Background: an optimization exercise with open tools, aiming at small area and a short achievable clock period. Do not read the settings as production practice.
Function was checked by simulation only, so behaviour that the tests miss may differ from the original.
Some runs may be left out. An edit can pass the tests and still lose a function that they never use.

==> flow/design.v <==
module main_decoder(
    input [31:0] instr,
    output [6:0] opcode,
    output [4:0] rd,
    output [4:0] rs1,
    output [4:0] rs2,
    output [2:0] funct3,
    output [6:0] funct7,
    output [11:0] imm_I,
    output [11:0] imm_S,
    output [11:0] imm_B,
    output [19:0] imm_U,
    output [19:0] imm_J);
    assign opcode = instr[6:0];
    assign rd = instr[11:7];
    assign rs1 = instr[19:15];
    assign rs2 = instr[24:20];
    assign funct3 = instr[14:12];
    assign funct7 = instr[31:25];
    assign imm_I = instr[31:20];
    assign imm_S = {instr[31:25], instr[11:7]};
    assign imm_B = {instr[31], instr[7], instr[30:25], instr[11:8]};
    assign imm_U = instr[31:12];
    assign imm_J = {instr[31], instr[19:12], instr[20], instr[30:21]};
endmodule
module alu_decoder(
    input [6:0] opcode,
    input [2:0] funct3,
    input [6:0] funct7,
    output [3:0] alu_ctrl);
parameter I_INSTR = 7'b0010011;
parameter R_INSTR = 7'b0110011;
parameter B_INSTR = 7'b1100011;
parameter LUI_INSTR = 7'b0110111;
parameter AUIPC_INSTR = 7'b0010111;
parameter JAL_INSTR = 7'b1101111;
parameter JALR_INSTR = 7'b1100111;
parameter ADD_SUB = 3'b000;
parameter SLL     = 3'b001;
parameter SLT     = 3'b010;
parameter SLTU    = 3'b011;
parameter XOR     = 3'b100;
parameter SRL_SRA = 3'b101;
parameter OR      = 3'b110;
parameter AND     = 3'b111;
parameter ALU_ADD = 4'b0000;
parameter ALU_SUB = 4'b0001;
parameter ALU_SLL = 4'b0010;
parameter ALU_SLT = 4'b0011;
parameter ALU_SLTU = 4'b0100;
parameter ALU_XOR = 4'b0101;
parameter ALU_SRL = 4'b0110;
parameter ALU_SRA = 4'b0111;
parameter ALU_OR = 4'b1000;
parameter ALU_AND = 4'b1001;
parameter BEQ = 3'b000;
parameter BNE = 3'b001;
parameter BLT = 3'b100;
parameter BGE = 3'b101;
parameter BLTU = 3'b110;
parameter BGEU = 3'b111;
parameter ALU_BEQ = 4'b0001;
parameter ALU_BNE = 4'b0001;
parameter ALU_BLT = 4'b0011;
parameter ALU_BGE = 4'b0011;
parameter ALU_BLTU = 4'b0100;
parameter ALU_BGEU = 4'b0100;
parameter ALU_LUI = 4'b1010;
parameter ALU_AUIPC = 4'b0000;
parameter ALU_JAL = 4'b0000;
parameter ALU_JALR = 4'b0000;
    assign alu_ctrl = alu_decode(opcode, funct3, funct7);
    function [3:0] alu_decode(input [6:0] opcode,
                                  input [2:0] funct3,
                                  input [6:0] funct7);
        begin
            alu_decode = ALU_ADD;
            case(opcode)
                I_INSTR: begin
                    case(funct3)
                        ADD_SUB: alu_decode = ALU_ADD;
                        SLT : alu_decode = ALU_SLT;
                        SLTU: alu_decode = ALU_SLTU;
                        XOR : alu_decode = ALU_XOR;
                        OR  : alu_decode = ALU_OR;
                        AND : alu_decode = ALU_AND;
                        SLL : alu_decode = ALU_SLL;
                        SRL_SRA : begin
                            case(funct7)
                                7'b0000000: alu_decode = ALU_SRL;
                                7'b0100000: alu_decode = ALU_SRA;
                            endcase
                        end
                    endcase
                end
                R_INSTR: begin
                    case(funct3)
                        ADD_SUB: begin
                            case(funct7)
                                7'b0000000: alu_decode = ALU_ADD;
                                7'b0100000: alu_decode = ALU_SUB;
                            endcase
                        end
                        SLL: alu_decode = ALU_SLL;
                        SLT: alu_decode = ALU_SLT;
                        SLTU: alu_decode = ALU_SLTU;
                        XOR: alu_decode = ALU_XOR;
                        SRL_SRA: begin
                            case(funct7)
                                7'b0000000: alu_decode = ALU_SRL;
                                7'b0100000: alu_decode = ALU_SRA;
                            endcase
                        end
                        OR: alu_decode = ALU_OR;
                        AND: alu_decode = ALU_AND;
                    endcase
                end
                B_INSTR: begin
                    case(funct3)
                        BEQ: alu_decode = ALU_BEQ;
                        BNE: alu_decode = ALU_BNE;
                        BLT: alu_decode = ALU_BLT;
                        BGE: alu_decode = ALU_BGE;
                        BLTU: alu_decode = ALU_BLTU;
                        BGEU: alu_decode = ALU_BGEU;
                    endcase
                end
                LUI_INSTR: alu_decode = ALU_LUI; 
                AUIPC_INSTR: alu_decode = ALU_AUIPC;
                JAL_INSTR: alu_decode = ALU_JAL;
                JALR_INSTR: alu_decode = ALU_JALR;
            endcase
        end
    endfunction
endmodule
module main_controller(
    input [6:0] opcode,
    input [2:0] funct3,
    input [6:0] funct7,
    output reg_w_en,         
    output dmem_w_en,        
    output store_load_sel,   
    output [1:0] reg_w_sel,  
    output rs2_imm_sel,      
    output [1:0] imm_sel,    
    output rs1_pc_sel,       
    output jump_en,          
    output csr_w_en,         
    output ret,              
    output wfi);             
    assign {reg_w_en, dmem_w_en, store_load_sel, reg_w_sel, rs2_imm_sel, imm_sel, rs1_pc_sel, jump_en, csr_w_en, ret, wfi} = control(opcode, funct3, funct7);
    function [12:0] control(input [6:0] opcode, input [2:0] funct3, input [6:0] funct7);
        begin
            control = 13'b0;
            case(opcode)
                7'b0000011: control = 13'b101_00_0_01_00000;   
                7'b0100011: control = 13'b010_00_0_01_00000;   
                7'b0110011: control = 13'b100_01_0_01_00000;   
                7'b0010011: control = 13'b100_01_1_01_00000;   
                7'b1100011: control = 13'b000_00_0_01_00000;   
                7'b0110111: control = 13'b100_01_1_00_00000;   
                7'b0010111: control = 13'b100_01_1_00_10000;   
                7'b1101111: control = 13'b100_10_1_10_11000;   
                7'b1100111: control = 13'b100_10_1_01_01000;   
                7'b1110011: begin
                    case(funct3)
                        3'b000:  begin
                            case(funct7)
                            7'b0011000: control = 13'b000_00_0_00_00010;  
                            7'b0001000: control = 13'b000_00_0_00_00001;
                            endcase
                        end
                        default: control = 13'b100_11_0_11_00100;   
                    endcase
                end   
            endcase
        end
    endfunction
endmodule
module alu(
    input [3:0] alu_ctrl,
    input [31:0] data_x,
    input [31:0] data_y,
    output [31:0] alu_out);
parameter ALU_ADD = 4'b0000;
parameter ALU_SUB = 4'b0001;
parameter ALU_SLL = 4'b0010;
parameter ALU_SLT = 4'b0011;
parameter ALU_SLTU = 4'b0100;
parameter ALU_XOR = 4'b0101;
parameter ALU_SRL = 4'b0110;
parameter ALU_SRA = 4'b0111;
parameter ALU_OR = 4'b1000;
parameter ALU_AND = 4'b1001;
parameter ALU_LUI = 4'b1010;
    assign alu_out = alu_exec(data_x, data_y, alu_ctrl);
    function [31:0] alu_exec(input [31:0] data_x, 
                             input [31:0] data_y, 
                             input [3:0] alu_ctrl);
        begin
            alu_exec = 32'h00000000;
            case(alu_ctrl)
                ALU_ADD : alu_exec = data_x + data_y;
                ALU_SUB : alu_exec = data_x - data_y;
                ALU_SLL : alu_exec = data_x << data_y[4:0];
                ALU_SLT : alu_exec = $signed(data_x) < $signed(data_y);
                ALU_SLTU: alu_exec = data_x < data_y;
                ALU_XOR : alu_exec = data_x ^ data_y;
                ALU_SRL : alu_exec = data_x >> data_y[4:0];
                ALU_SRA : alu_exec = $signed(data_x) >>> data_y[4:0];
                ALU_OR  : alu_exec = data_x | data_y;
                ALU_AND : alu_exec = data_x & data_y;
                ALU_LUI : alu_exec = data_y;
            endcase
        end
    endfunction
endmodule
module branch_controller(
    input [6:0] opcode,
    input [2:0] funct3,
    input [31:0] alu_out,
    output branch_ctrl);
parameter BEQ = 3'b000;
parameter BNE = 3'b001;
parameter BLT = 3'b100;
parameter BGE = 3'b101;
parameter BLTU = 3'b110;
parameter BGEU = 3'b111;
    assign branch_ctrl = branch_control(opcode, funct3, alu_out);
    function branch_control(input [6:0] opcode, input [2:0] funct3, input [31:0] alu_out);
        begin
            branch_control = 1'b0;
            case(opcode)
                7'b1100011:begin
                    case(funct3)
                        BEQ: branch_control = ~|alu_out;
                        BNE: branch_control = |alu_out;
                        BLT: branch_control = alu_out[0];
                        BGE: branch_control = ~alu_out[0];
                        BLTU: branch_control = alu_out[0];
                        BGEU: branch_control = ~alu_out[0];
                    endcase
                end
                default: branch_control = 1'b0;
            endcase
        end
    endfunction
endmodule
module regfile(
    input [4:0] rd_addr,
    input [4:0] rs1_addr,
    input [4:0] rs2_addr,
    input [31:0] w_data,
    input w_en,
    output [31:0] rs1_data,
    output [31:0] rs2_data,
    input clock);
    reg [31:0] register[0:31];
    assign rs1_data = (rs1_addr == 5'd0) ? 32'h0000_0000 : register[rs1_addr];
    assign rs2_data = (rs2_addr == 5'd0) ? 32'h0000_0000 : register[rs2_addr];
    always @(posedge clock) begin
        if(w_en == 1 && rd_addr != 32'h0000_0000) begin
            register[rd_addr] <= w_data;
        end else begin
            register[rd_addr] <= register[rd_addr];
        end
    end
endmodule
module csr_controller(input [2:0] funct3,
                      input [31:0] csr_r_data,
                      input [31:0] zimm,
                      input [31:0] rs1_data,
                      output [31:0] csr_w_data);
    assign csr_w_data = csr_wd_gen(funct3, csr_r_data, zimm, rs1_data);
    function [31:0] csr_wd_gen(input [2:0] funct3,
                               input [31:0] csr_r_data,
                               input [31:0] zimm,
                               input [31:0] rs1_data);
        begin
            case(funct3)
                3'b001: csr_wd_gen = rs1_data;      
                3'b010: csr_wd_gen = csr_r_data | rs1_data;  
                3'b011: csr_wd_gen = csr_r_data & (~rs1_data);  
                3'b101: csr_wd_gen = zimm;  
                3'b110: csr_wd_gen = csr_r_data | zimm;  
                3'b111: csr_wd_gen = csr_r_data & (~zimm);   
                default: csr_wd_gen = 32'h00000000;
            endcase
        end
    endfunction
endmodule
module csr_regfile(
    input [11:0] csr_addr,
    input [31:0] csr_w_data,
    input [31:0] pc,
    input csr_w_en,
    output [31:0] csr_r_data,
    output reg [31:0] mtvec,
    output reg [31:0] mepc,
    output reg [31:0] mie,
    input int_req,
    input ret,
    input reset,
    input clock);
parameter MSTATUS   = 12'h300;
parameter MIE       = 12'h304;
parameter MTVEC     = 12'h305;
parameter MSCRATCH  = 12'h340;
parameter MEPC      = 12'h341;
parameter MCAUSE    = 12'h342;
parameter MTVAL     = 12'h343;
parameter MIP       = 12'h344;
    reg [31:0] mstatus;
    reg [31:0] mcause, mtval, mip, mscratch;
    assign csr_r_data = (csr_addr == MSTATUS)   ? mstatus
                      : (csr_addr == MIE)       ? mie
                      : (csr_addr == MTVEC)     ? mtvec
                      : (csr_addr == MSCRATCH)  ? mscratch
                      : (csr_addr == MEPC)      ? mepc
                      : (csr_addr == MCAUSE)    ? mcause
                      : (csr_addr == MTVAL)     ? mtval
                      : 32'h00000000;
    always @(posedge clock) begin
        if(csr_w_en) begin
            case(csr_addr)
                MSCRATCH: mscratch <= csr_w_data;
            endcase
        end
        if(reset) begin
            mstatus <= 32'h00000008;
        end else if(ret) begin
            mstatus <= 32'h00000008;
        end else if(mstatus[3] && mie[11] && int_req) begin
            mstatus <= 32'h00000000;
        end else begin
            mstatus <= mstatus;
        end
        if(reset) begin
            mie <= 32'h00000800;
        end else if(ret) begin
            mie <= 32'h00000800;
        end else if(mstatus[3] && mie[11] && int_req) begin   
            mie <= 32'h00000000;
        end else begin
            mie <= mie;
        end
        if(mstatus[3] && mie[11] && int_req) begin
            mcause <= 32'h8000000b;
        end
        if(reset) begin
            mtvec <= 32'h00000500;
        end else if(mstatus[3] && mie[11] && int_req) begin
            mtvec <= 32'h00000500;
        end else begin
            mtvec <= 32'h00000500;
        end
        if(mstatus[3] && mie[11] && int_req) begin
            mtval <= 32'h0000000f;
        end else begin
            mtval <= mtval;
        end
        if(mstatus[3] && mie[11] && int_req) begin
            mepc <= pc;
        end else begin
            mepc <= mepc;
        end
    end
endmodule
module cpu(
    output reg [31:0] pc,
    input [31:0] instr,
    output [31:0] dmem_rw_addr,
    output [31:0] rs2_data,
    output dmem_w_en,
    output [2:0] funct3,
    input [31:0] dmem_r_data,
    input int_req,
    input clock,
    output reg_w_en,
    input reset
);
    wire [31:0] _pc;
    wire [31:0] load_addr;
    wire [31:0] store_addr;
    wire store_load_sel;     
    wire [4:0] rd_addr;
    wire [4:0] rs1_addr;
    wire [4:0] rs2_addr;
    wire [31:0] rs1_data;
    wire [31:0] reg_w_data;
    wire [1:0] reg_w_sel;       
    wire [11:0] imm_I;
    wire [11:0] offset_s;
    wire [6:0] funct7;
    wire [6:0] opcode;
    wire [3:0] alu_ctrl;
    wire [31:0] alu_out;
    wire [31:0] alu_data_y;
    wire [31:0] alu_data_x;
    wire rs2_imm_sel;    
    wire [31:0] imm_I_data;
    wire [11:0] imm_B;
    wire branch_ctrl;  
    wire [19:0] imm_U;
    wire [31:0] imm_U_data;
    wire [1:0] imm_sel;    
    wire rs1_pc_sel;     
    wire [19:0] imm_J;
    wire [31:0] imm_J_data;
    wire [31:0] imm_data;
    wire jump_en;    
    wire [31:0] csr_w_data;
    wire csr_w_en;
    wire [31:0] csr_r_data;
    wire ret;
    wire wfi;
    main_decoder main_dec(.instr(instr),
                          .opcode(opcode),
                          .rd(rd_addr), 
                          .rs1(rs1_addr),
                          .rs2(rs2_addr),
                          .funct3(funct3),
                          .funct7(funct7),
                          .imm_I(imm_I),
                          .imm_S(offset_s),
                          .imm_B(imm_B),
                          .imm_U(imm_U),
                          .imm_J(imm_J));
    alu_decoder alu_dec(.opcode(opcode),
                        .funct3(funct3),
                        .funct7(funct7),
                        .alu_ctrl(alu_ctrl));
    main_controller main_controller(.opcode(opcode),
                                    .funct3(funct3),
                                    .funct7(funct7),
                                    .reg_w_en(reg_w_en),
                                    .dmem_w_en(dmem_w_en),
                                    .store_load_sel(store_load_sel),
                                    .reg_w_sel(reg_w_sel),
                                    .rs2_imm_sel(rs2_imm_sel),
                                    .imm_sel(imm_sel),
                                    .rs1_pc_sel(rs1_pc_sel),
                                    .jump_en(jump_en),
                                    .csr_w_en(csr_w_en),
                                    .ret(ret),
                                    .wfi(wfi));
    assign imm_I_data = (funct3 == 3'b001 || funct3 == 3'b101) ? {27'h0, imm_I[4:0]}
                                                           : imm_I[11] ? {20'hfffff, imm_I} 
                                                                       : {20'h00000, imm_I};    
    assign imm_U_data = {imm_U, 12'h000};
    assign imm_J_data = imm_J[19] ? {8'hff, 3'b111, imm_J, 1'b0} : {11'b0, imm_J, 1'b0};
    assign imm_data = (imm_sel == 2'b01) ? imm_I_data 
                    : (imm_sel == 2'b00) ? imm_U_data
                    : (imm_sel == 2'b10) ? imm_J_data 
                    : (imm_sel == 2'b11) ? {24'h000000, 3'b000, rs1_addr}
                    : 32'h00000000;
    assign alu_data_x = rs1_pc_sel ? pc : rs1_data;
    assign alu_data_y = rs2_imm_sel ? imm_data : rs2_data; 
    alu alu(.alu_ctrl(alu_ctrl),
            .data_x(alu_data_x),
            .data_y(alu_data_y),
            .alu_out(alu_out));
    assign reg_w_data = (reg_w_sel == 2'b00) ? dmem_r_data
                      : (reg_w_sel == 2'b01) ? alu_out
                      : (reg_w_sel == 2'b10) ? pc + 4 
                      : (reg_w_sel == 2'b11) ? csr_r_data
                      : 32'h00000000;
    regfile regfile(.rd_addr(rd_addr),
                    .rs1_addr(rs1_addr),
                    .rs2_addr(rs2_addr),
                    .w_data(reg_w_data),
                    .w_en(reg_w_en),
                    .rs1_data(rs1_data),
                    .rs2_data(rs2_data),
                    .clock(clock));
    csr_controller csr_controller(.funct3(funct3),
                                  .csr_r_data(csr_r_data),
                                  .zimm(imm_data),
                                  .rs1_data(rs1_data),
                                  .csr_w_data(csr_w_data));
    wire [31:0] csr_ro_data;
    wire [11:0] csr_ro_addr;
    wire [31:0] mtvec;
    wire [31:0] mepc;
    wire [31:0] mie;
    csr_regfile csr_regfile(.csr_addr(imm_I),
                            .csr_w_data(csr_w_data),
                            .csr_w_en(csr_w_en),
                            .pc(_pc),
                            .csr_r_data(csr_r_data),
                            .mtvec(mtvec),
                            .mepc(mepc),
                            .mie(mie),
                            .int_req(|int_req),
                            .ret(ret),
                            .reset(reset),
                            .clock(clock));
    assign load_addr = rs1_data + {imm_I[11] ? 20'hfffff : 20'h00000, imm_I};
    assign store_addr = rs1_data + {offset_s[11] ? 20'hfffff : 20'h00000, offset_s};
    assign dmem_rw_addr = store_load_sel ? load_addr : store_addr;
    branch_controller branch_controller(.opcode(opcode),
                                        .funct3(funct3),
                                        .alu_out(alu_out),
                                        .branch_ctrl(branch_ctrl));
    assign _pc = (branch_ctrl) ? pc + {imm_B[11] ? {16'hffff, 3'b111} : {16'h0000, 3'b000}, imm_B, 1'b0}
               : (jump_en) ? {alu_out[31:1], 1'b0}
               : pc + 4;
    always @(posedge clock) begin
        if(reset) begin
            pc <= 32'h00000000;
        end else if(int_req && mie[11]) begin
            pc <= mtvec;
        end else if(wfi) begin
            pc <= pc;
        end else if(ret) begin
            pc <= mepc;
        end else if(branch_ctrl) begin
            pc <= pc + {imm_B[11] ? {16'hffff, 3'b111} : {16'h0000, 3'b000}, imm_B, 1'b0};
		  end else if(jump_en) begin				
            pc <= {alu_out[31:1], 1'b0};
        end else begin
            pc <= pc + 4;
        end
    end
endmodule
==> flow/run.sh <==
#!/bin/bash
# synth_recipe.tcl (not shown) runs the flow's synth.tcl, then flattens the netlist and writes it again
# the make line also repeats each setting of config.mk as NAME=value (left out here)
make -C /OpenROAD-flow-scripts/flow DESIGN_CONFIG=/design/flow/config.mk WORK_HOME=/design/flow/orfs CLKGATE_MAP_FILE= SYNTH_SCRIPT=/design/flow/synth_recipe.tcl finish
==> flow/config.mk <==
export PLATFORM = sky130hd
export DESIGN_NAME = cpu
export DESIGN_NICKNAME = cpu
export VERILOG_FILES = /design/flow/design.v
export SDC_FILE = /design/flow/constraint.sdc
export NUM_CORES = 4
export LEC_CHECK = 0
export CAP_MARGIN = 20
export CORE_MARGIN = 2
export CORE_UTILIZATION = 40
export SLEW_MARGIN = 20
==> flow/constraint.sdc <==
create_clock -name core_clock -period 15.0 [get_ports {clock}]
set_input_delay 3.0000 -clock core_clock [delete_from_list [all_inputs] [get_ports {clock}]]
set_output_delay 3.0000 -clock core_clock [all_outputs]
set_load 0.01 [all_outputs]
**Run 1: I/O pins on the die edge**

Bar = 100 um. Pins as bars across the die edge, other pins in gray.
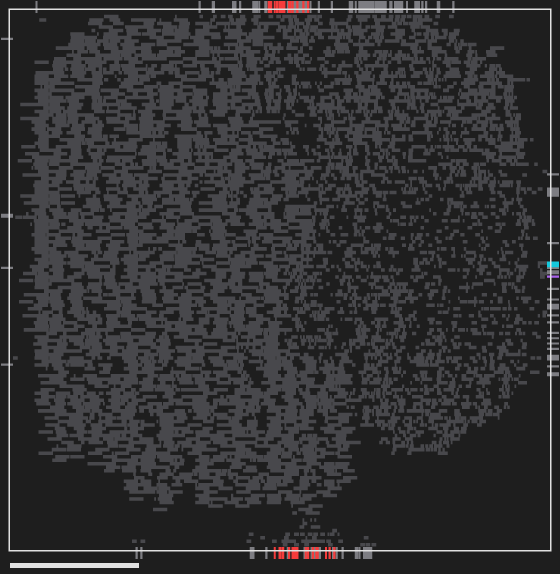
- `funct3`: cyan (pins 3; direction output; edge east)
- `dmem_rw_addr`: red (pins 32; direction output; edge 17 south, 15 north)
- `dmem_w_en`: purple (pins 1; direction output; edge east)
- all pins by edge: 87 north, 45 south, 31 east, 5 west
die height: 417 um
die span in x: 417 um
Port Buffer Count: 167

**Run 1: sequential cells colored by netlist name**

Bar = 100 um.
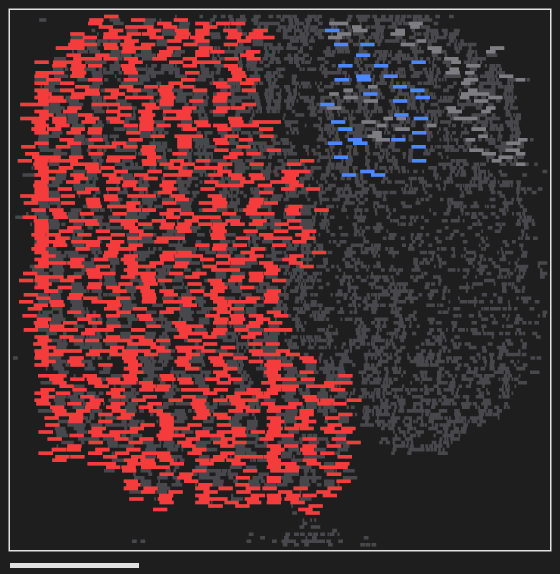
- `regfile.register`: red (placed flops 1024)
- `csr_regfile.mscratch`: blue (placed flops 32)
- not colored: 65
fraction of area in registers: 43.3%
register area: 33300 sq um
Final Core Density: 45.4%

**Run 1: supply network**

Pins as bars on the die edge. Tap cells in gray.
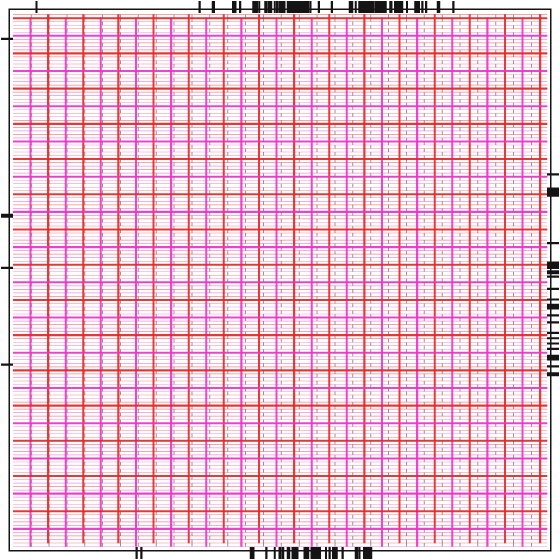
- VSS: magenta
- VDD: red
- met1 rails: 152
- rows: 151
- met5 straps: 30
- tap cells: 2218
core area: 169000 sq um

==> run_results.csv, run 1 <==
group,metric,value,unit
run_status,outcome,"finished clean",
layout,buffer_area_share,4.44,%
grt,grt_pass1_wl,404,mm
critical_path,path_class,"in2out",
critical_path,crit_start,"instr[18]",
layout,inv_count,148,
sta,slew_viol_final,0,
synth,synth_top_area_share,47.9,%
clock_network,clock_sinks,1121,
synth,synth_edf_count,1088,
place,dp_hpwl,200,mm
critical_path,cp_common_cell,"o21ai_0",
layout,final_layout_size_suffix_gt1_share,20.9,%
layout,nClkBuffers,141,
sta,fmax,0.0721,GHz
drt,final_antenna_net_count,0,
sta,finalWorstSetupSlack,1.13,ns
grt,grtUsageTotal,33.2,%
synth,yosysSeqAreaShare,48.8,%
synth,synth_xor_area_share,1.26,%
sta,clock_skew,0.0926,ns
drt,vias,52340,
layout,multi_input_area,33000,sq um
critical_path,cp-start-kind,"input pin",
floorplan,start_util,40.3,%
place,gp_congestion,1.04,
critical_path,crit_path_max_incr_delay,0.76,ns
drt,first_pass_iters,6,
layout,antenna_cells,6,
grt,antenna_found_initial,27,
layout,final_cell_mix,"1088 x edfxtp_1, 497 x mux4_2, 366 x mux2i_1",
critical_path,worstPathRequired,12.00,ns
synth,synth_area_leader_cell,"edfxtp_1",
synth,ys.flop_type,"edfxtp_1",
worst_hold_path,hp-class,"reg2reg",
floorplan,io_pins,168,
layout,dominant_cells,"sequential cells",
clock_network,cts_tree,"done",
grt,grt_remaining_overflow,0,
drt,post-route-drc-count,0,
sta,fin_tns_setup,0,ns
clock_network,cts_setup_buffers,0,
drt,viasPerCell,6.90,
layout,final_cells,7588,
place,place_inst,7360,
layout,non_clock_buffer_count,387,
clock_network,clk_pin_slew,0.06,ns
clock_network,clockBufferDepth,3,
grt,use_met2,50.5,%
sta,tightest_slew,1.30,ns
grt,met3_usage,7.99,%
synth,synth.top_cells.by_area,"edfxtp_1 48%, mux4_2 16%, mux2i_1 5.4%, ha_1 2.9%, a21oi_1 1.8%",
critical_path,r2r_cells,25,
synth,synth_area_per_cell,13.3,sq um
synth,ys_seq_elements,1121,
clock_network,ctsHoldBuffers,0,
layout,nets,5495,
critical_path,cpLargestDelayFamily,"compound AO/OA/AOI/OAI gates",
job,max_cap_violations,0,
floorplan,die-area,174000,sq um
sta,hold_violations,0,
critical_path,crit_buf_inv,4,
sta,hold_slack,0.550,ns
layout,multi_input_area_share,42.9,%
drt,drt-total-wl,294,mm
drt,wl_met3,32.5,mm
critical_path,cp-end-kind,"output pin",
layout,clkCellAreaFrac,5.03,%
place,dpl_worst_slack,1.33,ns
grt,busiest_layer,"met2",
clock_network,cts-root-buf,"clkbuf_16",
synth,synth_cells,5120,
synth,synth_top_cells_by_count,"1088 x edfxtp_1, 497 x mux4_2, 366 x mux2i_1",
grt,grt_pass1_vias,49804,
critical_path,critPathMaxFanout,28,
critical_path,r2r_start,"regfile.register[10][3]$_DFFE_PP_",
drt,drt-met1-wl,107,mm
clock_network,ctsResizeCount,0,
critical_path,path_depth,25,
grt,use_met1,41.9,%
critical_path,reg2reg_to,"pc[31]$_SDFFE_PP0N_",
clock_network,numCtsBuffers,118,
synth,synth.area.mux_share,22.8,%
floorplan,placementRows,151,
drt,post_drt_wl_per_cell,38.8,um
synth,synthArstFlopShare,0,%
synth,post_synth_instance_area,68200,sq um
critical_path,cp_slowest_cell,"a21boi_0",
critical_path,r2r_slack,6.38,ns
critical_path,worstSetupEndpoint,"dmem_rw_addr[30]",
sta,min_period,13.87,ns
synth,synth.yosys.warnings,8,
sta,post-route-period-util,92.5,%
layout,fin_area,77000,sq um
layout,n_fill_cell,14979,
drt,wl_met2,131,mm
synth,yosysMostFrequentCell,"edfxtp_1",
layout,syn2layout_area_growth,12.8,%
drt,highest_layer,"met5",
synth,ys_types,111,
clock_network,clk_latency,0.79,ns
sta,rsz0062_at_grt,"no",
synth,synth_compound_area_share,13.0,%
synth,synth_adder_area_share,3.03,%
floorplan,taps,2218,
clock_network,htreeDepth,3,
sta,finalSetupViolations,0,
layout,design.seq.count,1121,
place,placed_area,73100,sq um
grt,grt_max_degree,82,
drt,drtIter0Drc,8165,
synth,synth_top_family_by_area,"multiplexers",
layout,nMultiInputCombCells,3489,
critical_path,arrival,10.87,ns
layout,final_common_cell,"edfxtp_1",
sta,maxSlewHeadroom,13.1,%
synth,synth-simple-area-share,7.34,%
run 1: state kept, by name (all words and copies together) (netlist names):
| signal | count |
|---|---|
| csr_regfile.mepc | 32 |
| csr_regfile.mie | 1 |
| csr_regfile.mscratch | 32 |
| pc | 32 |
| regfile.register | 1024 |
run 1: worst min-delay path by stage:
stage | from | endpoint | depth (start not counted)
4_1_cts | csr_regfile.mepc[0]$_DFFE_PP_ | pc[0]$_SDFFE_PP0N_ | 2
6_report | csr_regfile.mepc[0]$_DFFE_PP_ | pc[0]$_SDFFE_PP0N_ | 2
5_1_grt | csr_regfile.mepc[0]$_DFFE_PP_ | pc[0]$_SDFFE_PP0N_ | 2
3_3_place_gp | csr_regfile.mepc[0]$_DFFE_PP_ | pc[0]$_SDFFE_PP0N_ | 2
2_1_floorplan | csr_regfile.mie[11]$_SDFFE_PP1P_ | csr_regfile.mie[11]$_SDFFE_PP1P_ | 2
3_5_place_dp | csr_regfile.mepc[0]$_DFFE_PP_ | pc[0]$_SDFFE_PP0N_ | 2
--- run 2 (changed files replaced; the others as in run 1) ---
==> flow/design.v <==
module add32_ks(
    input [31:0] a,
    input [31:0] b,
    output [31:0] s,
    output [31:0] po,
    output [31:0] go,
    output cout);
    wire [31:0] p = a ^ b;
    wire [31:0] g = a & b;
    assign po = p;
    assign go = g;
    wire G0 = g[1] | (p[1] & g[0]);
    wire P0 = p[1] & p[0];
    wire G1 = g[2] | (p[2] & g[1]);
    wire P1 = p[2] & p[1];
    wire G2 = g[3] | (p[3] & g[2]);
    wire P2 = p[3] & p[2];
    wire G3 = g[4] | (p[4] & g[3]);
    wire P3 = p[4] & p[3];
    wire G4 = g[5] | (p[5] & g[4]);
    wire P4 = p[5] & p[4];
    wire G5 = g[6] | (p[6] & g[5]);
    wire P5 = p[6] & p[5];
    wire G6 = g[7] | (p[7] & g[6]);
    wire P6 = p[7] & p[6];
    wire G7 = g[8] | (p[8] & g[7]);
    wire P7 = p[8] & p[7];
    wire G8 = g[9] | (p[9] & g[8]);
    wire P8 = p[9] & p[8];
    wire G9 = g[10] | (p[10] & g[9]);
    wire P9 = p[10] & p[9];
    wire G10 = g[11] | (p[11] & g[10]);
    wire P10 = p[11] & p[10];
    wire G11 = g[12] | (p[12] & g[11]);
    wire P11 = p[12] & p[11];
    wire G12 = g[13] | (p[13] & g[12]);
    wire P12 = p[13] & p[12];
    wire G13 = g[14] | (p[14] & g[13]);
    wire P13 = p[14] & p[13];
    wire G14 = g[15] | (p[15] & g[14]);
    wire P14 = p[15] & p[14];
    wire G15 = g[16] | (p[16] & g[15]);
    wire P15 = p[16] & p[15];
    wire G16 = g[17] | (p[17] & g[16]);
    wire P16 = p[17] & p[16];
    wire G17 = g[18] | (p[18] & g[17]);
    wire P17 = p[18] & p[17];
    wire G18 = g[19] | (p[19] & g[18]);
    wire P18 = p[19] & p[18];
    wire G19 = g[20] | (p[20] & g[19]);
    wire P19 = p[20] & p[19];
    wire G20 = g[21] | (p[21] & g[20]);
    wire P20 = p[21] & p[20];
    wire G21 = g[22] | (p[22] & g[21]);
    wire P21 = p[22] & p[21];
    wire G22 = g[23] | (p[23] & g[22]);
    wire P22 = p[23] & p[22];
    wire G23 = g[24] | (p[24] & g[23]);
    wire P23 = p[24] & p[23];
    wire G24 = g[25] | (p[25] & g[24]);
    wire P24 = p[25] & p[24];
    wire G25 = g[26] | (p[26] & g[25]);
    wire P25 = p[26] & p[25];
    wire G26 = g[27] | (p[27] & g[26]);
    wire P26 = p[27] & p[26];
    wire G27 = g[28] | (p[28] & g[27]);
    wire P27 = p[28] & p[27];
    wire G28 = g[29] | (p[29] & g[28]);
    wire P28 = p[29] & p[28];
    wire G29 = g[30] | (p[30] & g[29]);
    wire P29 = p[30] & p[29];
    wire G30 = g[31] | (p[31] & g[30]);
    wire P30 = p[31] & p[30];
    wire G31 = G1 | (P1 & g[0]);
    wire P31 = P1 & p[0];
    wire G32 = G2 | (P2 & G0);
    wire P32 = P2 & P0;
    wire G33 = G3 | (P3 & G1);
    wire P33 = P3 & P1;
    wire G34 = G4 | (P4 & G2);
    wire P34 = P4 & P2;
    wire G35 = G5 | (P5 & G3);
    wire P35 = P5 & P3;
    wire G36 = G6 | (P6 & G4);
    wire P36 = P6 & P4;
    wire G37 = G7 | (P7 & G5);
    wire P37 = P7 & P5;
    wire G38 = G8 | (P8 & G6);
    wire P38 = P8 & P6;
    wire G39 = G9 | (P9 & G7);
    wire P39 = P9 & P7;
    wire G40 = G10 | (P10 & G8);
    wire P40 = P10 & P8;
    wire G41 = G11 | (P11 & G9);
    wire P41 = P11 & P9;
    wire G42 = G12 | (P12 & G10);
    wire P42 = P12 & P10;
    wire G43 = G13 | (P13 & G11);
    wire P43 = P13 & P11;
    wire G44 = G14 | (P14 & G12);
    wire P44 = P14 & P12;
    wire G45 = G15 | (P15 & G13);
    wire P45 = P15 & P13;
    wire G46 = G16 | (P16 & G14);
    wire P46 = P16 & P14;
    wire G47 = G17 | (P17 & G15);
    wire P47 = P17 & P15;
    wire G48 = G18 | (P18 & G16);
    wire P48 = P18 & P16;
    wire G49 = G19 | (P19 & G17);
    wire P49 = P19 & P17;
    wire G50 = G20 | (P20 & G18);
    wire P50 = P20 & P18;
    wire G51 = G21 | (P21 & G19);
    wire P51 = P21 & P19;
    wire G52 = G22 | (P22 & G20);
    wire P52 = P22 & P20;
    wire G53 = G23 | (P23 & G21);
    wire P53 = P23 & P21;
    wire G54 = G24 | (P24 & G22);
    wire P54 = P24 & P22;
    wire G55 = G25 | (P25 & G23);
    wire P55 = P25 & P23;
    wire G56 = G26 | (P26 & G24);
    wire P56 = P26 & P24;
    wire G57 = G27 | (P27 & G25);
    wire P57 = P27 & P25;
    wire G58 = G28 | (P28 & G26);
    wire P58 = P28 & P26;
    wire G59 = G29 | (P29 & G27);
    wire P59 = P29 & P27;
    wire G60 = G30 | (P30 & G28);
    wire P60 = P30 & P28;
    wire G61 = G33 | (P33 & g[0]);
    wire P61 = P33 & p[0];
    wire G62 = G34 | (P34 & G0);
    wire P62 = P34 & P0;
    wire G63 = G35 | (P35 & G31);
    wire P63 = P35 & P31;
    wire G64 = G36 | (P36 & G32);
    wire P64 = P36 & P32;
    wire G65 = G37 | (P37 & G33);
    wire P65 = P37 & P33;
    wire G66 = G38 | (P38 & G34);
    wire P66 = P38 & P34;
    wire G67 = G39 | (P39 & G35);
    wire P67 = P39 & P35;
    wire G68 = G40 | (P40 & G36);
    wire P68 = P40 & P36;
    wire G69 = G41 | (P41 & G37);
    wire P69 = P41 & P37;
    wire G70 = G42 | (P42 & G38);
    wire P70 = P42 & P38;
    wire G71 = G43 | (P43 & G39);
    wire P71 = P43 & P39;
    wire G72 = G44 | (P44 & G40);
    wire P72 = P44 & P40;
    wire G73 = G45 | (P45 & G41);
    wire P73 = P45 & P41;
    wire G74 = G46 | (P46 & G42);
    wire P74 = P46 & P42;
    wire G75 = G47 | (P47 & G43);
    wire P75 = P47 & P43;
    wire G76 = G48 | (P48 & G44);
    wire P76 = P48 & P44;
    wire G77 = G49 | (P49 & G45);
    wire P77 = P49 & P45;
    wire G78 = G50 | (P50 & G46);
    wire P78 = P50 & P46;
    wire G79 = G51 | (P51 & G47);
    wire P79 = P51 & P47;
    wire G80 = G52 | (P52 & G48);
    wire P80 = P52 & P48;
    wire G81 = G53 | (P53 & G49);
    wire P81 = P53 & P49;
    wire G82 = G54 | (P54 & G50);
    wire P82 = P54 & P50;
    wire G83 = G55 | (P55 & G51);
    wire P83 = P55 & P51;
    wire G84 = G56 | (P56 & G52);
    wire P84 = P56 & P52;
    wire G85 = G57 | (P57 & G53);
    wire P85 = P57 & P53;
    wire G86 = G58 | (P58 & G54);
    wire P86 = P58 & P54;
    wire G87 = G59 | (P59 & G55);
    wire P87 = P59 & P55;
    wire G88 = G60 | (P60 & G56);
    wire P88 = P60 & P56;
    wire G89 = G65 | (P65 & g[0]);
    wire P89 = P65 & p[0];
    wire G90 = G66 | (P66 & G0);
    wire P90 = P66 & P0;
    wire G91 = G67 | (P67 & G31);
    wire P91 = P67 & P31;
    wire G92 = G68 | (P68 & G32);
    wire P92 = P68 & P32;
    wire G93 = G69 | (P69 & G61);
    wire P93 = P69 & P61;
    wire G94 = G70 | (P70 & G62);
    wire P94 = P70 & P62;
    wire G95 = G71 | (P71 & G63);
    wire P95 = P71 & P63;
    wire G96 = G72 | (P72 & G64);
    wire P96 = P72 & P64;
    wire G97 = G73 | (P73 & G65);
    wire P97 = P73 & P65;
    wire G98 = G74 | (P74 & G66);
    wire P98 = P74 & P66;
    wire G99 = G75 | (P75 & G67);
    wire P99 = P75 & P67;
    wire G100 = G76 | (P76 & G68);
    wire P100 = P76 & P68;
    wire G101 = G77 | (P77 & G69);
    wire P101 = P77 & P69;
    wire G102 = G78 | (P78 & G70);
    wire P102 = P78 & P70;
    wire G103 = G79 | (P79 & G71);
    wire P103 = P79 & P71;
    wire G104 = G80 | (P80 & G72);
    wire P104 = P80 & P72;
    wire G105 = G81 | (P81 & G73);
    wire P105 = P81 & P73;
    wire G106 = G82 | (P82 & G74);
    wire P106 = P82 & P74;
    wire G107 = G83 | (P83 & G75);
    wire P107 = P83 & P75;
    wire G108 = G84 | (P84 & G76);
    wire P108 = P84 & P76;
    wire G109 = G85 | (P85 & G77);
    wire P109 = P85 & P77;
    wire G110 = G86 | (P86 & G78);
    wire P110 = P86 & P78;
    wire G111 = G87 | (P87 & G79);
    wire P111 = P87 & P79;
    wire G112 = G88 | (P88 & G80);
    wire P112 = P88 & P80;
    wire G113 = G97 | (P97 & g[0]);
    wire P113 = P97 & p[0];
    wire G114 = G98 | (P98 & G0);
    wire P114 = P98 & P0;
    wire G115 = G99 | (P99 & G31);
    wire P115 = P99 & P31;
    wire G116 = G100 | (P100 & G32);
    wire P116 = P100 & P32;
    wire G117 = G101 | (P101 & G61);
    wire P117 = P101 & P61;
    wire G118 = G102 | (P102 & G62);
    wire P118 = P102 & P62;
    wire G119 = G103 | (P103 & G63);
    wire P119 = P103 & P63;
    wire G120 = G104 | (P104 & G64);
    wire P120 = P104 & P64;
    wire G121 = G105 | (P105 & G89);
    wire P121 = P105 & P89;
    wire G122 = G106 | (P106 & G90);
    wire P122 = P106 & P90;
    wire G123 = G107 | (P107 & G91);
    wire P123 = P107 & P91;
    wire G124 = G108 | (P108 & G92);
    wire P124 = P108 & P92;
    wire G125 = G109 | (P109 & G93);
    wire P125 = P109 & P93;
    wire G126 = G110 | (P110 & G94);
    wire P126 = P110 & P94;
    wire G127 = G111 | (P111 & G95);
    wire P127 = P111 & P95;
    wire G128 = G112 | (P112 & G96);
    wire P128 = P112 & P96;
    assign s[0] = p[0];
    assign s[1] = p[1] ^ g[0];
    assign s[2] = p[2] ^ G0;
    assign s[3] = p[3] ^ G31;
    assign s[4] = p[4] ^ G32;
    assign s[5] = p[5] ^ G61;
    assign s[6] = p[6] ^ G62;
    assign s[7] = p[7] ^ G63;
    assign s[8] = p[8] ^ G64;
    assign s[9] = p[9] ^ G89;
    assign s[10] = p[10] ^ G90;
    assign s[11] = p[11] ^ G91;
    assign s[12] = p[12] ^ G92;
    assign s[13] = p[13] ^ G93;
    assign s[14] = p[14] ^ G94;
    assign s[15] = p[15] ^ G95;
    assign s[16] = p[16] ^ G96;
    assign s[17] = p[17] ^ G113;
    assign s[18] = p[18] ^ G114;
    assign s[19] = p[19] ^ G115;
    assign s[20] = p[20] ^ G116;
    assign s[21] = p[21] ^ G117;
    assign s[22] = p[22] ^ G118;
    assign s[23] = p[23] ^ G119;
    assign s[24] = p[24] ^ G120;
    assign s[25] = p[25] ^ G121;
    assign s[26] = p[26] ^ G122;
    assign s[27] = p[27] ^ G123;
    assign s[28] = p[28] ^ G124;
    assign s[29] = p[29] ^ G125;
    assign s[30] = p[30] ^ G126;
    assign s[31] = p[31] ^ G127;
    assign cout = G128;
endmodule
module add32c_bk(
    input [31:0] a,
    input [31:0] b,
    input cin,
    output [31:0] s,
    output [31:0] po,
    output [31:0] go,
    output cout);
    wire [31:0] p = a ^ b;
    wire [31:0] g = a & b;
    assign po = p;
    assign go = g;
    wire G0 = g[0] | (p[0] & cin);
    wire G1 = g[2] | (p[2] & g[1]);
    wire P1 = p[2] & p[1];
    wire G2 = g[4] | (p[4] & g[3]);
    wire P2 = p[4] & p[3];
    wire G3 = g[6] | (p[6] & g[5]);
    wire P3 = p[6] & p[5];
    wire G4 = g[8] | (p[8] & g[7]);
    wire P4 = p[8] & p[7];
    wire G5 = g[10] | (p[10] & g[9]);
    wire P5 = p[10] & p[9];
    wire G6 = g[12] | (p[12] & g[11]);
    wire P6 = p[12] & p[11];
    wire G7 = g[14] | (p[14] & g[13]);
    wire P7 = p[14] & p[13];
    wire G8 = g[16] | (p[16] & g[15]);
    wire P8 = p[16] & p[15];
    wire G9 = g[18] | (p[18] & g[17]);
    wire P9 = p[18] & p[17];
    wire G10 = g[20] | (p[20] & g[19]);
    wire P10 = p[20] & p[19];
    wire G11 = g[22] | (p[22] & g[21]);
    wire P11 = p[22] & p[21];
    wire G12 = g[24] | (p[24] & g[23]);
    wire P12 = p[24] & p[23];
    wire G13 = g[26] | (p[26] & g[25]);
    wire P13 = p[26] & p[25];
    wire G14 = g[28] | (p[28] & g[27]);
    wire P14 = p[28] & p[27];
    wire G15 = g[30] | (p[30] & g[29]);
    wire P15 = p[30] & p[29];
    wire G16 = G1 | (P1 & G0);
    wire G17 = G3 | (P3 & G2);
    wire P17 = P3 & P2;
    wire G18 = G5 | (P5 & G4);
    wire P18 = P5 & P4;
    wire G19 = G7 | (P7 & G6);
    wire P19 = P7 & P6;
    wire G20 = G9 | (P9 & G8);
    wire P20 = P9 & P8;
    wire G21 = G11 | (P11 & G10);
    wire P21 = P11 & P10;
    wire G22 = G13 | (P13 & G12);
    wire P22 = P13 & P12;
    wire G23 = G15 | (P15 & G14);
    wire P23 = P15 & P14;
    wire G24 = G17 | (P17 & G16);
    wire G25 = G19 | (P19 & G18);
    wire P25 = P19 & P18;
    wire G26 = G21 | (P21 & G20);
    wire P26 = P21 & P20;
    wire G27 = G23 | (P23 & G22);
    wire P27 = P23 & P22;
    wire G28 = G25 | (P25 & G24);
    wire G29 = G27 | (P27 & G26);
    wire P29 = P27 & P26;
    wire G30 = G29 | (P29 & G28);
    wire G31 = G26 | (P26 & G28);
    wire G32 = G18 | (P18 & G24);
    wire G33 = G20 | (P20 & G28);
    wire G34 = G22 | (P22 & G31);
    wire G35 = G2 | (P2 & G16);
    wire G36 = G4 | (P4 & G24);
    wire G37 = G6 | (P6 & G32);
    wire G38 = G8 | (P8 & G28);
    wire G39 = G10 | (P10 & G33);
    wire G40 = G12 | (P12 & G31);
    wire G41 = G14 | (P14 & G34);
    wire G42 = g[1] | (p[1] & G0);
    wire G43 = g[3] | (p[3] & G16);
    wire G44 = g[5] | (p[5] & G35);
    wire G45 = g[7] | (p[7] & G24);
    wire G46 = g[9] | (p[9] & G36);
    wire G47 = g[11] | (p[11] & G32);
    wire G48 = g[13] | (p[13] & G37);
    wire G49 = g[15] | (p[15] & G28);
    wire G50 = g[17] | (p[17] & G38);
    wire G51 = g[19] | (p[19] & G33);
    wire G52 = g[21] | (p[21] & G39);
    wire G53 = g[23] | (p[23] & G31);
    wire G54 = g[25] | (p[25] & G40);
    wire G55 = g[27] | (p[27] & G34);
    wire G56 = g[29] | (p[29] & G41);
    wire G57 = g[31] | (p[31] & G30);
    assign s[0] = p[0] ^ cin;
    assign s[1] = p[1] ^ G0;
    assign s[2] = p[2] ^ G42;
    assign s[3] = p[3] ^ G16;
    assign s[4] = p[4] ^ G43;
    assign s[5] = p[5] ^ G35;
    assign s[6] = p[6] ^ G44;
    assign s[7] = p[7] ^ G24;
    assign s[8] = p[8] ^ G45;
    assign s[9] = p[9] ^ G36;
    assign s[10] = p[10] ^ G46;
    assign s[11] = p[11] ^ G32;
    assign s[12] = p[12] ^ G47;
    assign s[13] = p[13] ^ G37;
    assign s[14] = p[14] ^ G48;
    assign s[15] = p[15] ^ G28;
    assign s[16] = p[16] ^ G49;
    assign s[17] = p[17] ^ G38;
    assign s[18] = p[18] ^ G50;
    assign s[19] = p[19] ^ G33;
    assign s[20] = p[20] ^ G51;
    assign s[21] = p[21] ^ G39;
    assign s[22] = p[22] ^ G52;
    assign s[23] = p[23] ^ G31;
    assign s[24] = p[24] ^ G53;
    assign s[25] = p[25] ^ G40;
    assign s[26] = p[26] ^ G54;
    assign s[27] = p[27] ^ G34;
    assign s[28] = p[28] ^ G55;
    assign s[29] = p[29] ^ G41;
    assign s[30] = p[30] ^ G56;
    assign s[31] = p[31] ^ G30;
    assign cout = G57;
endmodule
module add31_bk(
    input [30:0] a,
    input [30:0] b,
    output [30:0] s,
    output [30:0] po,
    output [30:0] go,
    output cout);
    wire [30:0] p = a ^ b;
    wire [30:0] g = a & b;
    assign po = p;
    assign go = g;
    wire G0 = g[1] | (p[1] & g[0]);
    wire P0 = p[1] & p[0];
    wire G1 = g[3] | (p[3] & g[2]);
    wire P1 = p[3] & p[2];
    wire G2 = g[5] | (p[5] & g[4]);
    wire P2 = p[5] & p[4];
    wire G3 = g[7] | (p[7] & g[6]);
    wire P3 = p[7] & p[6];
    wire G4 = g[9] | (p[9] & g[8]);
    wire P4 = p[9] & p[8];
    wire G5 = g[11] | (p[11] & g[10]);
    wire P5 = p[11] & p[10];
    wire G6 = g[13] | (p[13] & g[12]);
    wire P6 = p[13] & p[12];
    wire G7 = g[15] | (p[15] & g[14]);
    wire P7 = p[15] & p[14];
    wire G8 = g[17] | (p[17] & g[16]);
    wire P8 = p[17] & p[16];
    wire G9 = g[19] | (p[19] & g[18]);
    wire P9 = p[19] & p[18];
    wire G10 = g[21] | (p[21] & g[20]);
    wire P10 = p[21] & p[20];
    wire G11 = g[23] | (p[23] & g[22]);
    wire P11 = p[23] & p[22];
    wire G12 = g[25] | (p[25] & g[24]);
    wire P12 = p[25] & p[24];
    wire G13 = g[27] | (p[27] & g[26]);
    wire P13 = p[27] & p[26];
    wire G14 = g[29] | (p[29] & g[28]);
    wire P14 = p[29] & p[28];
    wire G15 = G1 | (P1 & G0);
    wire P15 = P1 & P0;
    wire G16 = G3 | (P3 & G2);
    wire P16 = P3 & P2;
    wire G17 = G5 | (P5 & G4);
    wire P17 = P5 & P4;
    wire G18 = G7 | (P7 & G6);
    wire P18 = P7 & P6;
    wire G19 = G9 | (P9 & G8);
    wire P19 = P9 & P8;
    wire G20 = G11 | (P11 & G10);
    wire P20 = P11 & P10;
    wire G21 = G13 | (P13 & G12);
    wire P21 = P13 & P12;
    wire G22 = G16 | (P16 & G15);
    wire P22 = P16 & P15;
    wire G23 = G18 | (P18 & G17);
    wire P23 = P18 & P17;
    wire G24 = G20 | (P20 & G19);
    wire P24 = P20 & P19;
    wire G25 = G23 | (P23 & G22);
    wire P25 = P23 & P22;
    wire G26 = G24 | (P24 & G25);
    wire P26 = P24 & P25;
    wire G27 = G17 | (P17 & G22);
    wire P27 = P17 & P22;
    wire G28 = G19 | (P19 & G25);
    wire P28 = P19 & P25;
    wire G29 = G21 | (P21 & G26);
    wire P29 = P21 & P26;
    wire G30 = G2 | (P2 & G15);
    wire P30 = P2 & P15;
    wire G31 = G4 | (P4 & G22);
    wire P31 = P4 & P22;
    wire G32 = G6 | (P6 & G27);
    wire P32 = P6 & P27;
    wire G33 = G8 | (P8 & G25);
    wire P33 = P8 & P25;
    wire G34 = G10 | (P10 & G28);
    wire P34 = P10 & P28;
    wire G35 = G12 | (P12 & G26);
    wire P35 = P12 & P26;
    wire G36 = G14 | (P14 & G29);
    wire P36 = P14 & P29;
    wire G37 = g[2] | (p[2] & G0);
    wire P37 = p[2] & P0;
    wire G38 = g[4] | (p[4] & G15);
    wire P38 = p[4] & P15;
    wire G39 = g[6] | (p[6] & G30);
    wire P39 = p[6] & P30;
    wire G40 = g[8] | (p[8] & G22);
    wire P40 = p[8] & P22;
    wire G41 = g[10] | (p[10] & G31);
    wire P41 = p[10] & P31;
    wire G42 = g[12] | (p[12] & G27);
    wire P42 = p[12] & P27;
    wire G43 = g[14] | (p[14] & G32);
    wire P43 = p[14] & P32;
    wire G44 = g[16] | (p[16] & G25);
    wire P44 = p[16] & P25;
    wire G45 = g[18] | (p[18] & G33);
    wire P45 = p[18] & P33;
    wire G46 = g[20] | (p[20] & G28);
    wire P46 = p[20] & P28;
    wire G47 = g[22] | (p[22] & G34);
    wire P47 = p[22] & P34;
    wire G48 = g[24] | (p[24] & G26);
    wire P48 = p[24] & P26;
    wire G49 = g[26] | (p[26] & G35);
    wire P49 = p[26] & P35;
    wire G50 = g[28] | (p[28] & G29);
    wire P50 = p[28] & P29;
    wire G51 = g[30] | (p[30] & G36);
    wire P51 = p[30] & P36;
    assign s[0] = p[0];
    assign s[1] = p[1] ^ g[0];
    assign s[2] = p[2] ^ G0;
    assign s[3] = p[3] ^ G37;
    assign s[4] = p[4] ^ G15;
    assign s[5] = p[5] ^ G38;
    assign s[6] = p[6] ^ G30;
    assign s[7] = p[7] ^ G39;
    assign s[8] = p[8] ^ G22;
    assign s[9] = p[9] ^ G40;
    assign s[10] = p[10] ^ G31;
    assign s[11] = p[11] ^ G41;
    assign s[12] = p[12] ^ G27;
    assign s[13] = p[13] ^ G42;
    assign s[14] = p[14] ^ G32;
    assign s[15] = p[15] ^ G43;
    assign s[16] = p[16] ^ G25;
    assign s[17] = p[17] ^ G44;
    assign s[18] = p[18] ^ G33;
    assign s[19] = p[19] ^ G45;
    assign s[20] = p[20] ^ G28;
    assign s[21] = p[21] ^ G46;
    assign s[22] = p[22] ^ G34;
    assign s[23] = p[23] ^ G47;
    assign s[24] = p[24] ^ G26;
    assign s[25] = p[25] ^ G48;
    assign s[26] = p[26] ^ G35;
    assign s[27] = p[27] ^ G49;
    assign s[28] = p[28] ^ G29;
    assign s[29] = p[29] ^ G50;
    assign s[30] = p[30] ^ G36;
    assign cout = G51;
endmodule
module alu_addsub(
    input [31:0] x,
    input [31:0] y,
    input sub,
    output [31:0] sum,
    output [31:0] p,
    output [31:0] g,
    output eq,
    output lt,
    output ltu);
    wire cout;
    add32c_bk a(.a(x), .b(y ^ {32{sub}}), .cin(sub), .s(sum), .po(p), .go(g), .cout(cout));
    assign eq  = ~|sum;
    assign ltu = ~cout;
    assign lt  = (x[31] ^ y[31]) ? x[31] : sum[31];
endmodule
module muxi(
    input s,
    input a1,
    input a0,
    output y_n);
    assign y_n = ~(s ? a1 : a0);
endmodule
module alu_shift(
    input [31:0] x,
    input [4:0] sh,
    input left,
    input arith,
    output [31:0] sr,      
    output [31:0] sl);     
    wire fill = arith & x[31];
    wire [31:0] t0, t1, t2, t3, t4, t5;
    genvar i;
    generate
        for (i = 0; i < 32; i = i + 1) begin : g_st
            muxi m0(.s(left),  .a1(x[31-i]), .a0(x[i]), .y_n(t0[i]));
            muxi m1(.s(sh[0]), .a1(i + 1  < 32 ? t0[(i + 1) % 32]  : ~fill), .a0(t0[i]), .y_n(t1[i]));
            muxi m2(.s(sh[1]), .a1(i + 2  < 32 ? t1[(i + 2) % 32]  : fill),  .a0(t1[i]), .y_n(t2[i]));
            muxi m3(.s(sh[2]), .a1(i + 4  < 32 ? t2[(i + 4) % 32]  : ~fill), .a0(t2[i]), .y_n(t3[i]));
            muxi m4(.s(sh[3]), .a1(i + 8  < 32 ? t3[(i + 8) % 32]  : fill),  .a0(t3[i]), .y_n(t4[i]));
            muxi m5(.s(sh[4]), .a1(i + 16 < 32 ? t4[(i + 16) % 32] : ~fill), .a0(t4[i]), .y_n(t5[i]));
            assign sl[i] = t5[31-i];
        end
    endgenerate
    assign sr = t5;
endmodule
module addr_add(
    input [31:0] a,
    input [31:0] b,
    output [31:0] s);
    wire [31:0] p, g;
    wire cout;
    add32_ks u(.a(a), .b(b), .s(s), .po(p), .go(g), .cout(cout));
endmodule
module rf_hold(
    input we,
    input we_n,
    input d,
    input q,
    output y);
    assign y = (d & we) | (q & we_n);
endmodule
module rf_word(
    input clock,
    input we,
    input we_n,
    input [31:0] d,
    output reg [31:0] q);
    wire [31:0] nxt;
    genvar b;
    generate
        for (b = 0; b < 32; b = b + 1) begin : g_bit
            rf_hold h(.we(we), .we_n(we_n), .d(d[b]), .q(q[b]), .y(nxt[b]));
        end
    endgenerate
    always @(posedge clock)
        q <= nxt;
endmodule
module rf_aoi3(
    input sa,
    input sb,
    input sc,
    input a,
    input b,
    input c,
    output y_n);
    assign y_n = ~((a & sa) | (b & sb) | (c & sc));
endmodule
module rf_nand(
    input sa,
    input a,
    output y_n);
    assign y_n = ~(a & sa);
endmodule
module rf_port(
    input [4:0] addr,
    input [32*31-1:0] flat,
    output [31:0] data);
    wire [31:1] sel;
    genvar k, b;
    generate
        for (k = 1; k < 32; k = k + 1) begin : g_sel
            assign sel[k] = (addr == k);
        end
    endgenerate
    wire [32*11-1:0] t_n;
    generate
        for (b = 0; b < 32; b = b + 1) begin : g_bit
            for (k = 0; k < 10; k = k + 1) begin : g_a3
                rf_aoi3 u(.sa(sel[3*k+1]), .sb(sel[3*k+2]), .sc(sel[3*k+3]),
                          .a(flat[(3*k)*32 + b]), .b(flat[(3*k+1)*32 + b]), .c(flat[(3*k+2)*32 + b]),
                          .y_n(t_n[k*32 + b]));
            end
            rf_nand u(.sa(sel[31]), .a(flat[30*32 + b]), .y_n(t_n[10*32 + b]));
        end
    endgenerate
    function [31:0] nand_all(input [32*11-1:0] v);
        integer j;
        begin
            nand_all = 32'hffffffff;
            for (j = 0; j < 11; j = j + 1)
                nand_all = nand_all & v[j*32 +: 32];
            nand_all = ~nand_all;
        end
    endfunction
    assign data = nand_all(t_n);
endmodule
module regfile(
    input clock,
    input [4:0] rd_addr,
    input [4:0] rs1_addr,
    input [4:0] rs2_addr,
    input [31:0] w_data,
    input w_en,
    output [31:0] rs1_data,
    output [31:0] rs2_data);
    wire [32*31-1:0] flat;
    genvar i;
    generate
        for (i = 1; i < 32; i = i + 1) begin : g_reg
            wire we = w_en && (rd_addr == i);
            rf_word w(.clock(clock), .we(we), .we_n(~we), .d(w_data), .q(flat[(i-1)*32 +: 32]));
        end
    endgenerate
    rf_port p1(.addr(rs1_addr), .flat(flat), .data(rs1_data));
    rf_port p2(.addr(rs2_addr), .flat(flat), .data(rs2_data));
endmodule
module csr_unit(
    input clock,
    input [11:0] addr,
    input is_csr,
    input [2:0] f3,
    input [4:0] zimm,
    input [31:0] rs1_data,
    input [31:1] mepc,
    input ie,
    output reg [31:0] csr_r);
    reg [31:0] mscratch;
    always @(*) begin
        case (addr)
            12'h300: csr_r = {28'h0, ie, 3'b000};
            12'h304: csr_r = {20'h0, ie, 11'h000};
            12'h305: csr_r = 32'h00000500;
            12'h340: csr_r = mscratch;
            12'h341: csr_r = {mepc, 1'b0};
            12'h342: csr_r = 32'h8000000b;    
            12'h343: csr_r = 32'h0000000f;    
            default: csr_r = 32'h0;
        endcase
    end
    wire [31:0] src = f3[2] ? {27'h0, zimm} : rs1_data;
    reg  [31:0] nxt;
    always @(*) begin
        case (f3[1:0])
            2'b01: nxt = src;
            2'b10: nxt = mscratch | src;
            2'b11: nxt = mscratch & ~src;
            default: nxt = 32'h0;
        endcase
    end
    always @(posedge clock)
        if (is_csr && addr == 12'h340)
            mscratch <= nxt;
endmodule
module pc_unit(
    input clock,
    input reset,
    input int_req,
    input is_wfi,
    input is_mret,
    input take_rel,          
    input is_jalr,
    input [31:0] p_imm,
    input [31:1] jalr_t,
    output [31:0] pc,
    output [31:1] pc4,
    output [31:0] p_sum,
    output [31:1] mepc_o,
    output ie_o);
    reg [31:1] pc_q;
    reg [31:1] mepc;
    reg        ie;           
    assign pc = {pc_q, 1'b0};
    assign mepc_o = mepc;
    assign ie_o = ie;
    assign pc4 = pc_q + 31'd2;
    wire [31:1] ps, pp, pg;
    wire pco;
    add31_bk pa(.a(pc_q), .b(p_imm[31:1]), .s(ps), .po(pp), .go(pg), .cout(pco));
    assign p_sum = {ps, 1'b0};
    wire        int_take = int_req & ie;
    wire [31:1] seq_pc = take_rel ? p_sum[31:1]
                       : is_jalr ? jalr_t
                       : pc4;
    always @(posedge clock) begin
        if (reset)
            pc_q <= 31'h0;
        else if (int_take)
            pc_q <= 31'h280;
        else if (is_wfi)
            pc_q <= pc_q;
        else if (is_mret)
            pc_q <= mepc;
        else
            pc_q <= seq_pc;
        if (int_take)
            mepc <= seq_pc;
        if (reset | is_mret)
            ie <= 1'b1;
        else if (int_take)
            ie <= 1'b0;
    end
endmodule
module cpu(
    output [31:0] pc,
    input [31:0] instr,
    output [31:0] dmem_rw_addr,
    output [31:0] rs2_data,
    output dmem_w_en,
    output [2:0] funct3,
    input [31:0] dmem_r_data,
    input int_req,
    input clock,
    output reg_w_en,
    input reset
);
    wire [6:0] op = instr[6:0];
    wire [4:0] rd = instr[11:7];
    wire [2:0] f3 = instr[14:12];
    wire [4:0] rs1 = instr[19:15];
    wire [4:0] rs2 = instr[24:20];
    wire [6:0] f7 = instr[31:25];
    assign funct3 = f3;
    wire is_load   = (op == 7'b0000011);
    wire is_store  = (op == 7'b0100011);
    wire is_op     = (op == 7'b0110011);
    wire is_opimm  = (op == 7'b0010011);
    wire is_branch = (op == 7'b1100011);
    wire is_lui    = (op == 7'b0110111);
    wire is_auipc  = (op == 7'b0010111);
    wire is_jal    = (op == 7'b1101111);
    wire is_jalr   = (op == 7'b1100111);
    wire is_sys    = (op == 7'b1110011);
    wire is_csr    = is_sys & (f3 != 3'b000);
    wire is_mret   = is_sys & (f3 == 3'b000) & (f7 == 7'b0011000);
    wire is_wfi    = is_sys & (f3 == 3'b000) & (f7 == 7'b0001000);
    wire is_alu    = is_op | is_opimm;
    assign reg_w_en  = is_load | is_alu | is_lui | is_auipc | is_jal | is_jalr | is_csr;
    assign dmem_w_en = is_store;
    wire f7_zero = (f7 == 7'b0000000);
    wire f7_alt  = (f7 == 7'b0100000);
    wire sh_f3   = (f3 == 3'b001) | (f3 == 3'b101);
    wire [31:0] rs1_data;
    wire [31:0] w_data;
    regfile rf(.clock(clock), .rd_addr(rd), .rs1_addr(rs1), .rs2_addr(rs2),
               .w_data(w_data), .w_en(reg_w_en), .rs1_data(rs1_data), .rs2_data(rs2_data));
    wire [31:0] imm_i  = {{20{instr[31]}}, instr[31:20]};
    wire [31:0] imm_s  = {{20{instr[31]}}, instr[31:25], instr[11:7]};
    wire [31:0] imm_sh = {27'h0, instr[24:20]};
    wire [31:0] imm_b  = {{20{instr[31]}}, instr[7], instr[30:25], instr[11:8], 1'b0};
    wire [31:0] imm_u  = {instr[31:12], 12'h0};
    wire [31:0] imm_j  = {{12{instr[31]}}, instr[19:12], instr[20], instr[30:21], 1'b0};
    wire [31:0] a_imm = is_store ? imm_s
                      : (is_jalr & sh_f3) ? imm_sh
                      : imm_i;
    wire [31:0] a_sum;
    addr_add aa(.a(rs1_data), .b(a_imm), .s(a_sum));
    assign dmem_rw_addr = a_sum;
    wire [31:0] alu_y = (is_op | is_branch) ? rs2_data
                      : sh_f3 ? imm_sh
                      : imm_i;
    wire alu_sub = is_branch | (f3 == 3'b010) | (f3 == 3'b011) | (is_op & (f3 == 3'b000) & f7_alt);
    wire [31:0] sum, sr, sl, ap, ag;
    wire eq, lt, ltu;
    alu_addsub as(.x(rs1_data), .y(alu_y), .sub(alu_sub), .sum(sum), .p(ap), .g(ag), .eq(eq), .lt(lt), .ltu(ltu));
    alu_shift shf(.x(rs1_data), .sh(is_op ? rs2_data[4:0] : instr[24:20]),
                  .left(~f3[2]), .arith(f7_alt & f3[2]), .sr(sr), .sl(sl));
    reg br_taken;
    always @(*) begin
        case (f3)
            3'b000: br_taken = eq;
            3'b001: br_taken = ~eq;
            3'b100: br_taken = lt;
            3'b101: br_taken = ~lt;
            3'b110: br_taken = ltu;
            3'b111: br_taken = ~ltu;
            default: br_taken = 1'b0;
        endcase
        br_taken = br_taken & is_branch;
    end
    wire [31:0] p_imm = is_jal ? imm_j : is_auipc ? imm_u : imm_b;
    wire [31:1] pc4, mepc;
    wire [31:0] p_sum;
    wire ie;
    pc_unit pcu(.clock(clock), .reset(reset), .int_req(int_req), .is_wfi(is_wfi), .is_mret(is_mret),
                .take_rel(br_taken | is_jal), .is_jalr(is_jalr), .p_imm(p_imm), .jalr_t(a_sum[31:1]),
                .pc(pc), .pc4(pc4), .p_sum(p_sum), .mepc_o(mepc), .ie_o(ie));
    wire [31:0] csr_r;
    csr_unit csr(.clock(clock), .addr(instr[31:20]), .is_csr(is_csr), .f3(f3), .zimm(rs1),
                 .rs1_data(rs1_data), .mepc(mepc), .ie(ie), .csr_r(csr_r));
    wire a_add  = (f3 == 3'b000) | ((f3 == 3'b101) & ~f7_zero & ~f7_alt);
    wire s_sum  = is_alu & a_add;
    wire s_sl   = is_alu & (f3 == 3'b001);
    wire s_slt  = is_alu & (f3 == 3'b010);
    wire s_sltu = is_alu & (f3 == 3'b011);
    wire s_xor  = is_alu & (f3 == 3'b100);
    wire s_sr   = is_alu & (f3 == 3'b101) & ~a_add;
    wire s_or   = is_alu & (f3 == 3'b110);
    wire s_and  = is_alu & (f3 == 3'b111);
    wire s_link = is_jal | is_jalr;
    assign w_data = ({32{is_load}}  & dmem_r_data)
                  | ({32{s_sum}}    & sum)
                  | ({32{s_sl}}     & sl)
                  | ({32{s_sr}}     & sr)
                  | ({32{s_xor}}    & ap)
                  | ({32{s_or}}     & (ap | ag))
                  | ({32{s_and}}    & ag)
                  | {31'h0, (s_slt & lt) | (s_sltu & ltu)}
                  | ({32{is_lui}}   & imm_u)
                  | ({32{is_auipc}} & p_sum)
                  | ({32{s_link}}   & {pc4, 1'b0})
                  | ({32{is_csr}}   & csr_r);
endmodule
==> flow/config.mk <==
export PLATFORM = sky130hd
export DESIGN_NAME = cpu
export DESIGN_NICKNAME = cpu
export VERILOG_FILES = /design/flow/design.v
export SDC_FILE = /design/flow/constraint.sdc
export NUM_CORES = 4
export LEC_CHECK = 0
export CAP_MARGIN = 20
export CORE_MARGIN = 2
export CORE_UTILIZATION = 50
export CTS_BUF_LIST = sky130_fd_sc_hd__clkbuf_8
export SETUP_SLACK_MARGIN = 5
export SLEW_MARGIN = 20
export SYNTH_HIERARCHICAL = 1
export SYNTH_MINIMUM_KEEP_SIZE = 0
**Run 2: the worst timing path**

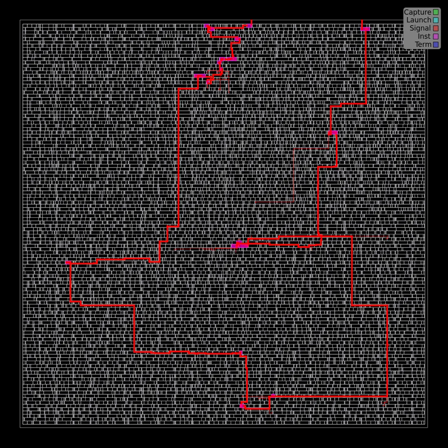
Finished Layout Cells: 7276
setup TNS: 0 ns

**Run 2: zoomed window**

Bar = 10 um. Window x 237 to 262, y 71 to 96 um. Cells in gray, sequential cells in the stronger gray; small squares are vias.
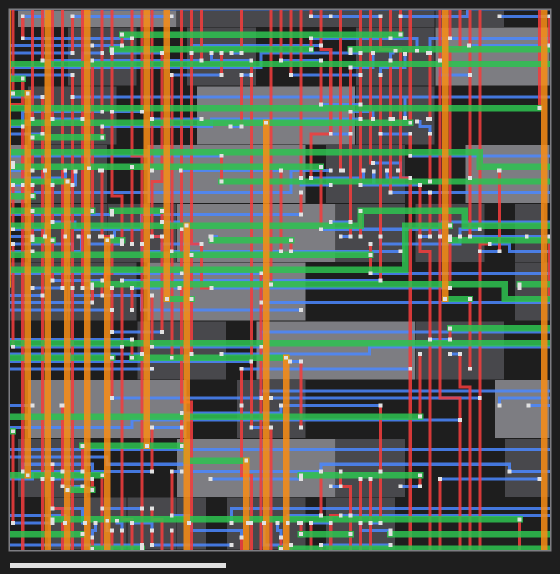
- M3: green
- M4: orange
- M1: blue
- M2: red
- cells with their middle in the window: 34
- sequential cells in the window: 9
- netlist names of flops here include: `rf.g_reg.w.q` (9)
- most frequent: a22o_1 (10), dfxtp_1 (9), a222oi_1 (7)

==> run_results.csv, run 2 <==
group,metric,value,unit
synth,synth.yosys.warnings,11,
layout,reg_top3,"rf.g.w.q x992, csr.mscratch x32",
layout,nets,5915,
drt,first_pass_iters,17,
critical_path,cp-end-kind,"output pin",
clock_network,clk_latency,0.91,ns
layout,n_fill_cell,8850,
drt,viasPerCell,8.19,
critical_path,path_class,"in2out",
grt,antenna_found_initial,37,
critical_path,worstPathRequired,12.00,ns
critical_path,critPathMaxFanout,8,
floorplan,start_util,50.4,%
floorplan,core_area,107000,sq um
layout,final_common_cell,"dfxtp_1",
layout,final_layout_size_suffix_gt1_share,19.5,%
critical_path,r2r_cells,28,
synth,post_synth_instance_area,53900,sq um
grt,grt_pass1_vias,53141,
sta,tightest_slew,1.31,ns
sta,hold_slack,0.501,ns
place,dp_hpwl,189,mm
grt,use_met2,70.2,%
layout,multi_input_area,32900,sq um
worst_hold_path,hp-class,"reg2reg",
critical_path,arrival,8.05,ns
sta,maxSlewHeadroom,12.7,%
sta,fmax,0.0905,GHz
drt,final_antenna_net_count,0,
layout,final_cell_mix,"1024 x dfxtp_1, 1016 x a22o_1, 662 x a222oi_1",
clock_network,ctsResizeCount,366,
job,max_cap_violations,0,
floorplan,die_w,332,um
grt,grt_pass1_wl,418,mm
place,placed_area,58600,sq um
clock_network,ctsHoldBuffers,0,
clock_network,cts_setup_buffers,181,
clock_network,cts_tree,"done",
sta,finalWorstSetupSlack,3.95,ns
clock_network,clk_pin_slew,0.06,ns
clock_network,htreeDepth,4,
critical_path,worstSetupEndpoint,"dmem_rw_addr[30]",
critical_path,r2r_start,"rf.g_reg[16].w.q[20]$_DFF_P_",
layout,final_util,62.6,%
grt,grtUsageTotal,52.2,%
clock_network,clockBufferDepth,3,
sta,clock_skew,0.0469,ns
clock_network,numCtsBuffers,182,
sta,post-route-period-util,73.7,%
run_status,outcome,"finished clean",
layout,syn2layout_area_growth,24.1,%
worst_hold_path,hp-start,"rf.g_reg[1].w.q[16]$_DFF_P_",
grt,met3_usage,25.4,%
floorplan,die_h,332,um
drt,post-route-drc-count,0,
critical_path,reg2reg_to,"pcu.pc_q[2]$_SDFFE_PP0N_",
drt,post_drt_wl_per_cell,42.0,um
sta,hold_violations,0,
synth,synth_cells,5077,
layout,largest_reg_flops,992,
floorplan,placementRows,120,
grt,use_met1,65.0,%
clock_network,cts-root-buf,"clkbuf_8",
place,numPortBuffers,166,
sta,rsz0062_at_grt,"yes",
critical_path,cp-start-kind,"input pin",
drt,drtIter0Drc,16127,
critical_path,crit_start,"instr[15]",
floorplan,die-area,111000,sq um
place,dpl_worst_slack,1.85,ns
clock_network,clock_sinks,1087,
place,gp_congestion,1.10,
drt,drt-total-wl,306,mm
worst_hold_path,hold_depth,1,
place,place_inst,6653,
drt,vias,59603,
floorplan,io_pins,168,
sta,finalSetupViolations,0,
grt,busiest_layer,"met2",
critical_path,r2r_slack,7.44,ns
sta,min_period,11.05,ns
grt,grt_max_degree,55,
grt,grt_remaining_overflow,0,
sta,slew_viol_final,0,
worst_hold_path,hold-path-endpoint,"rf.g_reg[1].w.q[16]$_DFF_P_",
synth,synth_area_per_cell,10.6,sq um
layout,fin_area,67000,sq um
layout,top_register,"rf.g.w.q",
**Run 2: sequential cells colored by netlist name**

Bar = 100 um.
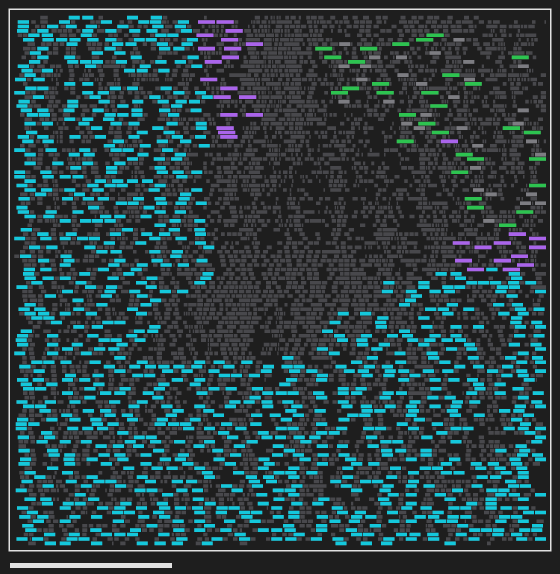
- `pcu.mepc`: green (placed flops 31; where north-east)
- `rf.g_reg.w.q`: cyan (placed flops 992; where widely spread)
- `csr.mscratch`: purple (placed flops 32)
- not colored: 32
fraction of area in registers: 33.4%
register area: 22400 sq um

==> run 2: critical path: stages <==
cell,delay (ns)
buf_12,0.13
buf_12,0.14
or3b_4,0.32
nor3_4,0.07
buf_12,0.17
buf_4,0.16
a222oi_1,0.53
nand4_1,0.57
or3_4,0.67
ha_4,0.32
a21oi_1,0.23
o21ai_1,0.17
a21oi_2,0.16
o21bai_2,0.10
o31ai_4,0.28
o22ai_2,0.15
or4b_1,0.49
nand3_2,0.10
clkdlybuf4s15_2,0.22
==> run 2: cell type report <==
class	instances	area share, %
flip-flops and latches	1087	33.4
multi-input cells	3776	49.2
clock buffers	229	4.71
well taps	1403	2.62
diodes	10	0.0374
inverters	67	0.381
repair buffers	605	8.62
clock inverters	99	1.01
==> run 2: metal layers <==
metal	vias up	share of wire [%]
met5	-	0.15
met4	46	9.0
met3	1428	18
met2	6133	38
met1	28663	35
li1	23333	-
## Run 3: large edit since run 2, in outline
flow/design.v: 924 -> 1066 lines; modules unchanged: 11
  c_nand2: new, 1 lines
  c_nor2: new, 1 lines
  c_inv: new, 1 lines
  c_nand3: new, 1 lines
  c_nand4: new, 1 lines
  c_nor3: new, 1 lines
  c_xor2: new, 1 lines
  c_xnor2: new, 1 lines
  c_a21oi: new, 1 lines
  c_o21ai: new, 1 lines
  add32_fast: new, 430 lines
  addr_add: edited, 8 -> 6 lines
  rf_port: edited, 33 -> 32 lines
  regfile: edited, 20 -> 28 lines
  cpu: edited, 110 -> 110 lines
  removed: add32_ks
==> module c_a21oi as of run 3 <==
module c_a21oi(input a1, input a2, input b1, output y); assign y = ~((a1 & a2) | b1); endmodule
==> module c_inv as of run 3 <==
module c_inv(input a, output y); assign y = ~a; endmodule
==> module cpu as of run 3 <==
module cpu(
    output [31:0] pc,
    input [31:0] instr,
    output [31:0] dmem_rw_addr,
    output [31:0] rs2_data,
    output dmem_w_en,
    output [2:0] funct3,
    input [31:0] dmem_r_data,
    input int_req,
    input clock,
    output reg_w_en,
    input reset
);
    wire [6:0] op = instr[6:0];
    wire [4:0] rd = instr[11:7];
    wire [2:0] f3 = instr[14:12];
    wire [4:0] rs1 = instr[19:15];
    wire [4:0] rs2 = instr[24:20];
    wire [6:0] f7 = instr[31:25];
    assign funct3 = f3;
    wire is_load   = (op == 7'b0000011);
    wire is_store  = (op == 7'b0100011);
    wire is_op     = (op == 7'b0110011);
    wire is_opimm  = (op == 7'b0010011);
    wire is_branch = (op == 7'b1100011);
    wire is_lui    = (op == 7'b0110111);
    wire is_auipc  = (op == 7'b0010111);
    wire is_jal    = (op == 7'b1101111);
    wire is_jalr   = (op == 7'b1100111);
    wire is_sys    = (op == 7'b1110011);
    wire is_csr    = is_sys & (f3 != 3'b000);
    wire is_mret   = is_sys & (f3 == 3'b000) & (f7 == 7'b0011000);
    wire is_wfi    = is_sys & (f3 == 3'b000) & (f7 == 7'b0001000);
    wire is_alu    = is_op | is_opimm;
    assign reg_w_en  = is_load | is_alu | is_lui | is_auipc | is_jal | is_jalr | is_csr;
    assign dmem_w_en = is_store;
    wire f7_zero = (f7 == 7'b0000000);
    wire f7_alt  = (f7 == 7'b0100000);
    wire sh_f3   = (f3 == 3'b001) | (f3 == 3'b101);
    wire [31:0] rs1_data, rs1_n;
    wire [31:0] w_data;
    regfile rf(.clock(clock), .rd_addr(rd), .rs1_addr(rs1), .rs2_addr(rs2),
               .w_data(w_data), .w_en(reg_w_en), .rs1_n(rs1_n), .rs1_data(rs1_data), .rs2_data(rs2_data));
    wire [31:0] imm_i  = {{20{instr[31]}}, instr[31:20]};
    wire [31:0] imm_s  = {{20{instr[31]}}, instr[31:25], instr[11:7]};
    wire [31:0] imm_sh = {27'h0, instr[24:20]};
    wire [31:0] imm_b  = {{20{instr[31]}}, instr[7], instr[30:25], instr[11:8], 1'b0};
    wire [31:0] imm_u  = {instr[31:12], 12'h0};
    wire [31:0] imm_j  = {{12{instr[31]}}, instr[19:12], instr[20], instr[30:21], 1'b0};
    wire [31:0] a_imm = is_store ? imm_s
                      : (is_jalr & sh_f3) ? imm_sh
                      : imm_i;
    wire [31:0] a_sum;
    addr_add aa(.an(rs1_n), .b(a_imm), .s(a_sum));
    assign dmem_rw_addr = a_sum;
    wire [31:0] alu_y = (is_op | is_branch) ? rs2_data
                      : sh_f3 ? imm_sh
                      : imm_i;
    wire alu_sub = is_branch | (f3 == 3'b010) | (f3 == 3'b011) | (is_op & (f3 == 3'b000) & f7_alt);
    wire [31:0] sum, sr, sl, ap, ag;
    wire eq, lt, ltu;
    alu_addsub as(.x(rs1_data), .y(alu_y), .sub(alu_sub), .sum(sum), .p(ap), .g(ag), .eq(eq), .lt(lt), .ltu(ltu));
    alu_shift shf(.x(rs1_data), .sh(is_op ? rs2_data[4:0] : instr[24:20]),
                  .left(~f3[2]), .arith(f7_alt & f3[2]), .sr(sr), .sl(sl));
    reg br_taken;
    always @(*) begin
        case (f3)
            3'b000: br_taken = eq;
            3'b001: br_taken = ~eq;
            3'b100: br_taken = lt;
            3'b101: br_taken = ~lt;
            3'b110: br_taken = ltu;
            3'b111: br_taken = ~ltu;
            default: br_taken = 1'b0;
        endcase
        br_taken = br_taken & is_branch;
    end
    wire [31:0] p_imm = is_jal ? imm_j : is_auipc ? imm_u : imm_b;
    wire [31:1] pc4, mepc;
    wire [31:0] p_sum;
    wire ie;
    pc_unit pcu(.clock(clock), .reset(reset), .int_req(int_req), .is_wfi(is_wfi), .is_mret(is_mret),
                .take_rel(br_taken | is_jal), .is_jalr(is_jalr), .p_imm(p_imm), .jalr_t(a_sum[31:1]),
                .pc(pc), .pc4(pc4), .p_sum(p_sum), .mepc_o(mepc), .ie_o(ie));
    wire [31:0] csr_r;
    csr_unit csr(.clock(clock), .addr(instr[31:20]), .is_csr(is_csr), .f3(f3), .zimm(rs1),
                 .rs1_data(rs1_data), .mepc(mepc), .ie(ie), .csr_r(csr_r));
    wire a_add  = (f3 == 3'b000) | ((f3 == 3'b101) & ~f7_zero & ~f7_alt);
    wire s_sum  = is_alu & a_add;
    wire s_sl   = is_alu & (f3 == 3'b001);
    wire s_slt  = is_alu & (f3 == 3'b010);
    wire s_sltu = is_alu & (f3 == 3'b011);
    wire s_xor  = is_alu & (f3 == 3'b100);
    wire s_sr   = is_alu & (f3 == 3'b101) & ~a_add;
    wire s_or   = is_alu & (f3 == 3'b110);
    wire s_and  = is_alu & (f3 == 3'b111);
    wire s_link = is_jal | is_jalr;
    assign w_data = ({32{is_load}}  & dmem_r_data)
                  | ({32{s_sum}}    & sum)
                  | ({32{s_sl}}     & sl)
                  | ({32{s_sr}}     & sr)
                  | ({32{s_xor}}    & ap)
                  | ({32{s_or}}     & (ap | ag))
                  | ({32{s_and}}    & ag)
                  | {31'h0, (s_slt & lt) | (s_sltu & ltu)}
                  | ({32{is_lui}}   & imm_u)
                  | ({32{is_auipc}} & p_sum)
                  | ({32{s_link}}   & {pc4, 1'b0})
                  | ({32{is_csr}}   & csr_r);
endmodule
==> module rf_port as of run 3 <==
module rf_port(
    input [4:0] addr,
    input [32*31-1:0] flat,
    output [31:0] data_n);
    wire [31:1] sel;
    genvar k, b;
    generate
        for (k = 1; k < 32; k = k + 1) begin : g_sel
            assign sel[k] = (addr == k);
        end
    endgenerate
    wire [32*11-1:0] t_n;
    generate
        for (b = 0; b < 32; b = b + 1) begin : g_bit
            for (k = 0; k < 10; k = k + 1) begin : g_a3
                rf_aoi3 u(.sa(sel[3*k+1]), .sb(sel[3*k+2]), .sc(sel[3*k+3]),
                          .a(flat[(3*k)*32 + b]), .b(flat[(3*k+1)*32 + b]), .c(flat[(3*k+2)*32 + b]),
                          .y_n(t_n[k*32 + b]));
            end
            rf_nand u(.sa(sel[31]), .a(flat[30*32 + b]), .y_n(t_n[10*32 + b]));
        end
    endgenerate
    wire [31:0] o0, o1, o2;
    generate
        for (b = 0; b < 32; b = b + 1) begin : g_or
            c_nand4 n0(.a(t_n[0*32+b]), .b(t_n[1*32+b]), .c(t_n[2*32+b]), .d(t_n[3*32+b]), .y(o0[b]));
            c_nand4 n1(.a(t_n[4*32+b]), .b(t_n[5*32+b]), .c(t_n[6*32+b]), .d(t_n[7*32+b]), .y(o1[b]));
            c_nand3 n2(.a(t_n[8*32+b]), .b(t_n[9*32+b]), .c(t_n[10*32+b]), .y(o2[b]));
            c_nor3  n3(.a(o0[b]), .b(o1[b]), .c(o2[b]), .y(data_n[b]));
        end
    endgenerate
endmodule
==> module c_nand2 as of run 3 <==
module c_nand2(input a, input b, output y); assign y = ~(a & b); endmodule
==> module c_nand4 as of run 3 <==
module c_nand4(input a, input b, input c, input d, output y); assign y = ~(a & b & c & d); endmodule
==> module addr_add as of run 3 <==
module addr_add(
    input [31:0] an,
    input [31:0] b,
    output [31:0] s);
    add32_fast u(.an(an), .b(b), .s(s));
endmodule
==> module c_xor2 as of run 3 <==
module c_xor2(input a, input b, output y); assign y = a ^ b; endmodule
==> module c_xnor2 as of run 3 <==
module c_xnor2(input a, input b, output y); assign y = ~(a ^ b); endmodule
==> module c_nor2 as of run 3 <==
module c_nor2(input a, input b, output y); assign y = ~(a | b); endmodule
==> module c_o21ai as of run 3 <==
module c_o21ai(input a1, input a2, input b1, output y); assign y = ~((a1 | a2) & b1); endmodule
==> module regfile as of run 3 <==
module regfile(
    input clock,
    input [4:0] rd_addr,
    input [4:0] rs1_addr,
    input [4:0] rs2_addr,
    input [31:0] w_data,
    input w_en,
    output [31:0] rs1_n,
    output [31:0] rs1_data,
    output [31:0] rs2_data);
    wire [32*31-1:0] flat;
    genvar i;
    generate
        for (i = 1; i < 32; i = i + 1) begin : g_reg
            wire we = w_en && (rd_addr == i);
            rf_word w(.clock(clock), .we(we), .we_n(~we), .d(w_data), .q(flat[(i-1)*32 +: 32]));
        end
    endgenerate
    wire [31:0] rs2_n;
    rf_port p1(.addr(rs1_addr), .flat(flat), .data_n(rs1_n));
    rf_port p2(.addr(rs2_addr), .flat(flat), .data_n(rs2_n));
    generate
        for (i = 0; i < 32; i = i + 1) begin : g_inv
            c_inv v1(.a(rs1_n[i]), .y(rs1_data[i]));
            c_inv v2(.a(rs2_n[i]), .y(rs2_data[i]));
        end
    endgenerate
endmodule
==> module c_nor3 as of run 3 <==
module c_nor3(input a, input b, input c, output y); assign y = ~(a | b | c); endmodule
==> module c_nand3 as of run 3 <==
module c_nand3(input a, input b, input c, output y); assign y = ~(a & b & c); endmodule
==> flow/flow/run.sh (new file) <==
#!/bin/bash
# The standard layout (the make command of standard.sh), with extra ORFS
# variables from flow/extra.txt (one VAR=VALUE per line) appended to the make
# command line. Each tool's output stays in the ORFS logs under orfs/logs/;
# make's own output goes to flow_make.log.
set -euo pipefail
line=$(grep -E '^make -C ' standard.sh)
line=${line% \"\$\{@:-finish\}\"}
eval "args=(${line#make })"
while IFS= read -r kv; do
  [[ -z "$kv" ]] && continue
  args+=("$kv")
done < flow/extra.txt
printf '%q ' make "${args[@]}" finish > make_cmd.txt
echo >> make_cmd.txt
make "${args[@]}" finish > flow_make.log 2>&1
# write the final DEF as standard.sh does after finish
sed -n '/^if \[\[ -f /,/^fi/p' standard.sh > write_def.sh
grep -q write_def write_def.sh
bash write_def.sh > write_def.log 2>&1
==> flow/flow/extra.txt (new file) <==
SETUP_SLACK_MARGIN=5
CTS_ARGS=-sink_clustering_enable -repair_clock_nets -dont_use_dummy_load
BUFFER_PORTS_ARGS=-buffer_cell sky130_fd_sc_hd__buf_2
==> flow/standard.sh (new file) <==
#!/bin/bash
# synth_recipe.tcl (not shown) runs the flow's synth.tcl, then flattens the netlist and writes it again
# the make line also repeats each setting of config.mk as NAME=value (left out here)
make -C /OpenROAD-flow-scripts/flow DESIGN_CONFIG=/design/flow/config.mk WORK_HOME=/design/flow/orfs CLKGATE_MAP_FILE= SYNTH_SCRIPT=/design/flow/synth_recipe.tcl "${@:-finish}"
--- a/flow/config.mk
+++ b/flow/config.mk
@@ -8,7 +8,5 @@
 export CAP_MARGIN = 20
 export CORE_MARGIN = 2
-export CORE_UTILIZATION = 50
-export CTS_BUF_LIST = sky130_fd_sc_hd__clkbuf_8
-export SETUP_SLACK_MARGIN = 5
+export CORE_UTILIZATION = 40
 export SLEW_MARGIN = 20
 export SYNTH_HIERARCHICAL = 1
removed: flow/run.sh
**Run 3: sequential cells colored by netlist name**

Bar = 100 um.
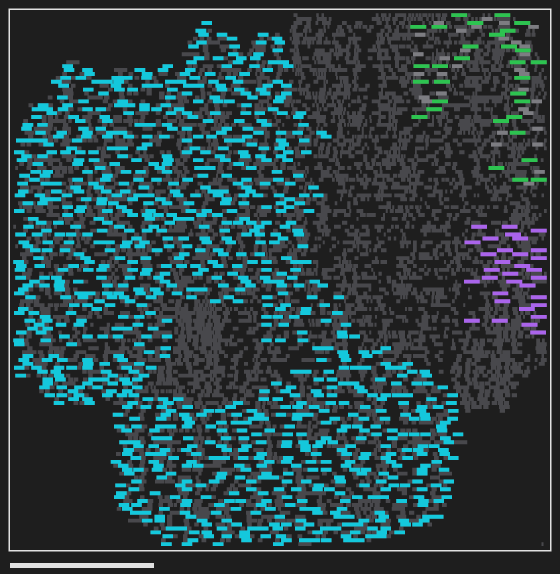
fraction of area in registers: 34.8%

**Run 3: I/O pins on the die edge**

Bar = 100 um. Pins as bars across the die edge, other pins in gray.
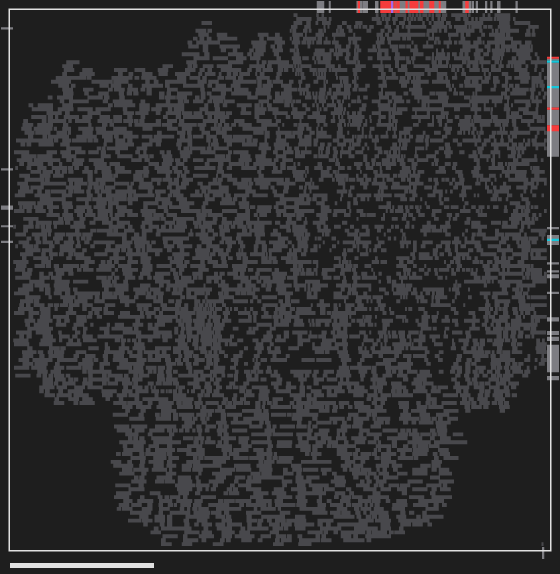
- `dmem_w_en`: purple (pins 1; direction output; edge north)
- `dmem_rw_addr`: red (pins 32; direction output; edge 27 north, 5 east)
- `funct3`: cyan (pins 3; direction output; edge east)
- all pins by edge: 84 east, 77 north, 6 west, 1 south
die span in x: 375 um
Port Buffer Count: 166
die height: 375 um

==> run_results.csv, run 3 <==
group,metric,value,unit
grt,antenna_found_initial,10,
layout,final_util,47.0,%
drt,drt-total-wl,295,mm
synth,post_synth_instance_area,55000,sq um
critical_path,cp_slowest_cell,"nand4_1",
floorplan,placementRows,136,
critical_path,crit_buf_inv,5,
layout,syn2layout_area_growth,17.0,%
drt,wl_met2,121,mm
floorplan,start_util,40.2,%
drt,viasPerCell,7.65,
critical_path,r2r_start,"rf.g_reg[16].w.q[2]$_DFF_P_",
clock_network,cts_tree,"done",
critical_path,critPathMaxFanout,32,
run_status,outcome,"finished clean",
sta,min_period,10.04,ns
grt,grt_max_degree,46,
sta,finalSetupViolations,0,
sta,clock_skew,0.0884,ns
place,place_inst,7272,
drt,post_drt_wl_per_cell,39.2,um
drt,post-route-drc-count,0,
layout,final_layout_size_suffix_gt1_share,17.0,%
sta,post-route-period-util,66.9,%
layout,top_register,"rf.g.w.q",
sta,tightest_slew,1.29,ns
synth,synth_area_per_cell,10.4,sq um
critical_path,crit_path_max_incr_delay,0.64,ns
grt,grtUsageTotal,39.7,%
critical_path,worstPathRequired,12.00,ns
floorplan,die-area,141000,sq um
place,gp_congestion,1.07,
layout,n_fill_cell,12684,
place,dpl_worst_slack,3.24,ns
sta,fin_tns_setup,0,ns
worst_hold_path,hp-class,"reg2reg",
drt,highest_layer,"met5",
sta,maxSlewHeadroom,14.1,%
drt,final_antenna_net_count,0,
layout,multi_input_area,32600,sq um
place,dp_hpwl,190,mm
sta,fmax,0.0996,GHz
layout,fin_area,64400,sq um
grt,grt_pass1_wl,407,mm
critical_path,cpLargestDelayFamily,"simple AND/OR/NAND/NOR gates",
layout,final_cell_mix,"1024 x dfxtp_1, 1014 x a22o_1, 662 x a222oi_1",
clock_network,cts-root-buf,"clkbuf_16",
synth,synth_cells,5311,
place,placed_area,59200,sq um
sta,hold_slack,0.498,ns
synth,synth.yosys.warnings,10,
critical_path,cp-end-kind,"output pin",
floorplan,core_area,137000,sq um
clock_network,clk_pin_slew,0.05,ns
critical_path,cp-start-kind,"input pin",
critical_path,path_class,"in2out",
drt,first_pass_iters,17,
critical_path,arrival,7.04,ns
layout,final_common_cell,"dfxtp_1",
layout,regArea,22400,sq um
grt,grt_pass1_vias,51878,
worst_hold_path,hp-start,"rf.g_reg[1].w.q[4]$_DFF_P_",
sta,rsz0062_at_grt,"no",
clock_network,clockBufferDepth,3,
critical_path,crit_start,"instr[15]",
floorplan,io_pins,168,
drt,drt-met1-wl,107,mm
drt,wl_met3,39.6,mm
layout,reg_top3,"rf.g.w.q x992, csr.mscratch x32",
sta,hold_violations,0,
grt,grt_remaining_overflow,0,
sta,slew_viol_final,0,
critical_path,path_cells,"buf_6 -> nand3b_1 -> buf_4 -> nor2_4 -> buf_4 -> a222oi_1 -> nand4_1 -> nor3_4 -> buf_4 -> nand2_2 -> a21oi_2 -> o21ai_1 -> a21oi_2 -> o21ai_1 -> a21oi_2 -> xnor2_1 -> buf_2",
clock_network,htreeDepth,3,
clock_network,ctsHoldBuffers,0,
clock_network,clock_sinks,1087,
job,max_cap_violations,0,
clock_network,numCtsBuffers,114,
layout,nets,5898,
sta,finalWorstSetupSlack,4.96,ns
layout,largest_reg_flops,992,
layout,final_cells,7534,
drt,vias,57655,
clock_network,clk_latency,0.79,ns
drt,drtIter0Drc,12844,
**Run 3: zoomed window**

Bar = 10 um. Window x 269 to 294, y 81 to 106 um. Cells in gray, sequential cells in the stronger gray; small squares are vias.
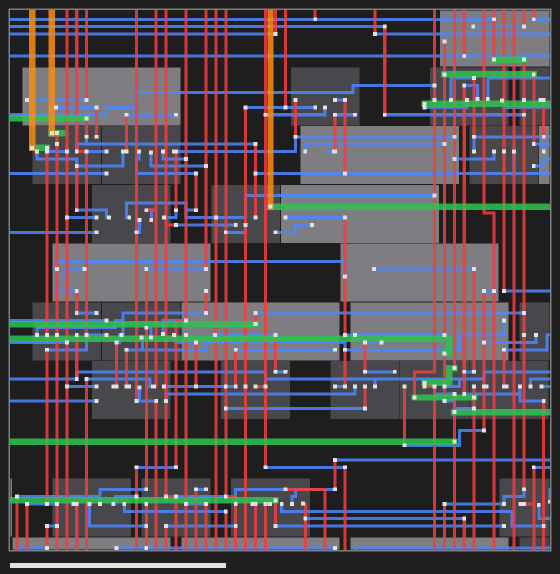

run 3: path summary, 6_finish.rpt:
path	to	slack (ns)	depth (start not counted)
max	dmem_rw_addr[21]	4.96	17
min	rf.g_reg[1].w.q[4]$_DFF_P_	0.50	1
max reg2reg	pcu.mepc[19]$_DFFE_PP_	7.95	28
min reg2reg	rf.g_reg[1].w.q[4]$_DFF_P_	0.50	1
run 3: layer usage:
metal / up-vias / GRT usage (%)
met5: - / 0
met4: 8 / 29.9
met3: 1110 / 11.6
met2: 5123 / 57.2
met1: 28087 / 50.0
li1: 23327 / -
run 3: layout make-up:
| type | instances | area share [%] |
|---|---|---|
| multi-input combinational | 3908 | 50.6 |
| sequential | 1087 | 34.8 |
| timing repair buffer | 458 | 5.69 |
| clock buffer | 114 | 4.43 |
| tap | 1794 | 3.49 |
| inverter | 166 | 0.968 |
| antenna | 7 | 0.0272 |
run 3: timing repair:
item | 4_1_cts | 5_1_grt
setup buffers | 46 | 75
endpoints found under the setup margin | 121 | 82
pin swaps | 31 | 101
gates resized for setup | 76 | 99
cloned | 11 | 4
==> run 3 -> run 4 <==
--- a/flow/design.v
+++ b/flow/design.v
@@ -802,6 +802,14 @@
     output y_n);
     assign y_n = ~((a & sa) | (b & sb) | (c & sc));
 endmodule
+module rf_aoi2(
+    input sa,
+    input sb,
+    input a,
+    input b,
+    output y_n);
+    assign y_n = ~((a & sa) | (b & sb));
+endmodule
 module rf_nand(
     input sa,
     input a,
@@ -870,27 +878,11 @@
 endmodule
 module csr_unit(
     input clock,
-    input [11:0] addr,
-    input is_csr,
+    input we,                
     input [2:0] f3,
     input [4:0] zimm,
     input [31:0] rs1_data,
-    input [31:1] mepc,
-    input ie,
-    output reg [31:0] csr_r);
-    reg [31:0] mscratch;
-    always @(*) begin
-        case (addr)
-            12'h300: csr_r = {28'h0, ie, 3'b000};
-            12'h304: csr_r = {20'h0, ie, 11'h000};
-            12'h305: csr_r = 32'h00000500;
-            12'h340: csr_r = mscratch;
-            12'h341: csr_r = {mepc, 1'b0};
-            12'h342: csr_r = 32'h8000000b;    
-            12'h343: csr_r = 32'h0000000f;    
-            default: csr_r = 32'h0;
-        endcase
-    end
+    output reg [31:0] mscratch);
     wire [31:0] src = f3[2] ? {27'h0, zimm} : rs1_data;
     reg  [31:0] nxt;
     always @(*) begin
@@ -902,9 +894,39 @@
         endcase
     end
     always @(posedge clock)
-        if (is_csr && addr == 12'h340)
+        if (we)
             mscratch <= nxt;
 endmodule
+module wb_mux(
+    input s_load, input s_sum, input s_sl, input s_sr, input s_p, input s_g,
+    input s_lui, input s_auipc, input s_link, input s_ms, input s_mepc,
+    input [31:0] load, input [31:0] sum, input [31:0] sl, input [31:0] sr,
+    input [31:0] p, input [31:0] g, input [31:12] lui, input [31:1] auipc,
+    input [31:1] link, input [31:0] ms, input [31:1] mepc,
+    input [7:0] kc,          
+    output [31:0] y);
+    wire [31:0] ta, tb, tc, td;
+    genvar i;
+    generate
+        for (i = 0; i < 32; i = i + 1) begin : g_bit
+            rf_aoi3 ua(.sa(s_load), .sb(s_sum), .sc(s_sl), .a(load[i]), .b(sum[i]), .c(sl[i]), .y_n(ta[i]));
+            rf_aoi3 ub(.sa(s_sr), .sb(s_p), .sc(s_g), .a(sr[i]), .b(p[i]), .c(g[i]), .y_n(tb[i]));
+            if (i == 0) begin : g_b0
+                rf_nand uc(.sa(s_ms), .a(ms[0]), .y_n(tc[0]));
+                assign td[0] = 1'b1;
+            end else begin : g_bn
+                rf_aoi3 uc(.sa(s_auipc), .sb(s_ms), .sc(s_mepc), .a(auipc[i]), .b(ms[i]), .c(mepc[i]), .y_n(tc[i]));
+                if (i >= 12) begin : g_hi
+                    rf_aoi2 ud(.sa(s_lui), .sb(s_link), .a(lui[i]), .b(link[i]), .y_n(td[i]));
+                end else begin : g_lo
+                    rf_nand ud(.sa(s_link), .a(link[i]), .y_n(td[i]));
+                end
+            end
+        end
+    endgenerate
+    wire [31:0] k = {kc[7], 19'h0, kc[6], kc[5], 1'b0, kc[4], 4'h0, kc[3:0]};
+    assign y = ~(ta & tb & tc & td) | k;
+endmodule
 module pc_unit(
     input clock,
     input reset,
@@ -931,21 +953,31 @@
     wire pco;
     add31_bk pa(.a(pc_q), .b(p_imm[31:1]), .s(ps), .po(pp), .go(pg), .cout(pco));
     assign p_sum = {ps, 1'b0};
-    wire        int_take = int_req & ie;
-    wire [31:1] seq_pc = take_rel ? p_sum[31:1]
-                       : is_jalr ? jalr_t
-                       : pc4;
+    wire int_take = int_req & ie;
+    wire s_rel  = take_rel;
+    wire s_jalr = ~take_rel & is_jalr;
+    wire s_inc  = ~take_rel & ~is_jalr;
+    wire run    = ~reset & ~int_take;
+    wire s_hold = run & is_wfi;
+    wire s_mret = run & ~is_wfi & is_mret;
+    wire s_seq  = run & ~is_wfi & ~is_mret;
+    wire vec_n  = ~(~reset & int_take);      
+    wire [31:1] seq_n, seq_pc, pcd_n, pc_d;
+    genvar i;
+    generate
+        for (i = 1; i < 32; i = i + 1) begin : g_pc
+            rf_aoi3 us(.sa(s_rel), .sb(s_jalr), .sc(s_inc), .a(ps[i]), .b(jalr_t[i]), .c(pc4[i]), .y_n(seq_n[i]));
+            c_inv   ui(.a(seq_n[i]), .y(seq_pc[i]));
+            rf_aoi3 up(.sa(s_hold), .sb(s_mret), .sc(s_seq), .a(pc_q[i]), .b(mepc[i]), .c(seq_pc[i]), .y_n(pcd_n[i]));
+            if (i == 8 || i == 10) begin : g_vec
+                c_nand2 uv(.a(pcd_n[i]), .b(vec_n), .y(pc_d[i]));
+            end else begin : g_nv
+                c_inv uv(.a(pcd_n[i]), .y(pc_d[i]));
+            end
+        end
+    endgenerate
     always @(posedge clock) begin
-        if (reset)
-            pc_q <= 31'h0;
-        else if (int_take)
-            pc_q <= 31'h280;
-        else if (is_wfi)
-            pc_q <= pc_q;
-        else if (is_mret)
-            pc_q <= mepc;
-        else
-            pc_q <= seq_pc;
+        pc_q <= pc_d;
         if (int_take)
             mepc <= seq_pc;
         if (reset | is_mret)
@@ -1038,9 +1070,17 @@
     pc_unit pcu(.clock(clock), .reset(reset), .int_req(int_req), .is_wfi(is_wfi), .is_mret(is_mret),
                 .take_rel(br_taken | is_jal), .is_jalr(is_jalr), .p_imm(p_imm), .jalr_t(a_sum[31:1]),
                 .pc(pc), .pc4(pc4), .p_sum(p_sum), .mepc_o(mepc), .ie_o(ie));
-    wire [31:0] csr_r;
-    csr_unit csr(.clock(clock), .addr(instr[31:20]), .is_csr(is_csr), .f3(f3), .zimm(rs1),
-                 .rs1_data(rs1_data), .mepc(mepc), .ie(ie), .csr_r(csr_r));
+    wire [11:0] csr_a = instr[31:20];
+    wire s_ms   = is_csr & (csr_a == 12'h340);
+    wire s_mepc = is_csr & (csr_a == 12'h341);
+    wire s300   = is_csr & (csr_a == 12'h300);
+    wire s304   = is_csr & (csr_a == 12'h304);
+    wire s305   = is_csr & (csr_a == 12'h305);
+    wire s342   = is_csr & (csr_a == 12'h342);    
+    wire s343   = is_csr & (csr_a == 12'h343);    
+    wire [31:0] mscratch;
+    csr_unit csr(.clock(clock), .we(s_ms), .f3(f3), .zimm(rs1),
+                 .rs1_data(rs1_data), .mscratch(mscratch));
     wire a_add  = (f3 == 3'b000) | ((f3 == 3'b101) & ~f7_zero & ~f7_alt);
     wire s_sum  = is_alu & a_add;
     wire s_sl   = is_alu & (f3 == 3'b001);
@@ -1051,16 +1091,19 @@
     wire s_or   = is_alu & (f3 == 3'b110);
     wire s_and  = is_alu & (f3 == 3'b111);
     wire s_link = is_jal | is_jalr;
-    assign w_data = ({32{is_load}}  & dmem_r_data)
-                  | ({32{s_sum}}    & sum)
-                  | ({32{s_sl}}     & sl)
-                  | ({32{s_sr}}     & sr)
-                  | ({32{s_xor}}    & ap)
-                  | ({32{s_or}}     & (ap | ag))
-                  | ({32{s_and}}    & ag)
-                  | {31'h0, (s_slt & lt) | (s_sltu & ltu)}
-                  | ({32{is_lui}}   & imm_u)
-                  | ({32{is_auipc}} & p_sum)
-                  | ({32{s_link}}   & {pc4, 1'b0})
-                  | ({32{is_csr}}   & csr_r);
+    wire [7:0] kc;       
+    assign kc[0] = (s_slt & lt) | (s_sltu & ltu) | s342 | s343;
+    assign kc[1] = s342 | s343;
+    assign kc[2] = s343;
+    assign kc[3] = s342 | s343 | (s300 & ie);
+    assign kc[4] = s305;
+    assign kc[5] = s305;
+    assign kc[6] = s304 & ie;
+    assign kc[7] = s342;
+    wb_mux wb(.s_load(is_load), .s_sum(s_sum), .s_sl(s_sl), .s_sr(s_sr),
+              .s_p(s_xor | s_or), .s_g(s_or | s_and), .s_lui(is_lui), .s_auipc(is_auipc),
+              .s_link(s_link), .s_ms(s_ms), .s_mepc(s_mepc),
+              .load(dmem_r_data), .sum(sum), .sl(sl), .sr(sr), .p(ap), .g(ag),
+              .lui(instr[31:12]), .auipc(p_sum[31:1]), .link(pc4), .ms(mscratch), .mepc(mepc),
+              .kc(kc), .y(w_data));
 endmodule
==> flow/flow/extra.txt (replaced) <==
SETUP_SLACK_MARGIN=5
CTS_ARGS=-sink_clustering_enable -repair_clock_nets -dont_use_dummy_load -sink_clustering_size 18 -sink_clustering_max_diameter 80 -buf_list sky130_fd_sc_hd__clkbuf_16
BUFFER_PORTS_ARGS=-buffer_cell sky130_fd_sc_hd__buf_2
**Run 4: I/O pins on the die edge**

Bar = 100 um. Pins as bars across the die edge, other pins in gray.
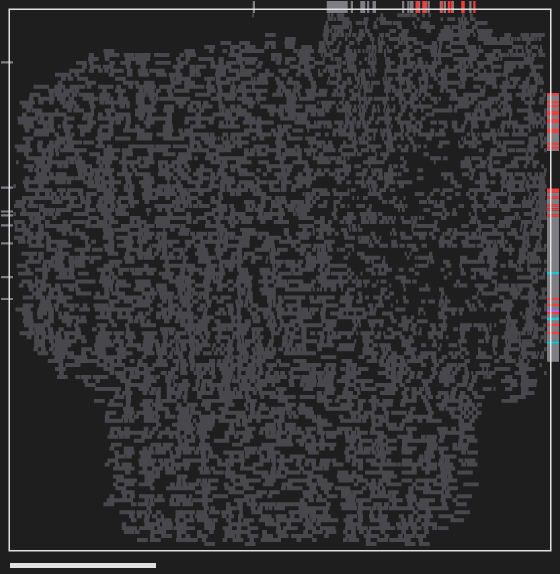
- `dmem_rw_addr`: red (pins 32; direction output; edge 22 east, 10 north)
- `funct3`: cyan (pins 3; direction output; edge east)
- `dmem_w_en`: purple (pins 1; direction output; edge east)
die height: 369 um
die span in x: 369 um

**Run 4: the worst timing path**

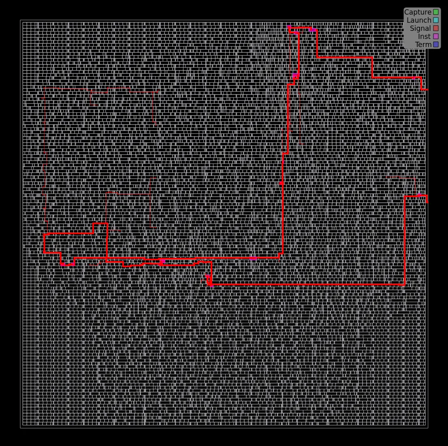
Final Core Density: 46.4%
Finished Layout Cells: 7152

**Run 4: sequential cells colored by netlist name**

Bar = 100 um.
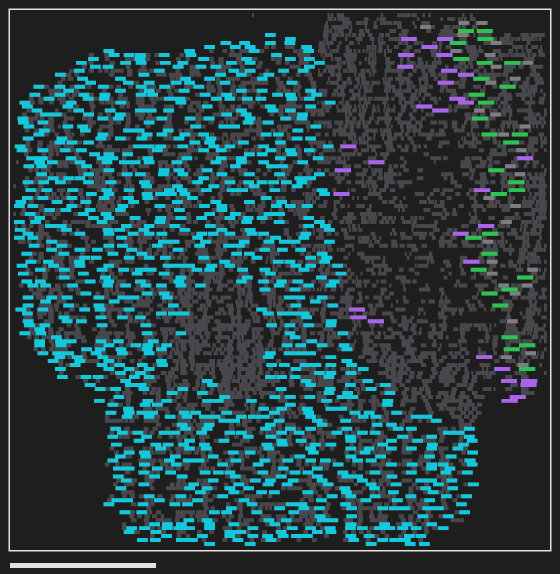
- `rf.g_reg.w.q`: cyan (placed flops 992)
- `csr.mscratch`: purple (placed flops 32)
- `pcu.mepc`: green (placed flops 31)
fraction of area in registers: 36.3%

==> run_results.csv, run 4 <==
group,metric,value,unit
run_status,outcome,"finished clean",
place,place_inst,6957,
sta,finalSetupViolations,0,
synth,post_synth_instance_area,53400,sq um
critical_path,reg2reg_to,"pcu.pc_q[8]$_DFF_P_",
place,placed_area,57900,sq um
synth,synth_cells,4964,
floorplan,placementRows,134,
critical_path,r2r_cells,29,
layout,design.seq.count,1087,
job,max_cap_violations,0,
layout,multi_input_area_share,50.3,%
critical_path,worstPathRequired,12.00,ns
layout,final_common_cell,"dfxtp_1",
drt,drt-met1-wl,104,mm
clock_network,clockBufferDepth,3,
sta,maxSlewHeadroom,15.6,%
critical_path,path_class,"in2out",
sta,rsz0062_at_grt,"yes",
grt,grt_max_degree,62,
floorplan,die-area,136000,sq um
layout,nClkBuffers,75,
layout,regArea,22400,sq um
layout,inv_count,211,
clock_network,ctsHoldBuffers,0,
layout,non_clock_buffer_count,424,
sta,hold_slack,0.496,ns
critical_path,cp-start-kind,"input pin",
clock_network,ctsResizeCount,90,
drt,highest_layer,"met5",
sta,hold_violations,0,
drt,wl_met2,116,mm
critical_path,crit_path_max_incr_delay,0.54,ns
critical_path,r2r_slack,7.92,ns
sta,post-route-period-util,67.7,%
grt,grtUsageTotal,39.0,%
drt,post_drt_wl_per_cell,39.3,um
drt,drtIter0Drc,13310,
clock_network,clock_sinks,1087,
sta,fin_tns_setup,0,ns
place,numPortBuffers,166,
layout,reg_top3,"rf.g.w.q x992, csr.mscratch x32",
grt,grt_remaining_overflow,0,
critical_path,cp_common_cell,"buf_4",
place,gp_congestion,1.04,
sta,slew_viol_final,0,
clock_network,clk_latency,0.75,ns
floorplan,core_area,133000,sq um
place,dpl_worst_slack,3.32,ns
clock_network,cts-root-buf,"clkbuf_16",
synth,synth_area_per_cell,10.8,sq um
layout,top_register,"rf.g.w.q",
worst_hold_path,hold-path-endpoint,"pcu.pc_q[15]$_DFF_P_",
layout,buffer_area_share,5.43,%
critical_path,critPathMaxFanout,32,
drt,vias,54980,
sta,min_period,10.16,ns
worst_hold_path,hp-start,"pcu.mepc[15]$_DFFE_PP_",
clock_network,numCtsBuffers,75,
layout,multi_input_area,31000,sq um
grt,grt_pass1_vias,49702,
layout,n_fill_cell,12427,
worst_hold_path,hp-class,"reg2reg",
drt,final_antenna_net_count,0,
grt,grt_pass1_wl,388,mm
layout,dominant_cells,"multi-input combinational cells",
drt,post-route-drc-count,0,
critical_path,path_cells,"buf_4 -> nand3b_1 -> buf_4 -> nor2_4 -> buf_4 -> a222oi_1 -> nand4_1 -> nor3_4 -> nand2_1 -> nand2_1 -> nor2_1 -> a21oi_4 -> o21ai_2 -> a21oi_2 -> xnor2_2 -> buf_2",
layout,syn2layout_area_growth,15.5,%
sta,finalWorstSetupSlack,4.84,ns
clock_network,cts_setup_buffers,59,
layout,nets,5542,
sta,fmax,0.0985,GHz
sta,tightest_slew,1.26,ns
worst_hold_path,hold_depth,2,
layout,final_layout_size_suffix_gt1_share,16.9,%
critical_path,r2r_start,"rf.g_reg[1].w.q[24]$_DFF_P_",
layout,largest_reg_flops,992,
drt,first_pass_iters,17,
drt,wl_met3,37.1,mm
place,dp_hpwl,179,mm
layout,nMultiInputCombCells,3581,
critical_path,cp-end-kind,"output pin",
critical_path,cp_slowest_cell,"nand4_1",
clock_network,cts_tree,"done",
critical_path,arrival,7.16,ns
layout,final_cell_mix,"1024 x dfxtp_1, 997 x a22o_1, 797 x a222oi_1",
synth,synth.yosys.warnings,10,
clock_network,htreeDepth,3,
layout,fin_area,61700,sq um
## run 4: worst max-delay path, delay by kind of cell
family / cells / cell delay, ns
compound gates: 4 / 1.08
xor+xnor: 1 / 0.22
buf+inv: 4 / 0.95
simple gates: 7 / 1.85
## run 4: per-layer routing
metal | vias to the layer above | GRT usage, %
met3 | 997 | 12.2
met2 | 4711 | 56.2
met1 | 27055 | 49.3
met5 | - | 1.07
met4 | 6 | 27.2
li1 | 22211 | -
## run 4: how the worst max path moves through the flow
stage	end	depth (start not counted)	slack (ns)	from
final	dmem_rw_addr[30]	16	4.84	instr[16]
after global routing	dmem_rw_addr[30]	16	4.87	instr[17]
after CTS	pcu.pc_q[8]$_DFF_P_	35	5.00	instr[24]
after detailed placement	pcu.pc_q[8]$_DFF_P_	34	3.32	instr[21]
after global placement	pcu.pc_q[1]$_DFF_P_	34	3.33	instr[21]
after floorplan	dmem_rw_addr[31]	13	5.03	instr[13]
==> run 4 -> run 5 <==
--- a/flow/config.mk
+++ b/flow/config.mk
@@ -7,7 +7,7 @@
 export LEC_CHECK = 0
 export CAP_MARGIN = 20
 export CORE_MARGIN = 2
-export CORE_UTILIZATION = 40
+export CORE_UTILIZATION = 45
 export SLEW_MARGIN = 20
 export SYNTH_HIERARCHICAL = 1
 export SYNTH_MINIMUM_KEEP_SIZE = 0
==> run_results.csv, run 5 <==
group,metric,value,unit
layout,syn2layout_area_growth,15.5,%
sta,slew_viol_final,0,
sta,fmax,0.0992,GHz
grt,antenna_found_initial,6,
critical_path,path_cells,"buf_4 -> or3b_4 -> nor2_4 -> buf_8 -> a222oi_1 -> nand4_1 -> nor3_4 -> buf_4 -> nand2_1 -> a21oi_2 -> o21ai_1 -> a21oi_2 -> o21ai_2 -> a21oi_2 -> xnor2_2 -> buf_2",
job,max_cap_violations,0,
critical_path,worstPathRequired,12.00,ns
critical_path,crit_path_max_incr_delay,0.64,ns
sta,hold_slack,0.498,ns
grt,grt_pass1_vias,49959,
drt,final_antenna_net_count,0,
synth,synth_cells,4964,
critical_path,cp_common_cell,"a21oi_2",
critical_path,cp_slowest_cell,"a222oi_1",
clock_network,clockBufferDepth,3,
clock_network,ctsHoldBuffers,0,
floorplan,io_pins,168,
floorplan,start_util,45.3,%
drt,post-route-drc-count,0,
drt,drt-total-wl,288,mm
critical_path,critPathMaxFanout,32,
critical_path,cp-start-kind,"input pin",
grt,grt_max_degree,60,
clock_network,clk_pin_slew,0.08,ns
layout,final_cells,6954,
critical_path,cp-end-kind,"output pin",
critical_path,r2r_slack,7.92,ns
sta,finalSetupViolations,0,
place,numPortBuffers,166,
sta,maxSlewHeadroom,15.1,%
synth,synth_area_per_cell,10.8,sq um
sta,min_period,10.09,ns
worst_hold_path,hp-class,"reg2reg",
sta,clock_skew,0.102,ns
place,dpl_worst_slack,3.04,ns
grt,grt_remaining_overflow,0,
clock_network,clk_latency,0.72,ns
grt,grt_pass1_wl,394,mm
layout,final_util,52.3,%
clock_network,clock_sinks,1087,
layout,final_cell_mix,"1024 x dfxtp_1, 997 x a22o_1, 797 x a222oi_1",
layout,reg_top3,"rf.g.w.q x992, csr.mscratch x32",
run_status,outcome,"finished clean",
sta,finalWorstSetupSlack,4.91,ns
layout,fin_area,61700,sq um
critical_path,crit_buf_inv,4,
clock_network,numCtsBuffers,76,
sta,post-route-period-util,67.2,%
clock_network,cts-root-buf,"clkbuf_16",
place,dp_hpwl,179,mm
clock_network,htreeDepth,3,
layout,nets,5581,
layout,regArea,22400,sq um
drt,viasPerCell,7.99,
critical_path,path_class,"in2out",
layout,n_fill_cell,10643,
clock_network,cts_tree,"done",
layout,largest_reg_flops,992,
drt,drtIter0Drc,13902,
sta,tightest_slew,1.27,ns
layout,final_layout_size_suffix_gt1_share,17.6,%
floorplan,placementRows,126,
floorplan,die-area,121000,sq um
critical_path,arrival,7.09,ns
layout,multi_input_area,31100,sq um
critical_path,cpLargestDelayFamily,"compound AO/OA/AOI/OAI gates",
place,gp_congestion,1.04,
layout,final_common_cell,"dfxtp_1",
drt,vias,55533,
sta,hold_violations,0,
layout,top_register,"rf.g.w.q",
synth,synth.yosys.warnings,10,
place,placed_area,57400,sq um
drt,post_drt_wl_per_cell,41.4,um
sta,fin_tns_setup,0,ns
synth,post_synth_instance_area,53400,sq um
grt,grtUsageTotal,44.9,%
place,place_inst,6710,
drt,first_pass_iters,17,
sta,rsz0062_at_grt,"yes",
[run 5: repair_timing]
action / CTS / global route
buffers inserted: 97 / 47
pin swaps: 70 / 79
gates resized for setup: 91 / 78
gates cloned: 16 / 0
endpoints found under the setup margin: 123 / 86
[run 5: routing by layer]
metal  wire length (um)  vias up  track usage, %
li1                   -    22278               -
met2             116000     5124            64.4
met3              42700     1080            15.2
met1             104000    27043            56.8
met4              25600        8            30.5
met5                 54        -               0
[run 5: worst paths after layout]
path	depth (start not counted)	start	endpoint
max	16	instr[17]	dmem_rw_addr[27]
min	2	pcu.mepc[23]$_DFFE_PP_	pcu.pc_q[23]$_DFF_P_
max reg2reg	28	rf.g_reg[4].w.q[12]$_DFF_P_	pcu.pc_q[20]$_DFF_P_
min reg2reg	2	pcu.mepc[23]$_DFFE_PP_	pcu.pc_q[23]$_DFF_P_
[run 5: cell type report]
cell class,instances,area share [%]
repair buffers,456,5.72
well taps,1536,3.12
inverters,211,1.29
clock buffers,76,3.08
multi-input cells,3587,50.5
diodes,1,0.00406
flip-flops and latches,1087,36.3
[run 5: tightest hold or removal path, stage by stage, from the launching register on]
cell      delay (ns)
edfxtp_1        0.35
a222oi_1        0.07
inv_1           0.05
**Run 5: supply network**

Pins as bars on the die edge. Tap cells in gray.
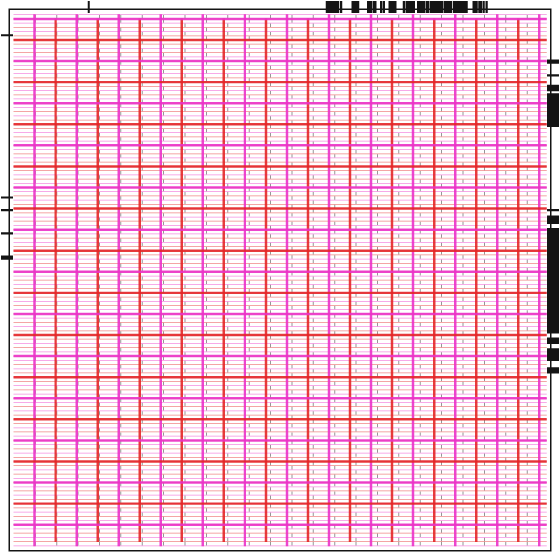
die height: 348 um
die span in x: 348 um
core area: 118000 sq um

**Run 5: I/O pins on the die edge**

Bar = 100 um. Pins as bars across the die edge, other pins in gray.
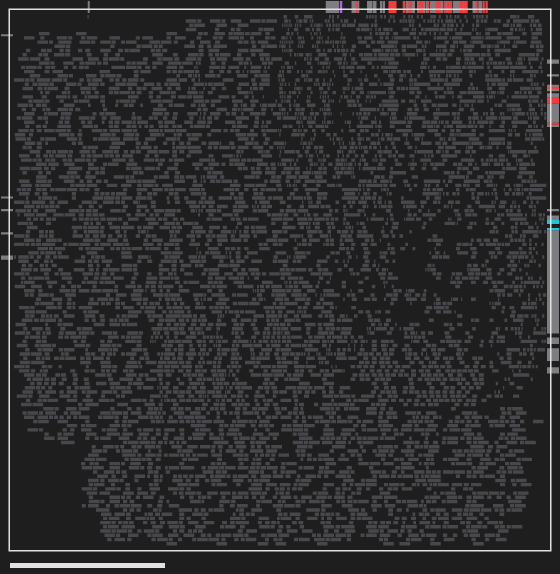
- `dmem_w_en`: purple (pins 1; direction output; edge north)
- `funct3`: cyan (pins 3; direction output; edge east)
- `dmem_rw_addr`: red (pins 32; direction output; edge 27 north, 5 east)

**Run 5: zoomed window**

Bar = 10 um. Window x 249 to 274, y 75 to 100 um. Cells in gray, sequential cells in the stronger gray; small squares are vias.
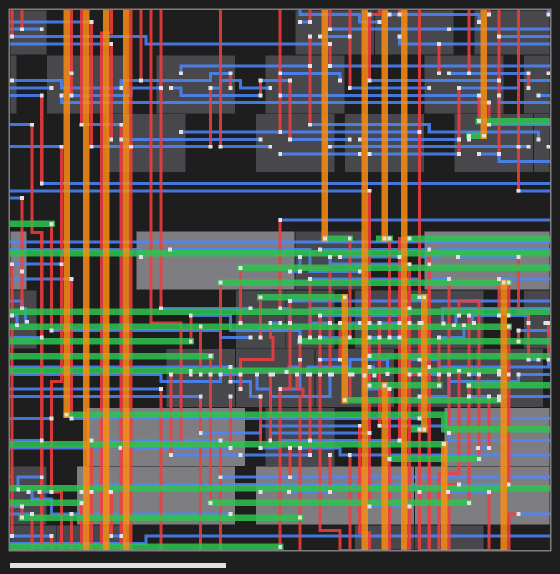
- M4: orange
- M2: red
- M3: green
- M1: blue
- cells with their middle in the window: 29
- sequential cells in the window: 7
- most frequent: mux2i_1 (11), dfxtp_1 (7), a22o_1 (5)
- netlist names of flops here include: `rf.g_reg.w.q` (7)

==> run 5 -> run 6 <==
--- a/flow/config.mk
+++ b/flow/config.mk
@@ -7,7 +7,7 @@
 export LEC_CHECK = 0
 export CAP_MARGIN = 20
 export CORE_MARGIN = 2
-export CORE_UTILIZATION = 45
+export CORE_UTILIZATION = 50
 export SLEW_MARGIN = 20
 export SYNTH_HIERARCHICAL = 1
 export SYNTH_MINIMUM_KEEP_SIZE = 0
**Run 6: I/O pins on the die edge**

Bar = 100 um. Pins as bars across the die edge, other pins in gray.
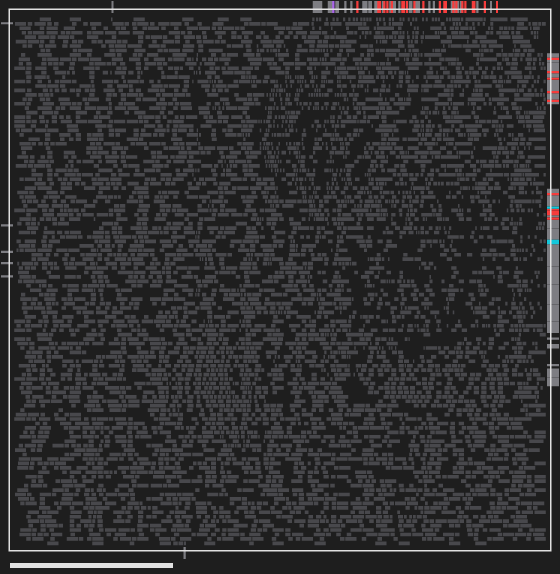
- `dmem_w_en`: purple (pins 1; direction output; edge north)
- `dmem_rw_addr`: red (pins 32; direction output; edge 22 north, 10 east)
- `funct3`: cyan (pins 3; direction output; edge east)
- all pins by edge: 100 east, 62 north, 5 west, 1 south
die span in x: 331 um
die height: 331 um

**Run 6: sequential cells colored by netlist name**

Bar = 100 um.
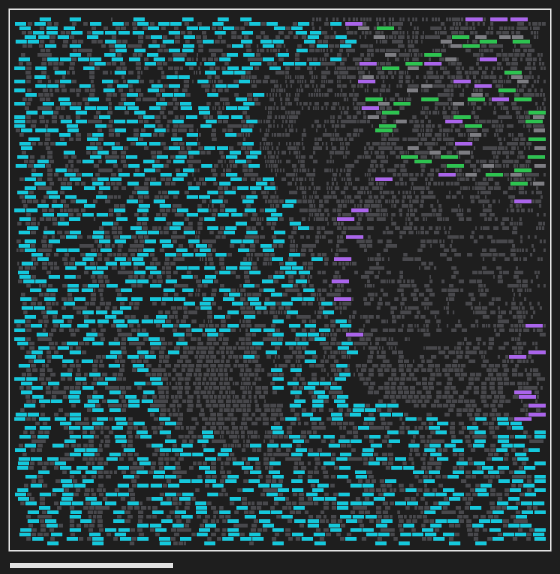
- `pcu.mepc`: green (placed flops 31; where north-east)
- `rf.g_reg.w.q`: cyan (placed flops 992; where widely spread)
- `csr.mscratch`: purple (placed flops 32)
- not colored: 32
fraction of area in registers: 36.7%
Final Core Density: 57.8%

**Run 6: the worst timing path**

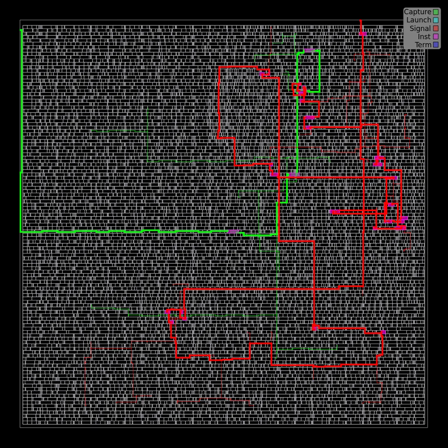
Setup WS post-layout: 4.89 ns
Finished Layout Cells: 6763
fin crit period: 10.11 ns

==> run_results.csv, run 6 <==
group,metric,value,unit
layout,buffer_area_share,5.14,%
sta,fmax,0.0989,GHz
critical_path,path_depth,32,
grt,met3_usage,16.2,%
grt,busiest_layer,"met2",
drt,highest_layer,"met5",
place,dp_hpwl,178,mm
layout,non_clock_buffer_count,420,
layout,final_layout_size_suffix_gt1_share,16.8,%
layout,final_cell_mix,"1024 x dfxtp_1, 997 x a22o_1, 797 x a222oi_1",
sta,fin_tns_setup,0,ns
critical_path,r2r_cells,27,
critical_path,worstSetupEndpoint,"pcu.pc_q[20]$_DFF_P_",
drt,first_pass_iters,22,
floorplan,taps,1391,
sta,slew_viol_final,0,
layout,multi_input_area,31000,sq um
layout,final_common_cell,"dfxtp_1",
critical_path,r2r_start,"rf.g_reg[4].w.q[26]$_DFF_P_",
sta,finalSetupViolations,0,
run_status,outcome,"finished clean",
grt,grt_pass1_wl,382,mm
critical_path,cp-start-kind,"input pin",
synth,post_synth_instance_area,53400,sq um
drt,post_drt_wl_per_cell,41.2,um
layout,nets,5534,
sta,rsz0062_at_grt,"yes",
grt,grt_remaining_overflow,0,
floorplan,io_pins,168,
synth,synth_area_per_cell,10.8,sq um
critical_path,crit_path_max_incr_delay,0.65,ns
sta,maxSlewHeadroom,14.5,%
floorplan,core_area,106000,sq um
clock_network,cts-root-buf,"clkbuf_16",
layout,syn2layout_area_growth,14.2,%
clock_network,clockBufferDepth,3,
grt,use_met2,68.5,%
layout,fin_area,61000,sq um
layout,multi_input_area_share,50.9,%
drt,wl_met2,111,mm
place,dpl_worst_slack,3.63,ns
floorplan,placementRows,119,
sta,hold_violations,0,
grt,grtUsageTotal,48.2,%
clock_network,clk_latency,0.72,ns
layout,inv_count,211,
place,gp_congestion,1.05,
grt,grt_max_degree,65,
clock_network,cts_tree,"done",
job,max_cap_violations,0,
clock_network,clock_sinks,1087,
critical_path,worstPathRequired,15.55,ns
drt,wl_met3,43.7,mm
grt,antenna_found_initial,4,
sta,tightest_slew,1.28,ns
grt,grt_pass1_vias,49198,
critical_path,critPathMaxFanout,32,
critical_path,arrival,10.66,ns
layout,design.seq.count,1087,
worst_hold_path,hold-path-endpoint,"pcu.pc_q[13]$_DFF_P_",
layout,largest_reg_flops,992,
layout,antenna_cells,2,
critical_path,crit_start,"instr[24]",
drt,vias,55486,
layout,n_fill_cell,9100,
critical_path,r2r_slack,7.87,ns
drt,drt-total-wl,278,mm
critical_path,cpLargestDelayFamily,"simple AND/OR/NAND/NOR gates",
synth,synth_cells,4964,
drt,drt-met1-wl,99.9,mm
drt,drtIter0Drc,14235,
sta,clock_skew,0.115,ns
worst_hold_path,hold_depth,2,
synth,synth.yosys.warnings,10,
worst_hold_path,hp-class,"reg2reg",
layout,regArea,22400,sq um
worst_hold_path,hp-start,"pcu.mepc[13]$_DFFE_PP_",
layout,reg_top3,"rf.g.w.q x992, csr.mscratch x32",
sta,hold_slack,0.483,ns
sta,post-route-period-util,67.4,%
place,numPortBuffers,166,
critical_path,reg2reg_to,"pcu.pc_q[20]$_DFF_P_",
layout,clkCellAreaFrac,3.12,%
critical_path,cp_slowest_cell,"nand4_1",
clock_network,clk_pin_slew,0.08,ns
layout,nMultiInputCombCells,3576,
critical_path,path_class,"in2reg",
drt,post-route-drc-count,0,
critical_path,cp-end-kind,"flip-flop",
floorplan,die-area,109000,sq um
place,place_inst,6585,
clock_network,numCtsBuffers,76,
layout,dominant_cells,"multi-input combinational cells",
layout,nClkBuffers,76,
layout,top_register,"rf.g.w.q",
critical_path,crit_buf_inv,9,
place,placed_area,57400,sq um
run 6: worst reg2reg max path: stages (launching register included):
cell and delay (ns):
dfxtp_1 0.33, a222oi_1 0.66, nand4_1 0.66, nor3_2 0.32, inv_1 0.20, a21o_1 0.24
xor2_2 0.20, ha_1 0.46, nand4_1 0.27, nor3_2 0.20, a21oi_2 0.11, o31a_1 0.33
fa_1 0.48, inv_1 0.10, nor4_2 0.24, nand4_1 0.13, nor2_1 0.14, xnor2_1 0.09
nor3_2 0.27, a21oi_4 0.09, o21bai_4 0.19, buf_12 0.16, nor2_4 0.06, buf_12 0.19
a222oi_1 0.35, inv_1 0.10, a222oi_1 0.36, inv_1 0.09
run 6: what timing repair did:
| action | CTS | global route |
|---|---|---|
| gates resized for setup | 65 | 95 |
| endpoints found under the setup margin | 110 | 86 |
| gates cloned | 3 | 2 |
| setup buffers | 29 | 61 |
| pin swaps | 35 | 109 |

## Gallery

Supply network.
Pins as bars on the die edge. Tap cells in gray.
shot_01.png
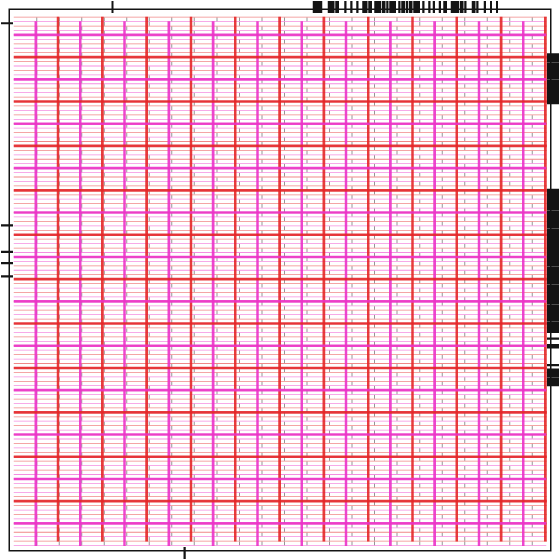
shot_02.png
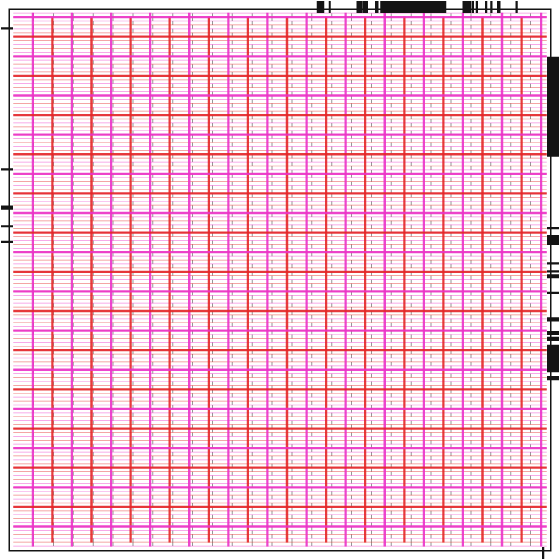
shot_03.png
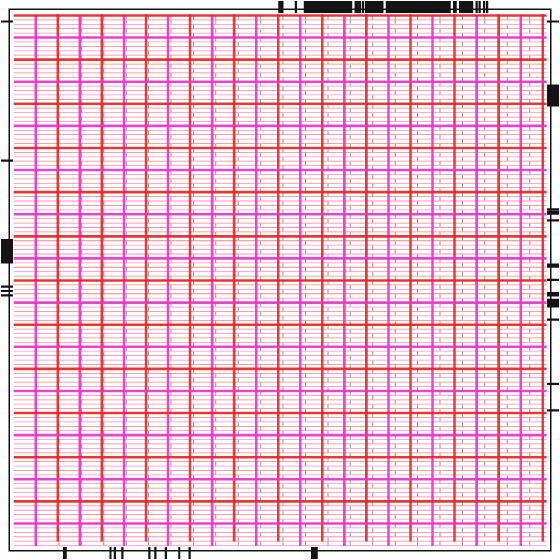
run 2: shot_03.png
run 6: shot_01.png
run 3: shot_02.png
The one with the largest die is shot_02.png.


## Gallery

Zoomed window.
image #1
Bar = 10 um. Window x 265 to 290, y 80 to 105 um. Cells in gray, sequential cells in the stronger gray; small squares are vias.
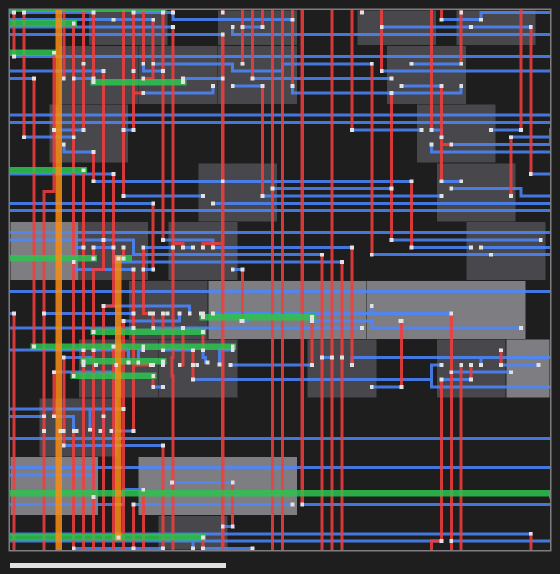
image #2
Bar = 10 um. Window x 236 to 261, y 70 to 95 um. Cells in gray, sequential cells in the stronger gray; small squares are vias.
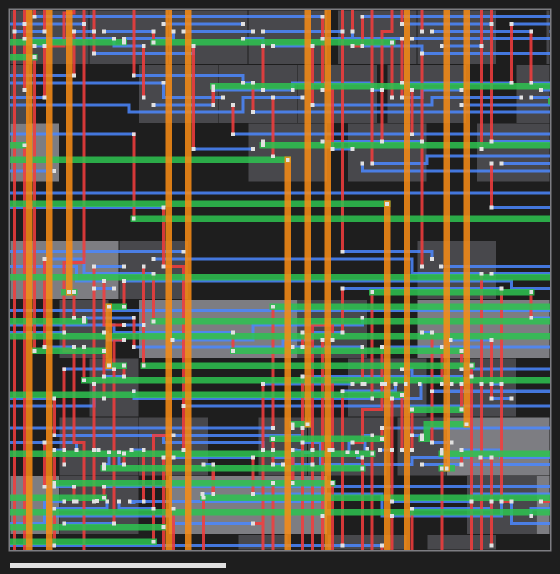
image #3
Bar = 10 um. Window x 300 to 325, y 92 to 117 um. Cells in gray, sequential cells in the stronger gray; small squares are vias.
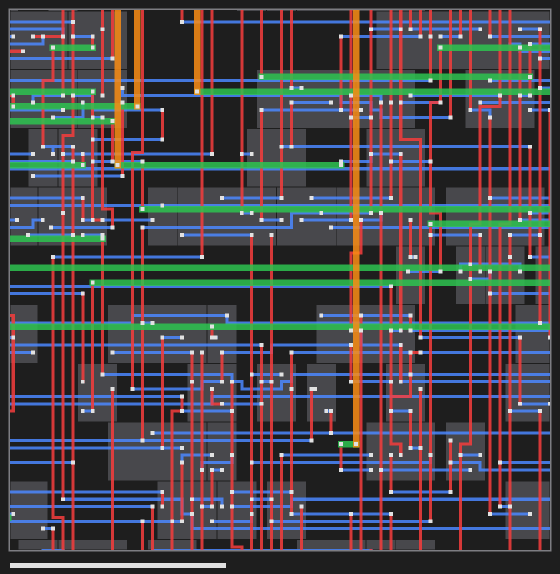
- smallest die: image #2
- largest die: image #3
Run 4 is image #1.
Run 1 is image #3.
Run 6 is image #2.

Key to image #1:
- M2: red
- M4: orange
- M1: blue
- M3: green
- cells with their middle in the window: 26
- sequential cells in the window: 4
- most frequent: mux2i_1 (13), a22o_1 (5)
- netlist names of flops here include: `rf.g_reg.w.q` (4)

==> port drivers added, routing unchanged <==
The flow's constraints put no driver on any port. The routed layouts listed below were extracted and timed again, unchanged, in two steps. Step 1 sets driving cells, clkbuf_16 on the clock port and buf_2 on the other inputs (assumed; they add their load-dependent delay and slew). Step 2 adds t to the input delays and takes it off the output delays; t is the mean of the earliest and latest rising clock arrival at the registers after step 1. Input paths then give back, and output paths get back, about the clock's delay inside the block. Three values: no drivers, after step 1, after step 2; two values: the first two.
run	t (ns)	setup WS [ns]	worst setup path after step 2	pins driven straight from the clock port
run 1	0.834	1.129 / 1.102 / 1.102	input to output	1
run 2	0.966	3.951 / 3.904 / 3.798	input to register	1
run 3	0.819	4.959 / 4.920 / 4.290	input to register	1
run 4	0.774	4.843 / 4.811 / 4.300	input to register	1
run 5	0.754	4.915 / 4.870 / 4.302	input to register	1
run 6	0.740	4.892 / 4.852 / 4.177	input to register	1
After both steps setup and hold are still met in every run listed. The setup slack of run 6, which loses most, moves by -0.040 ns with the drivers and by -0.715 ns with both steps.
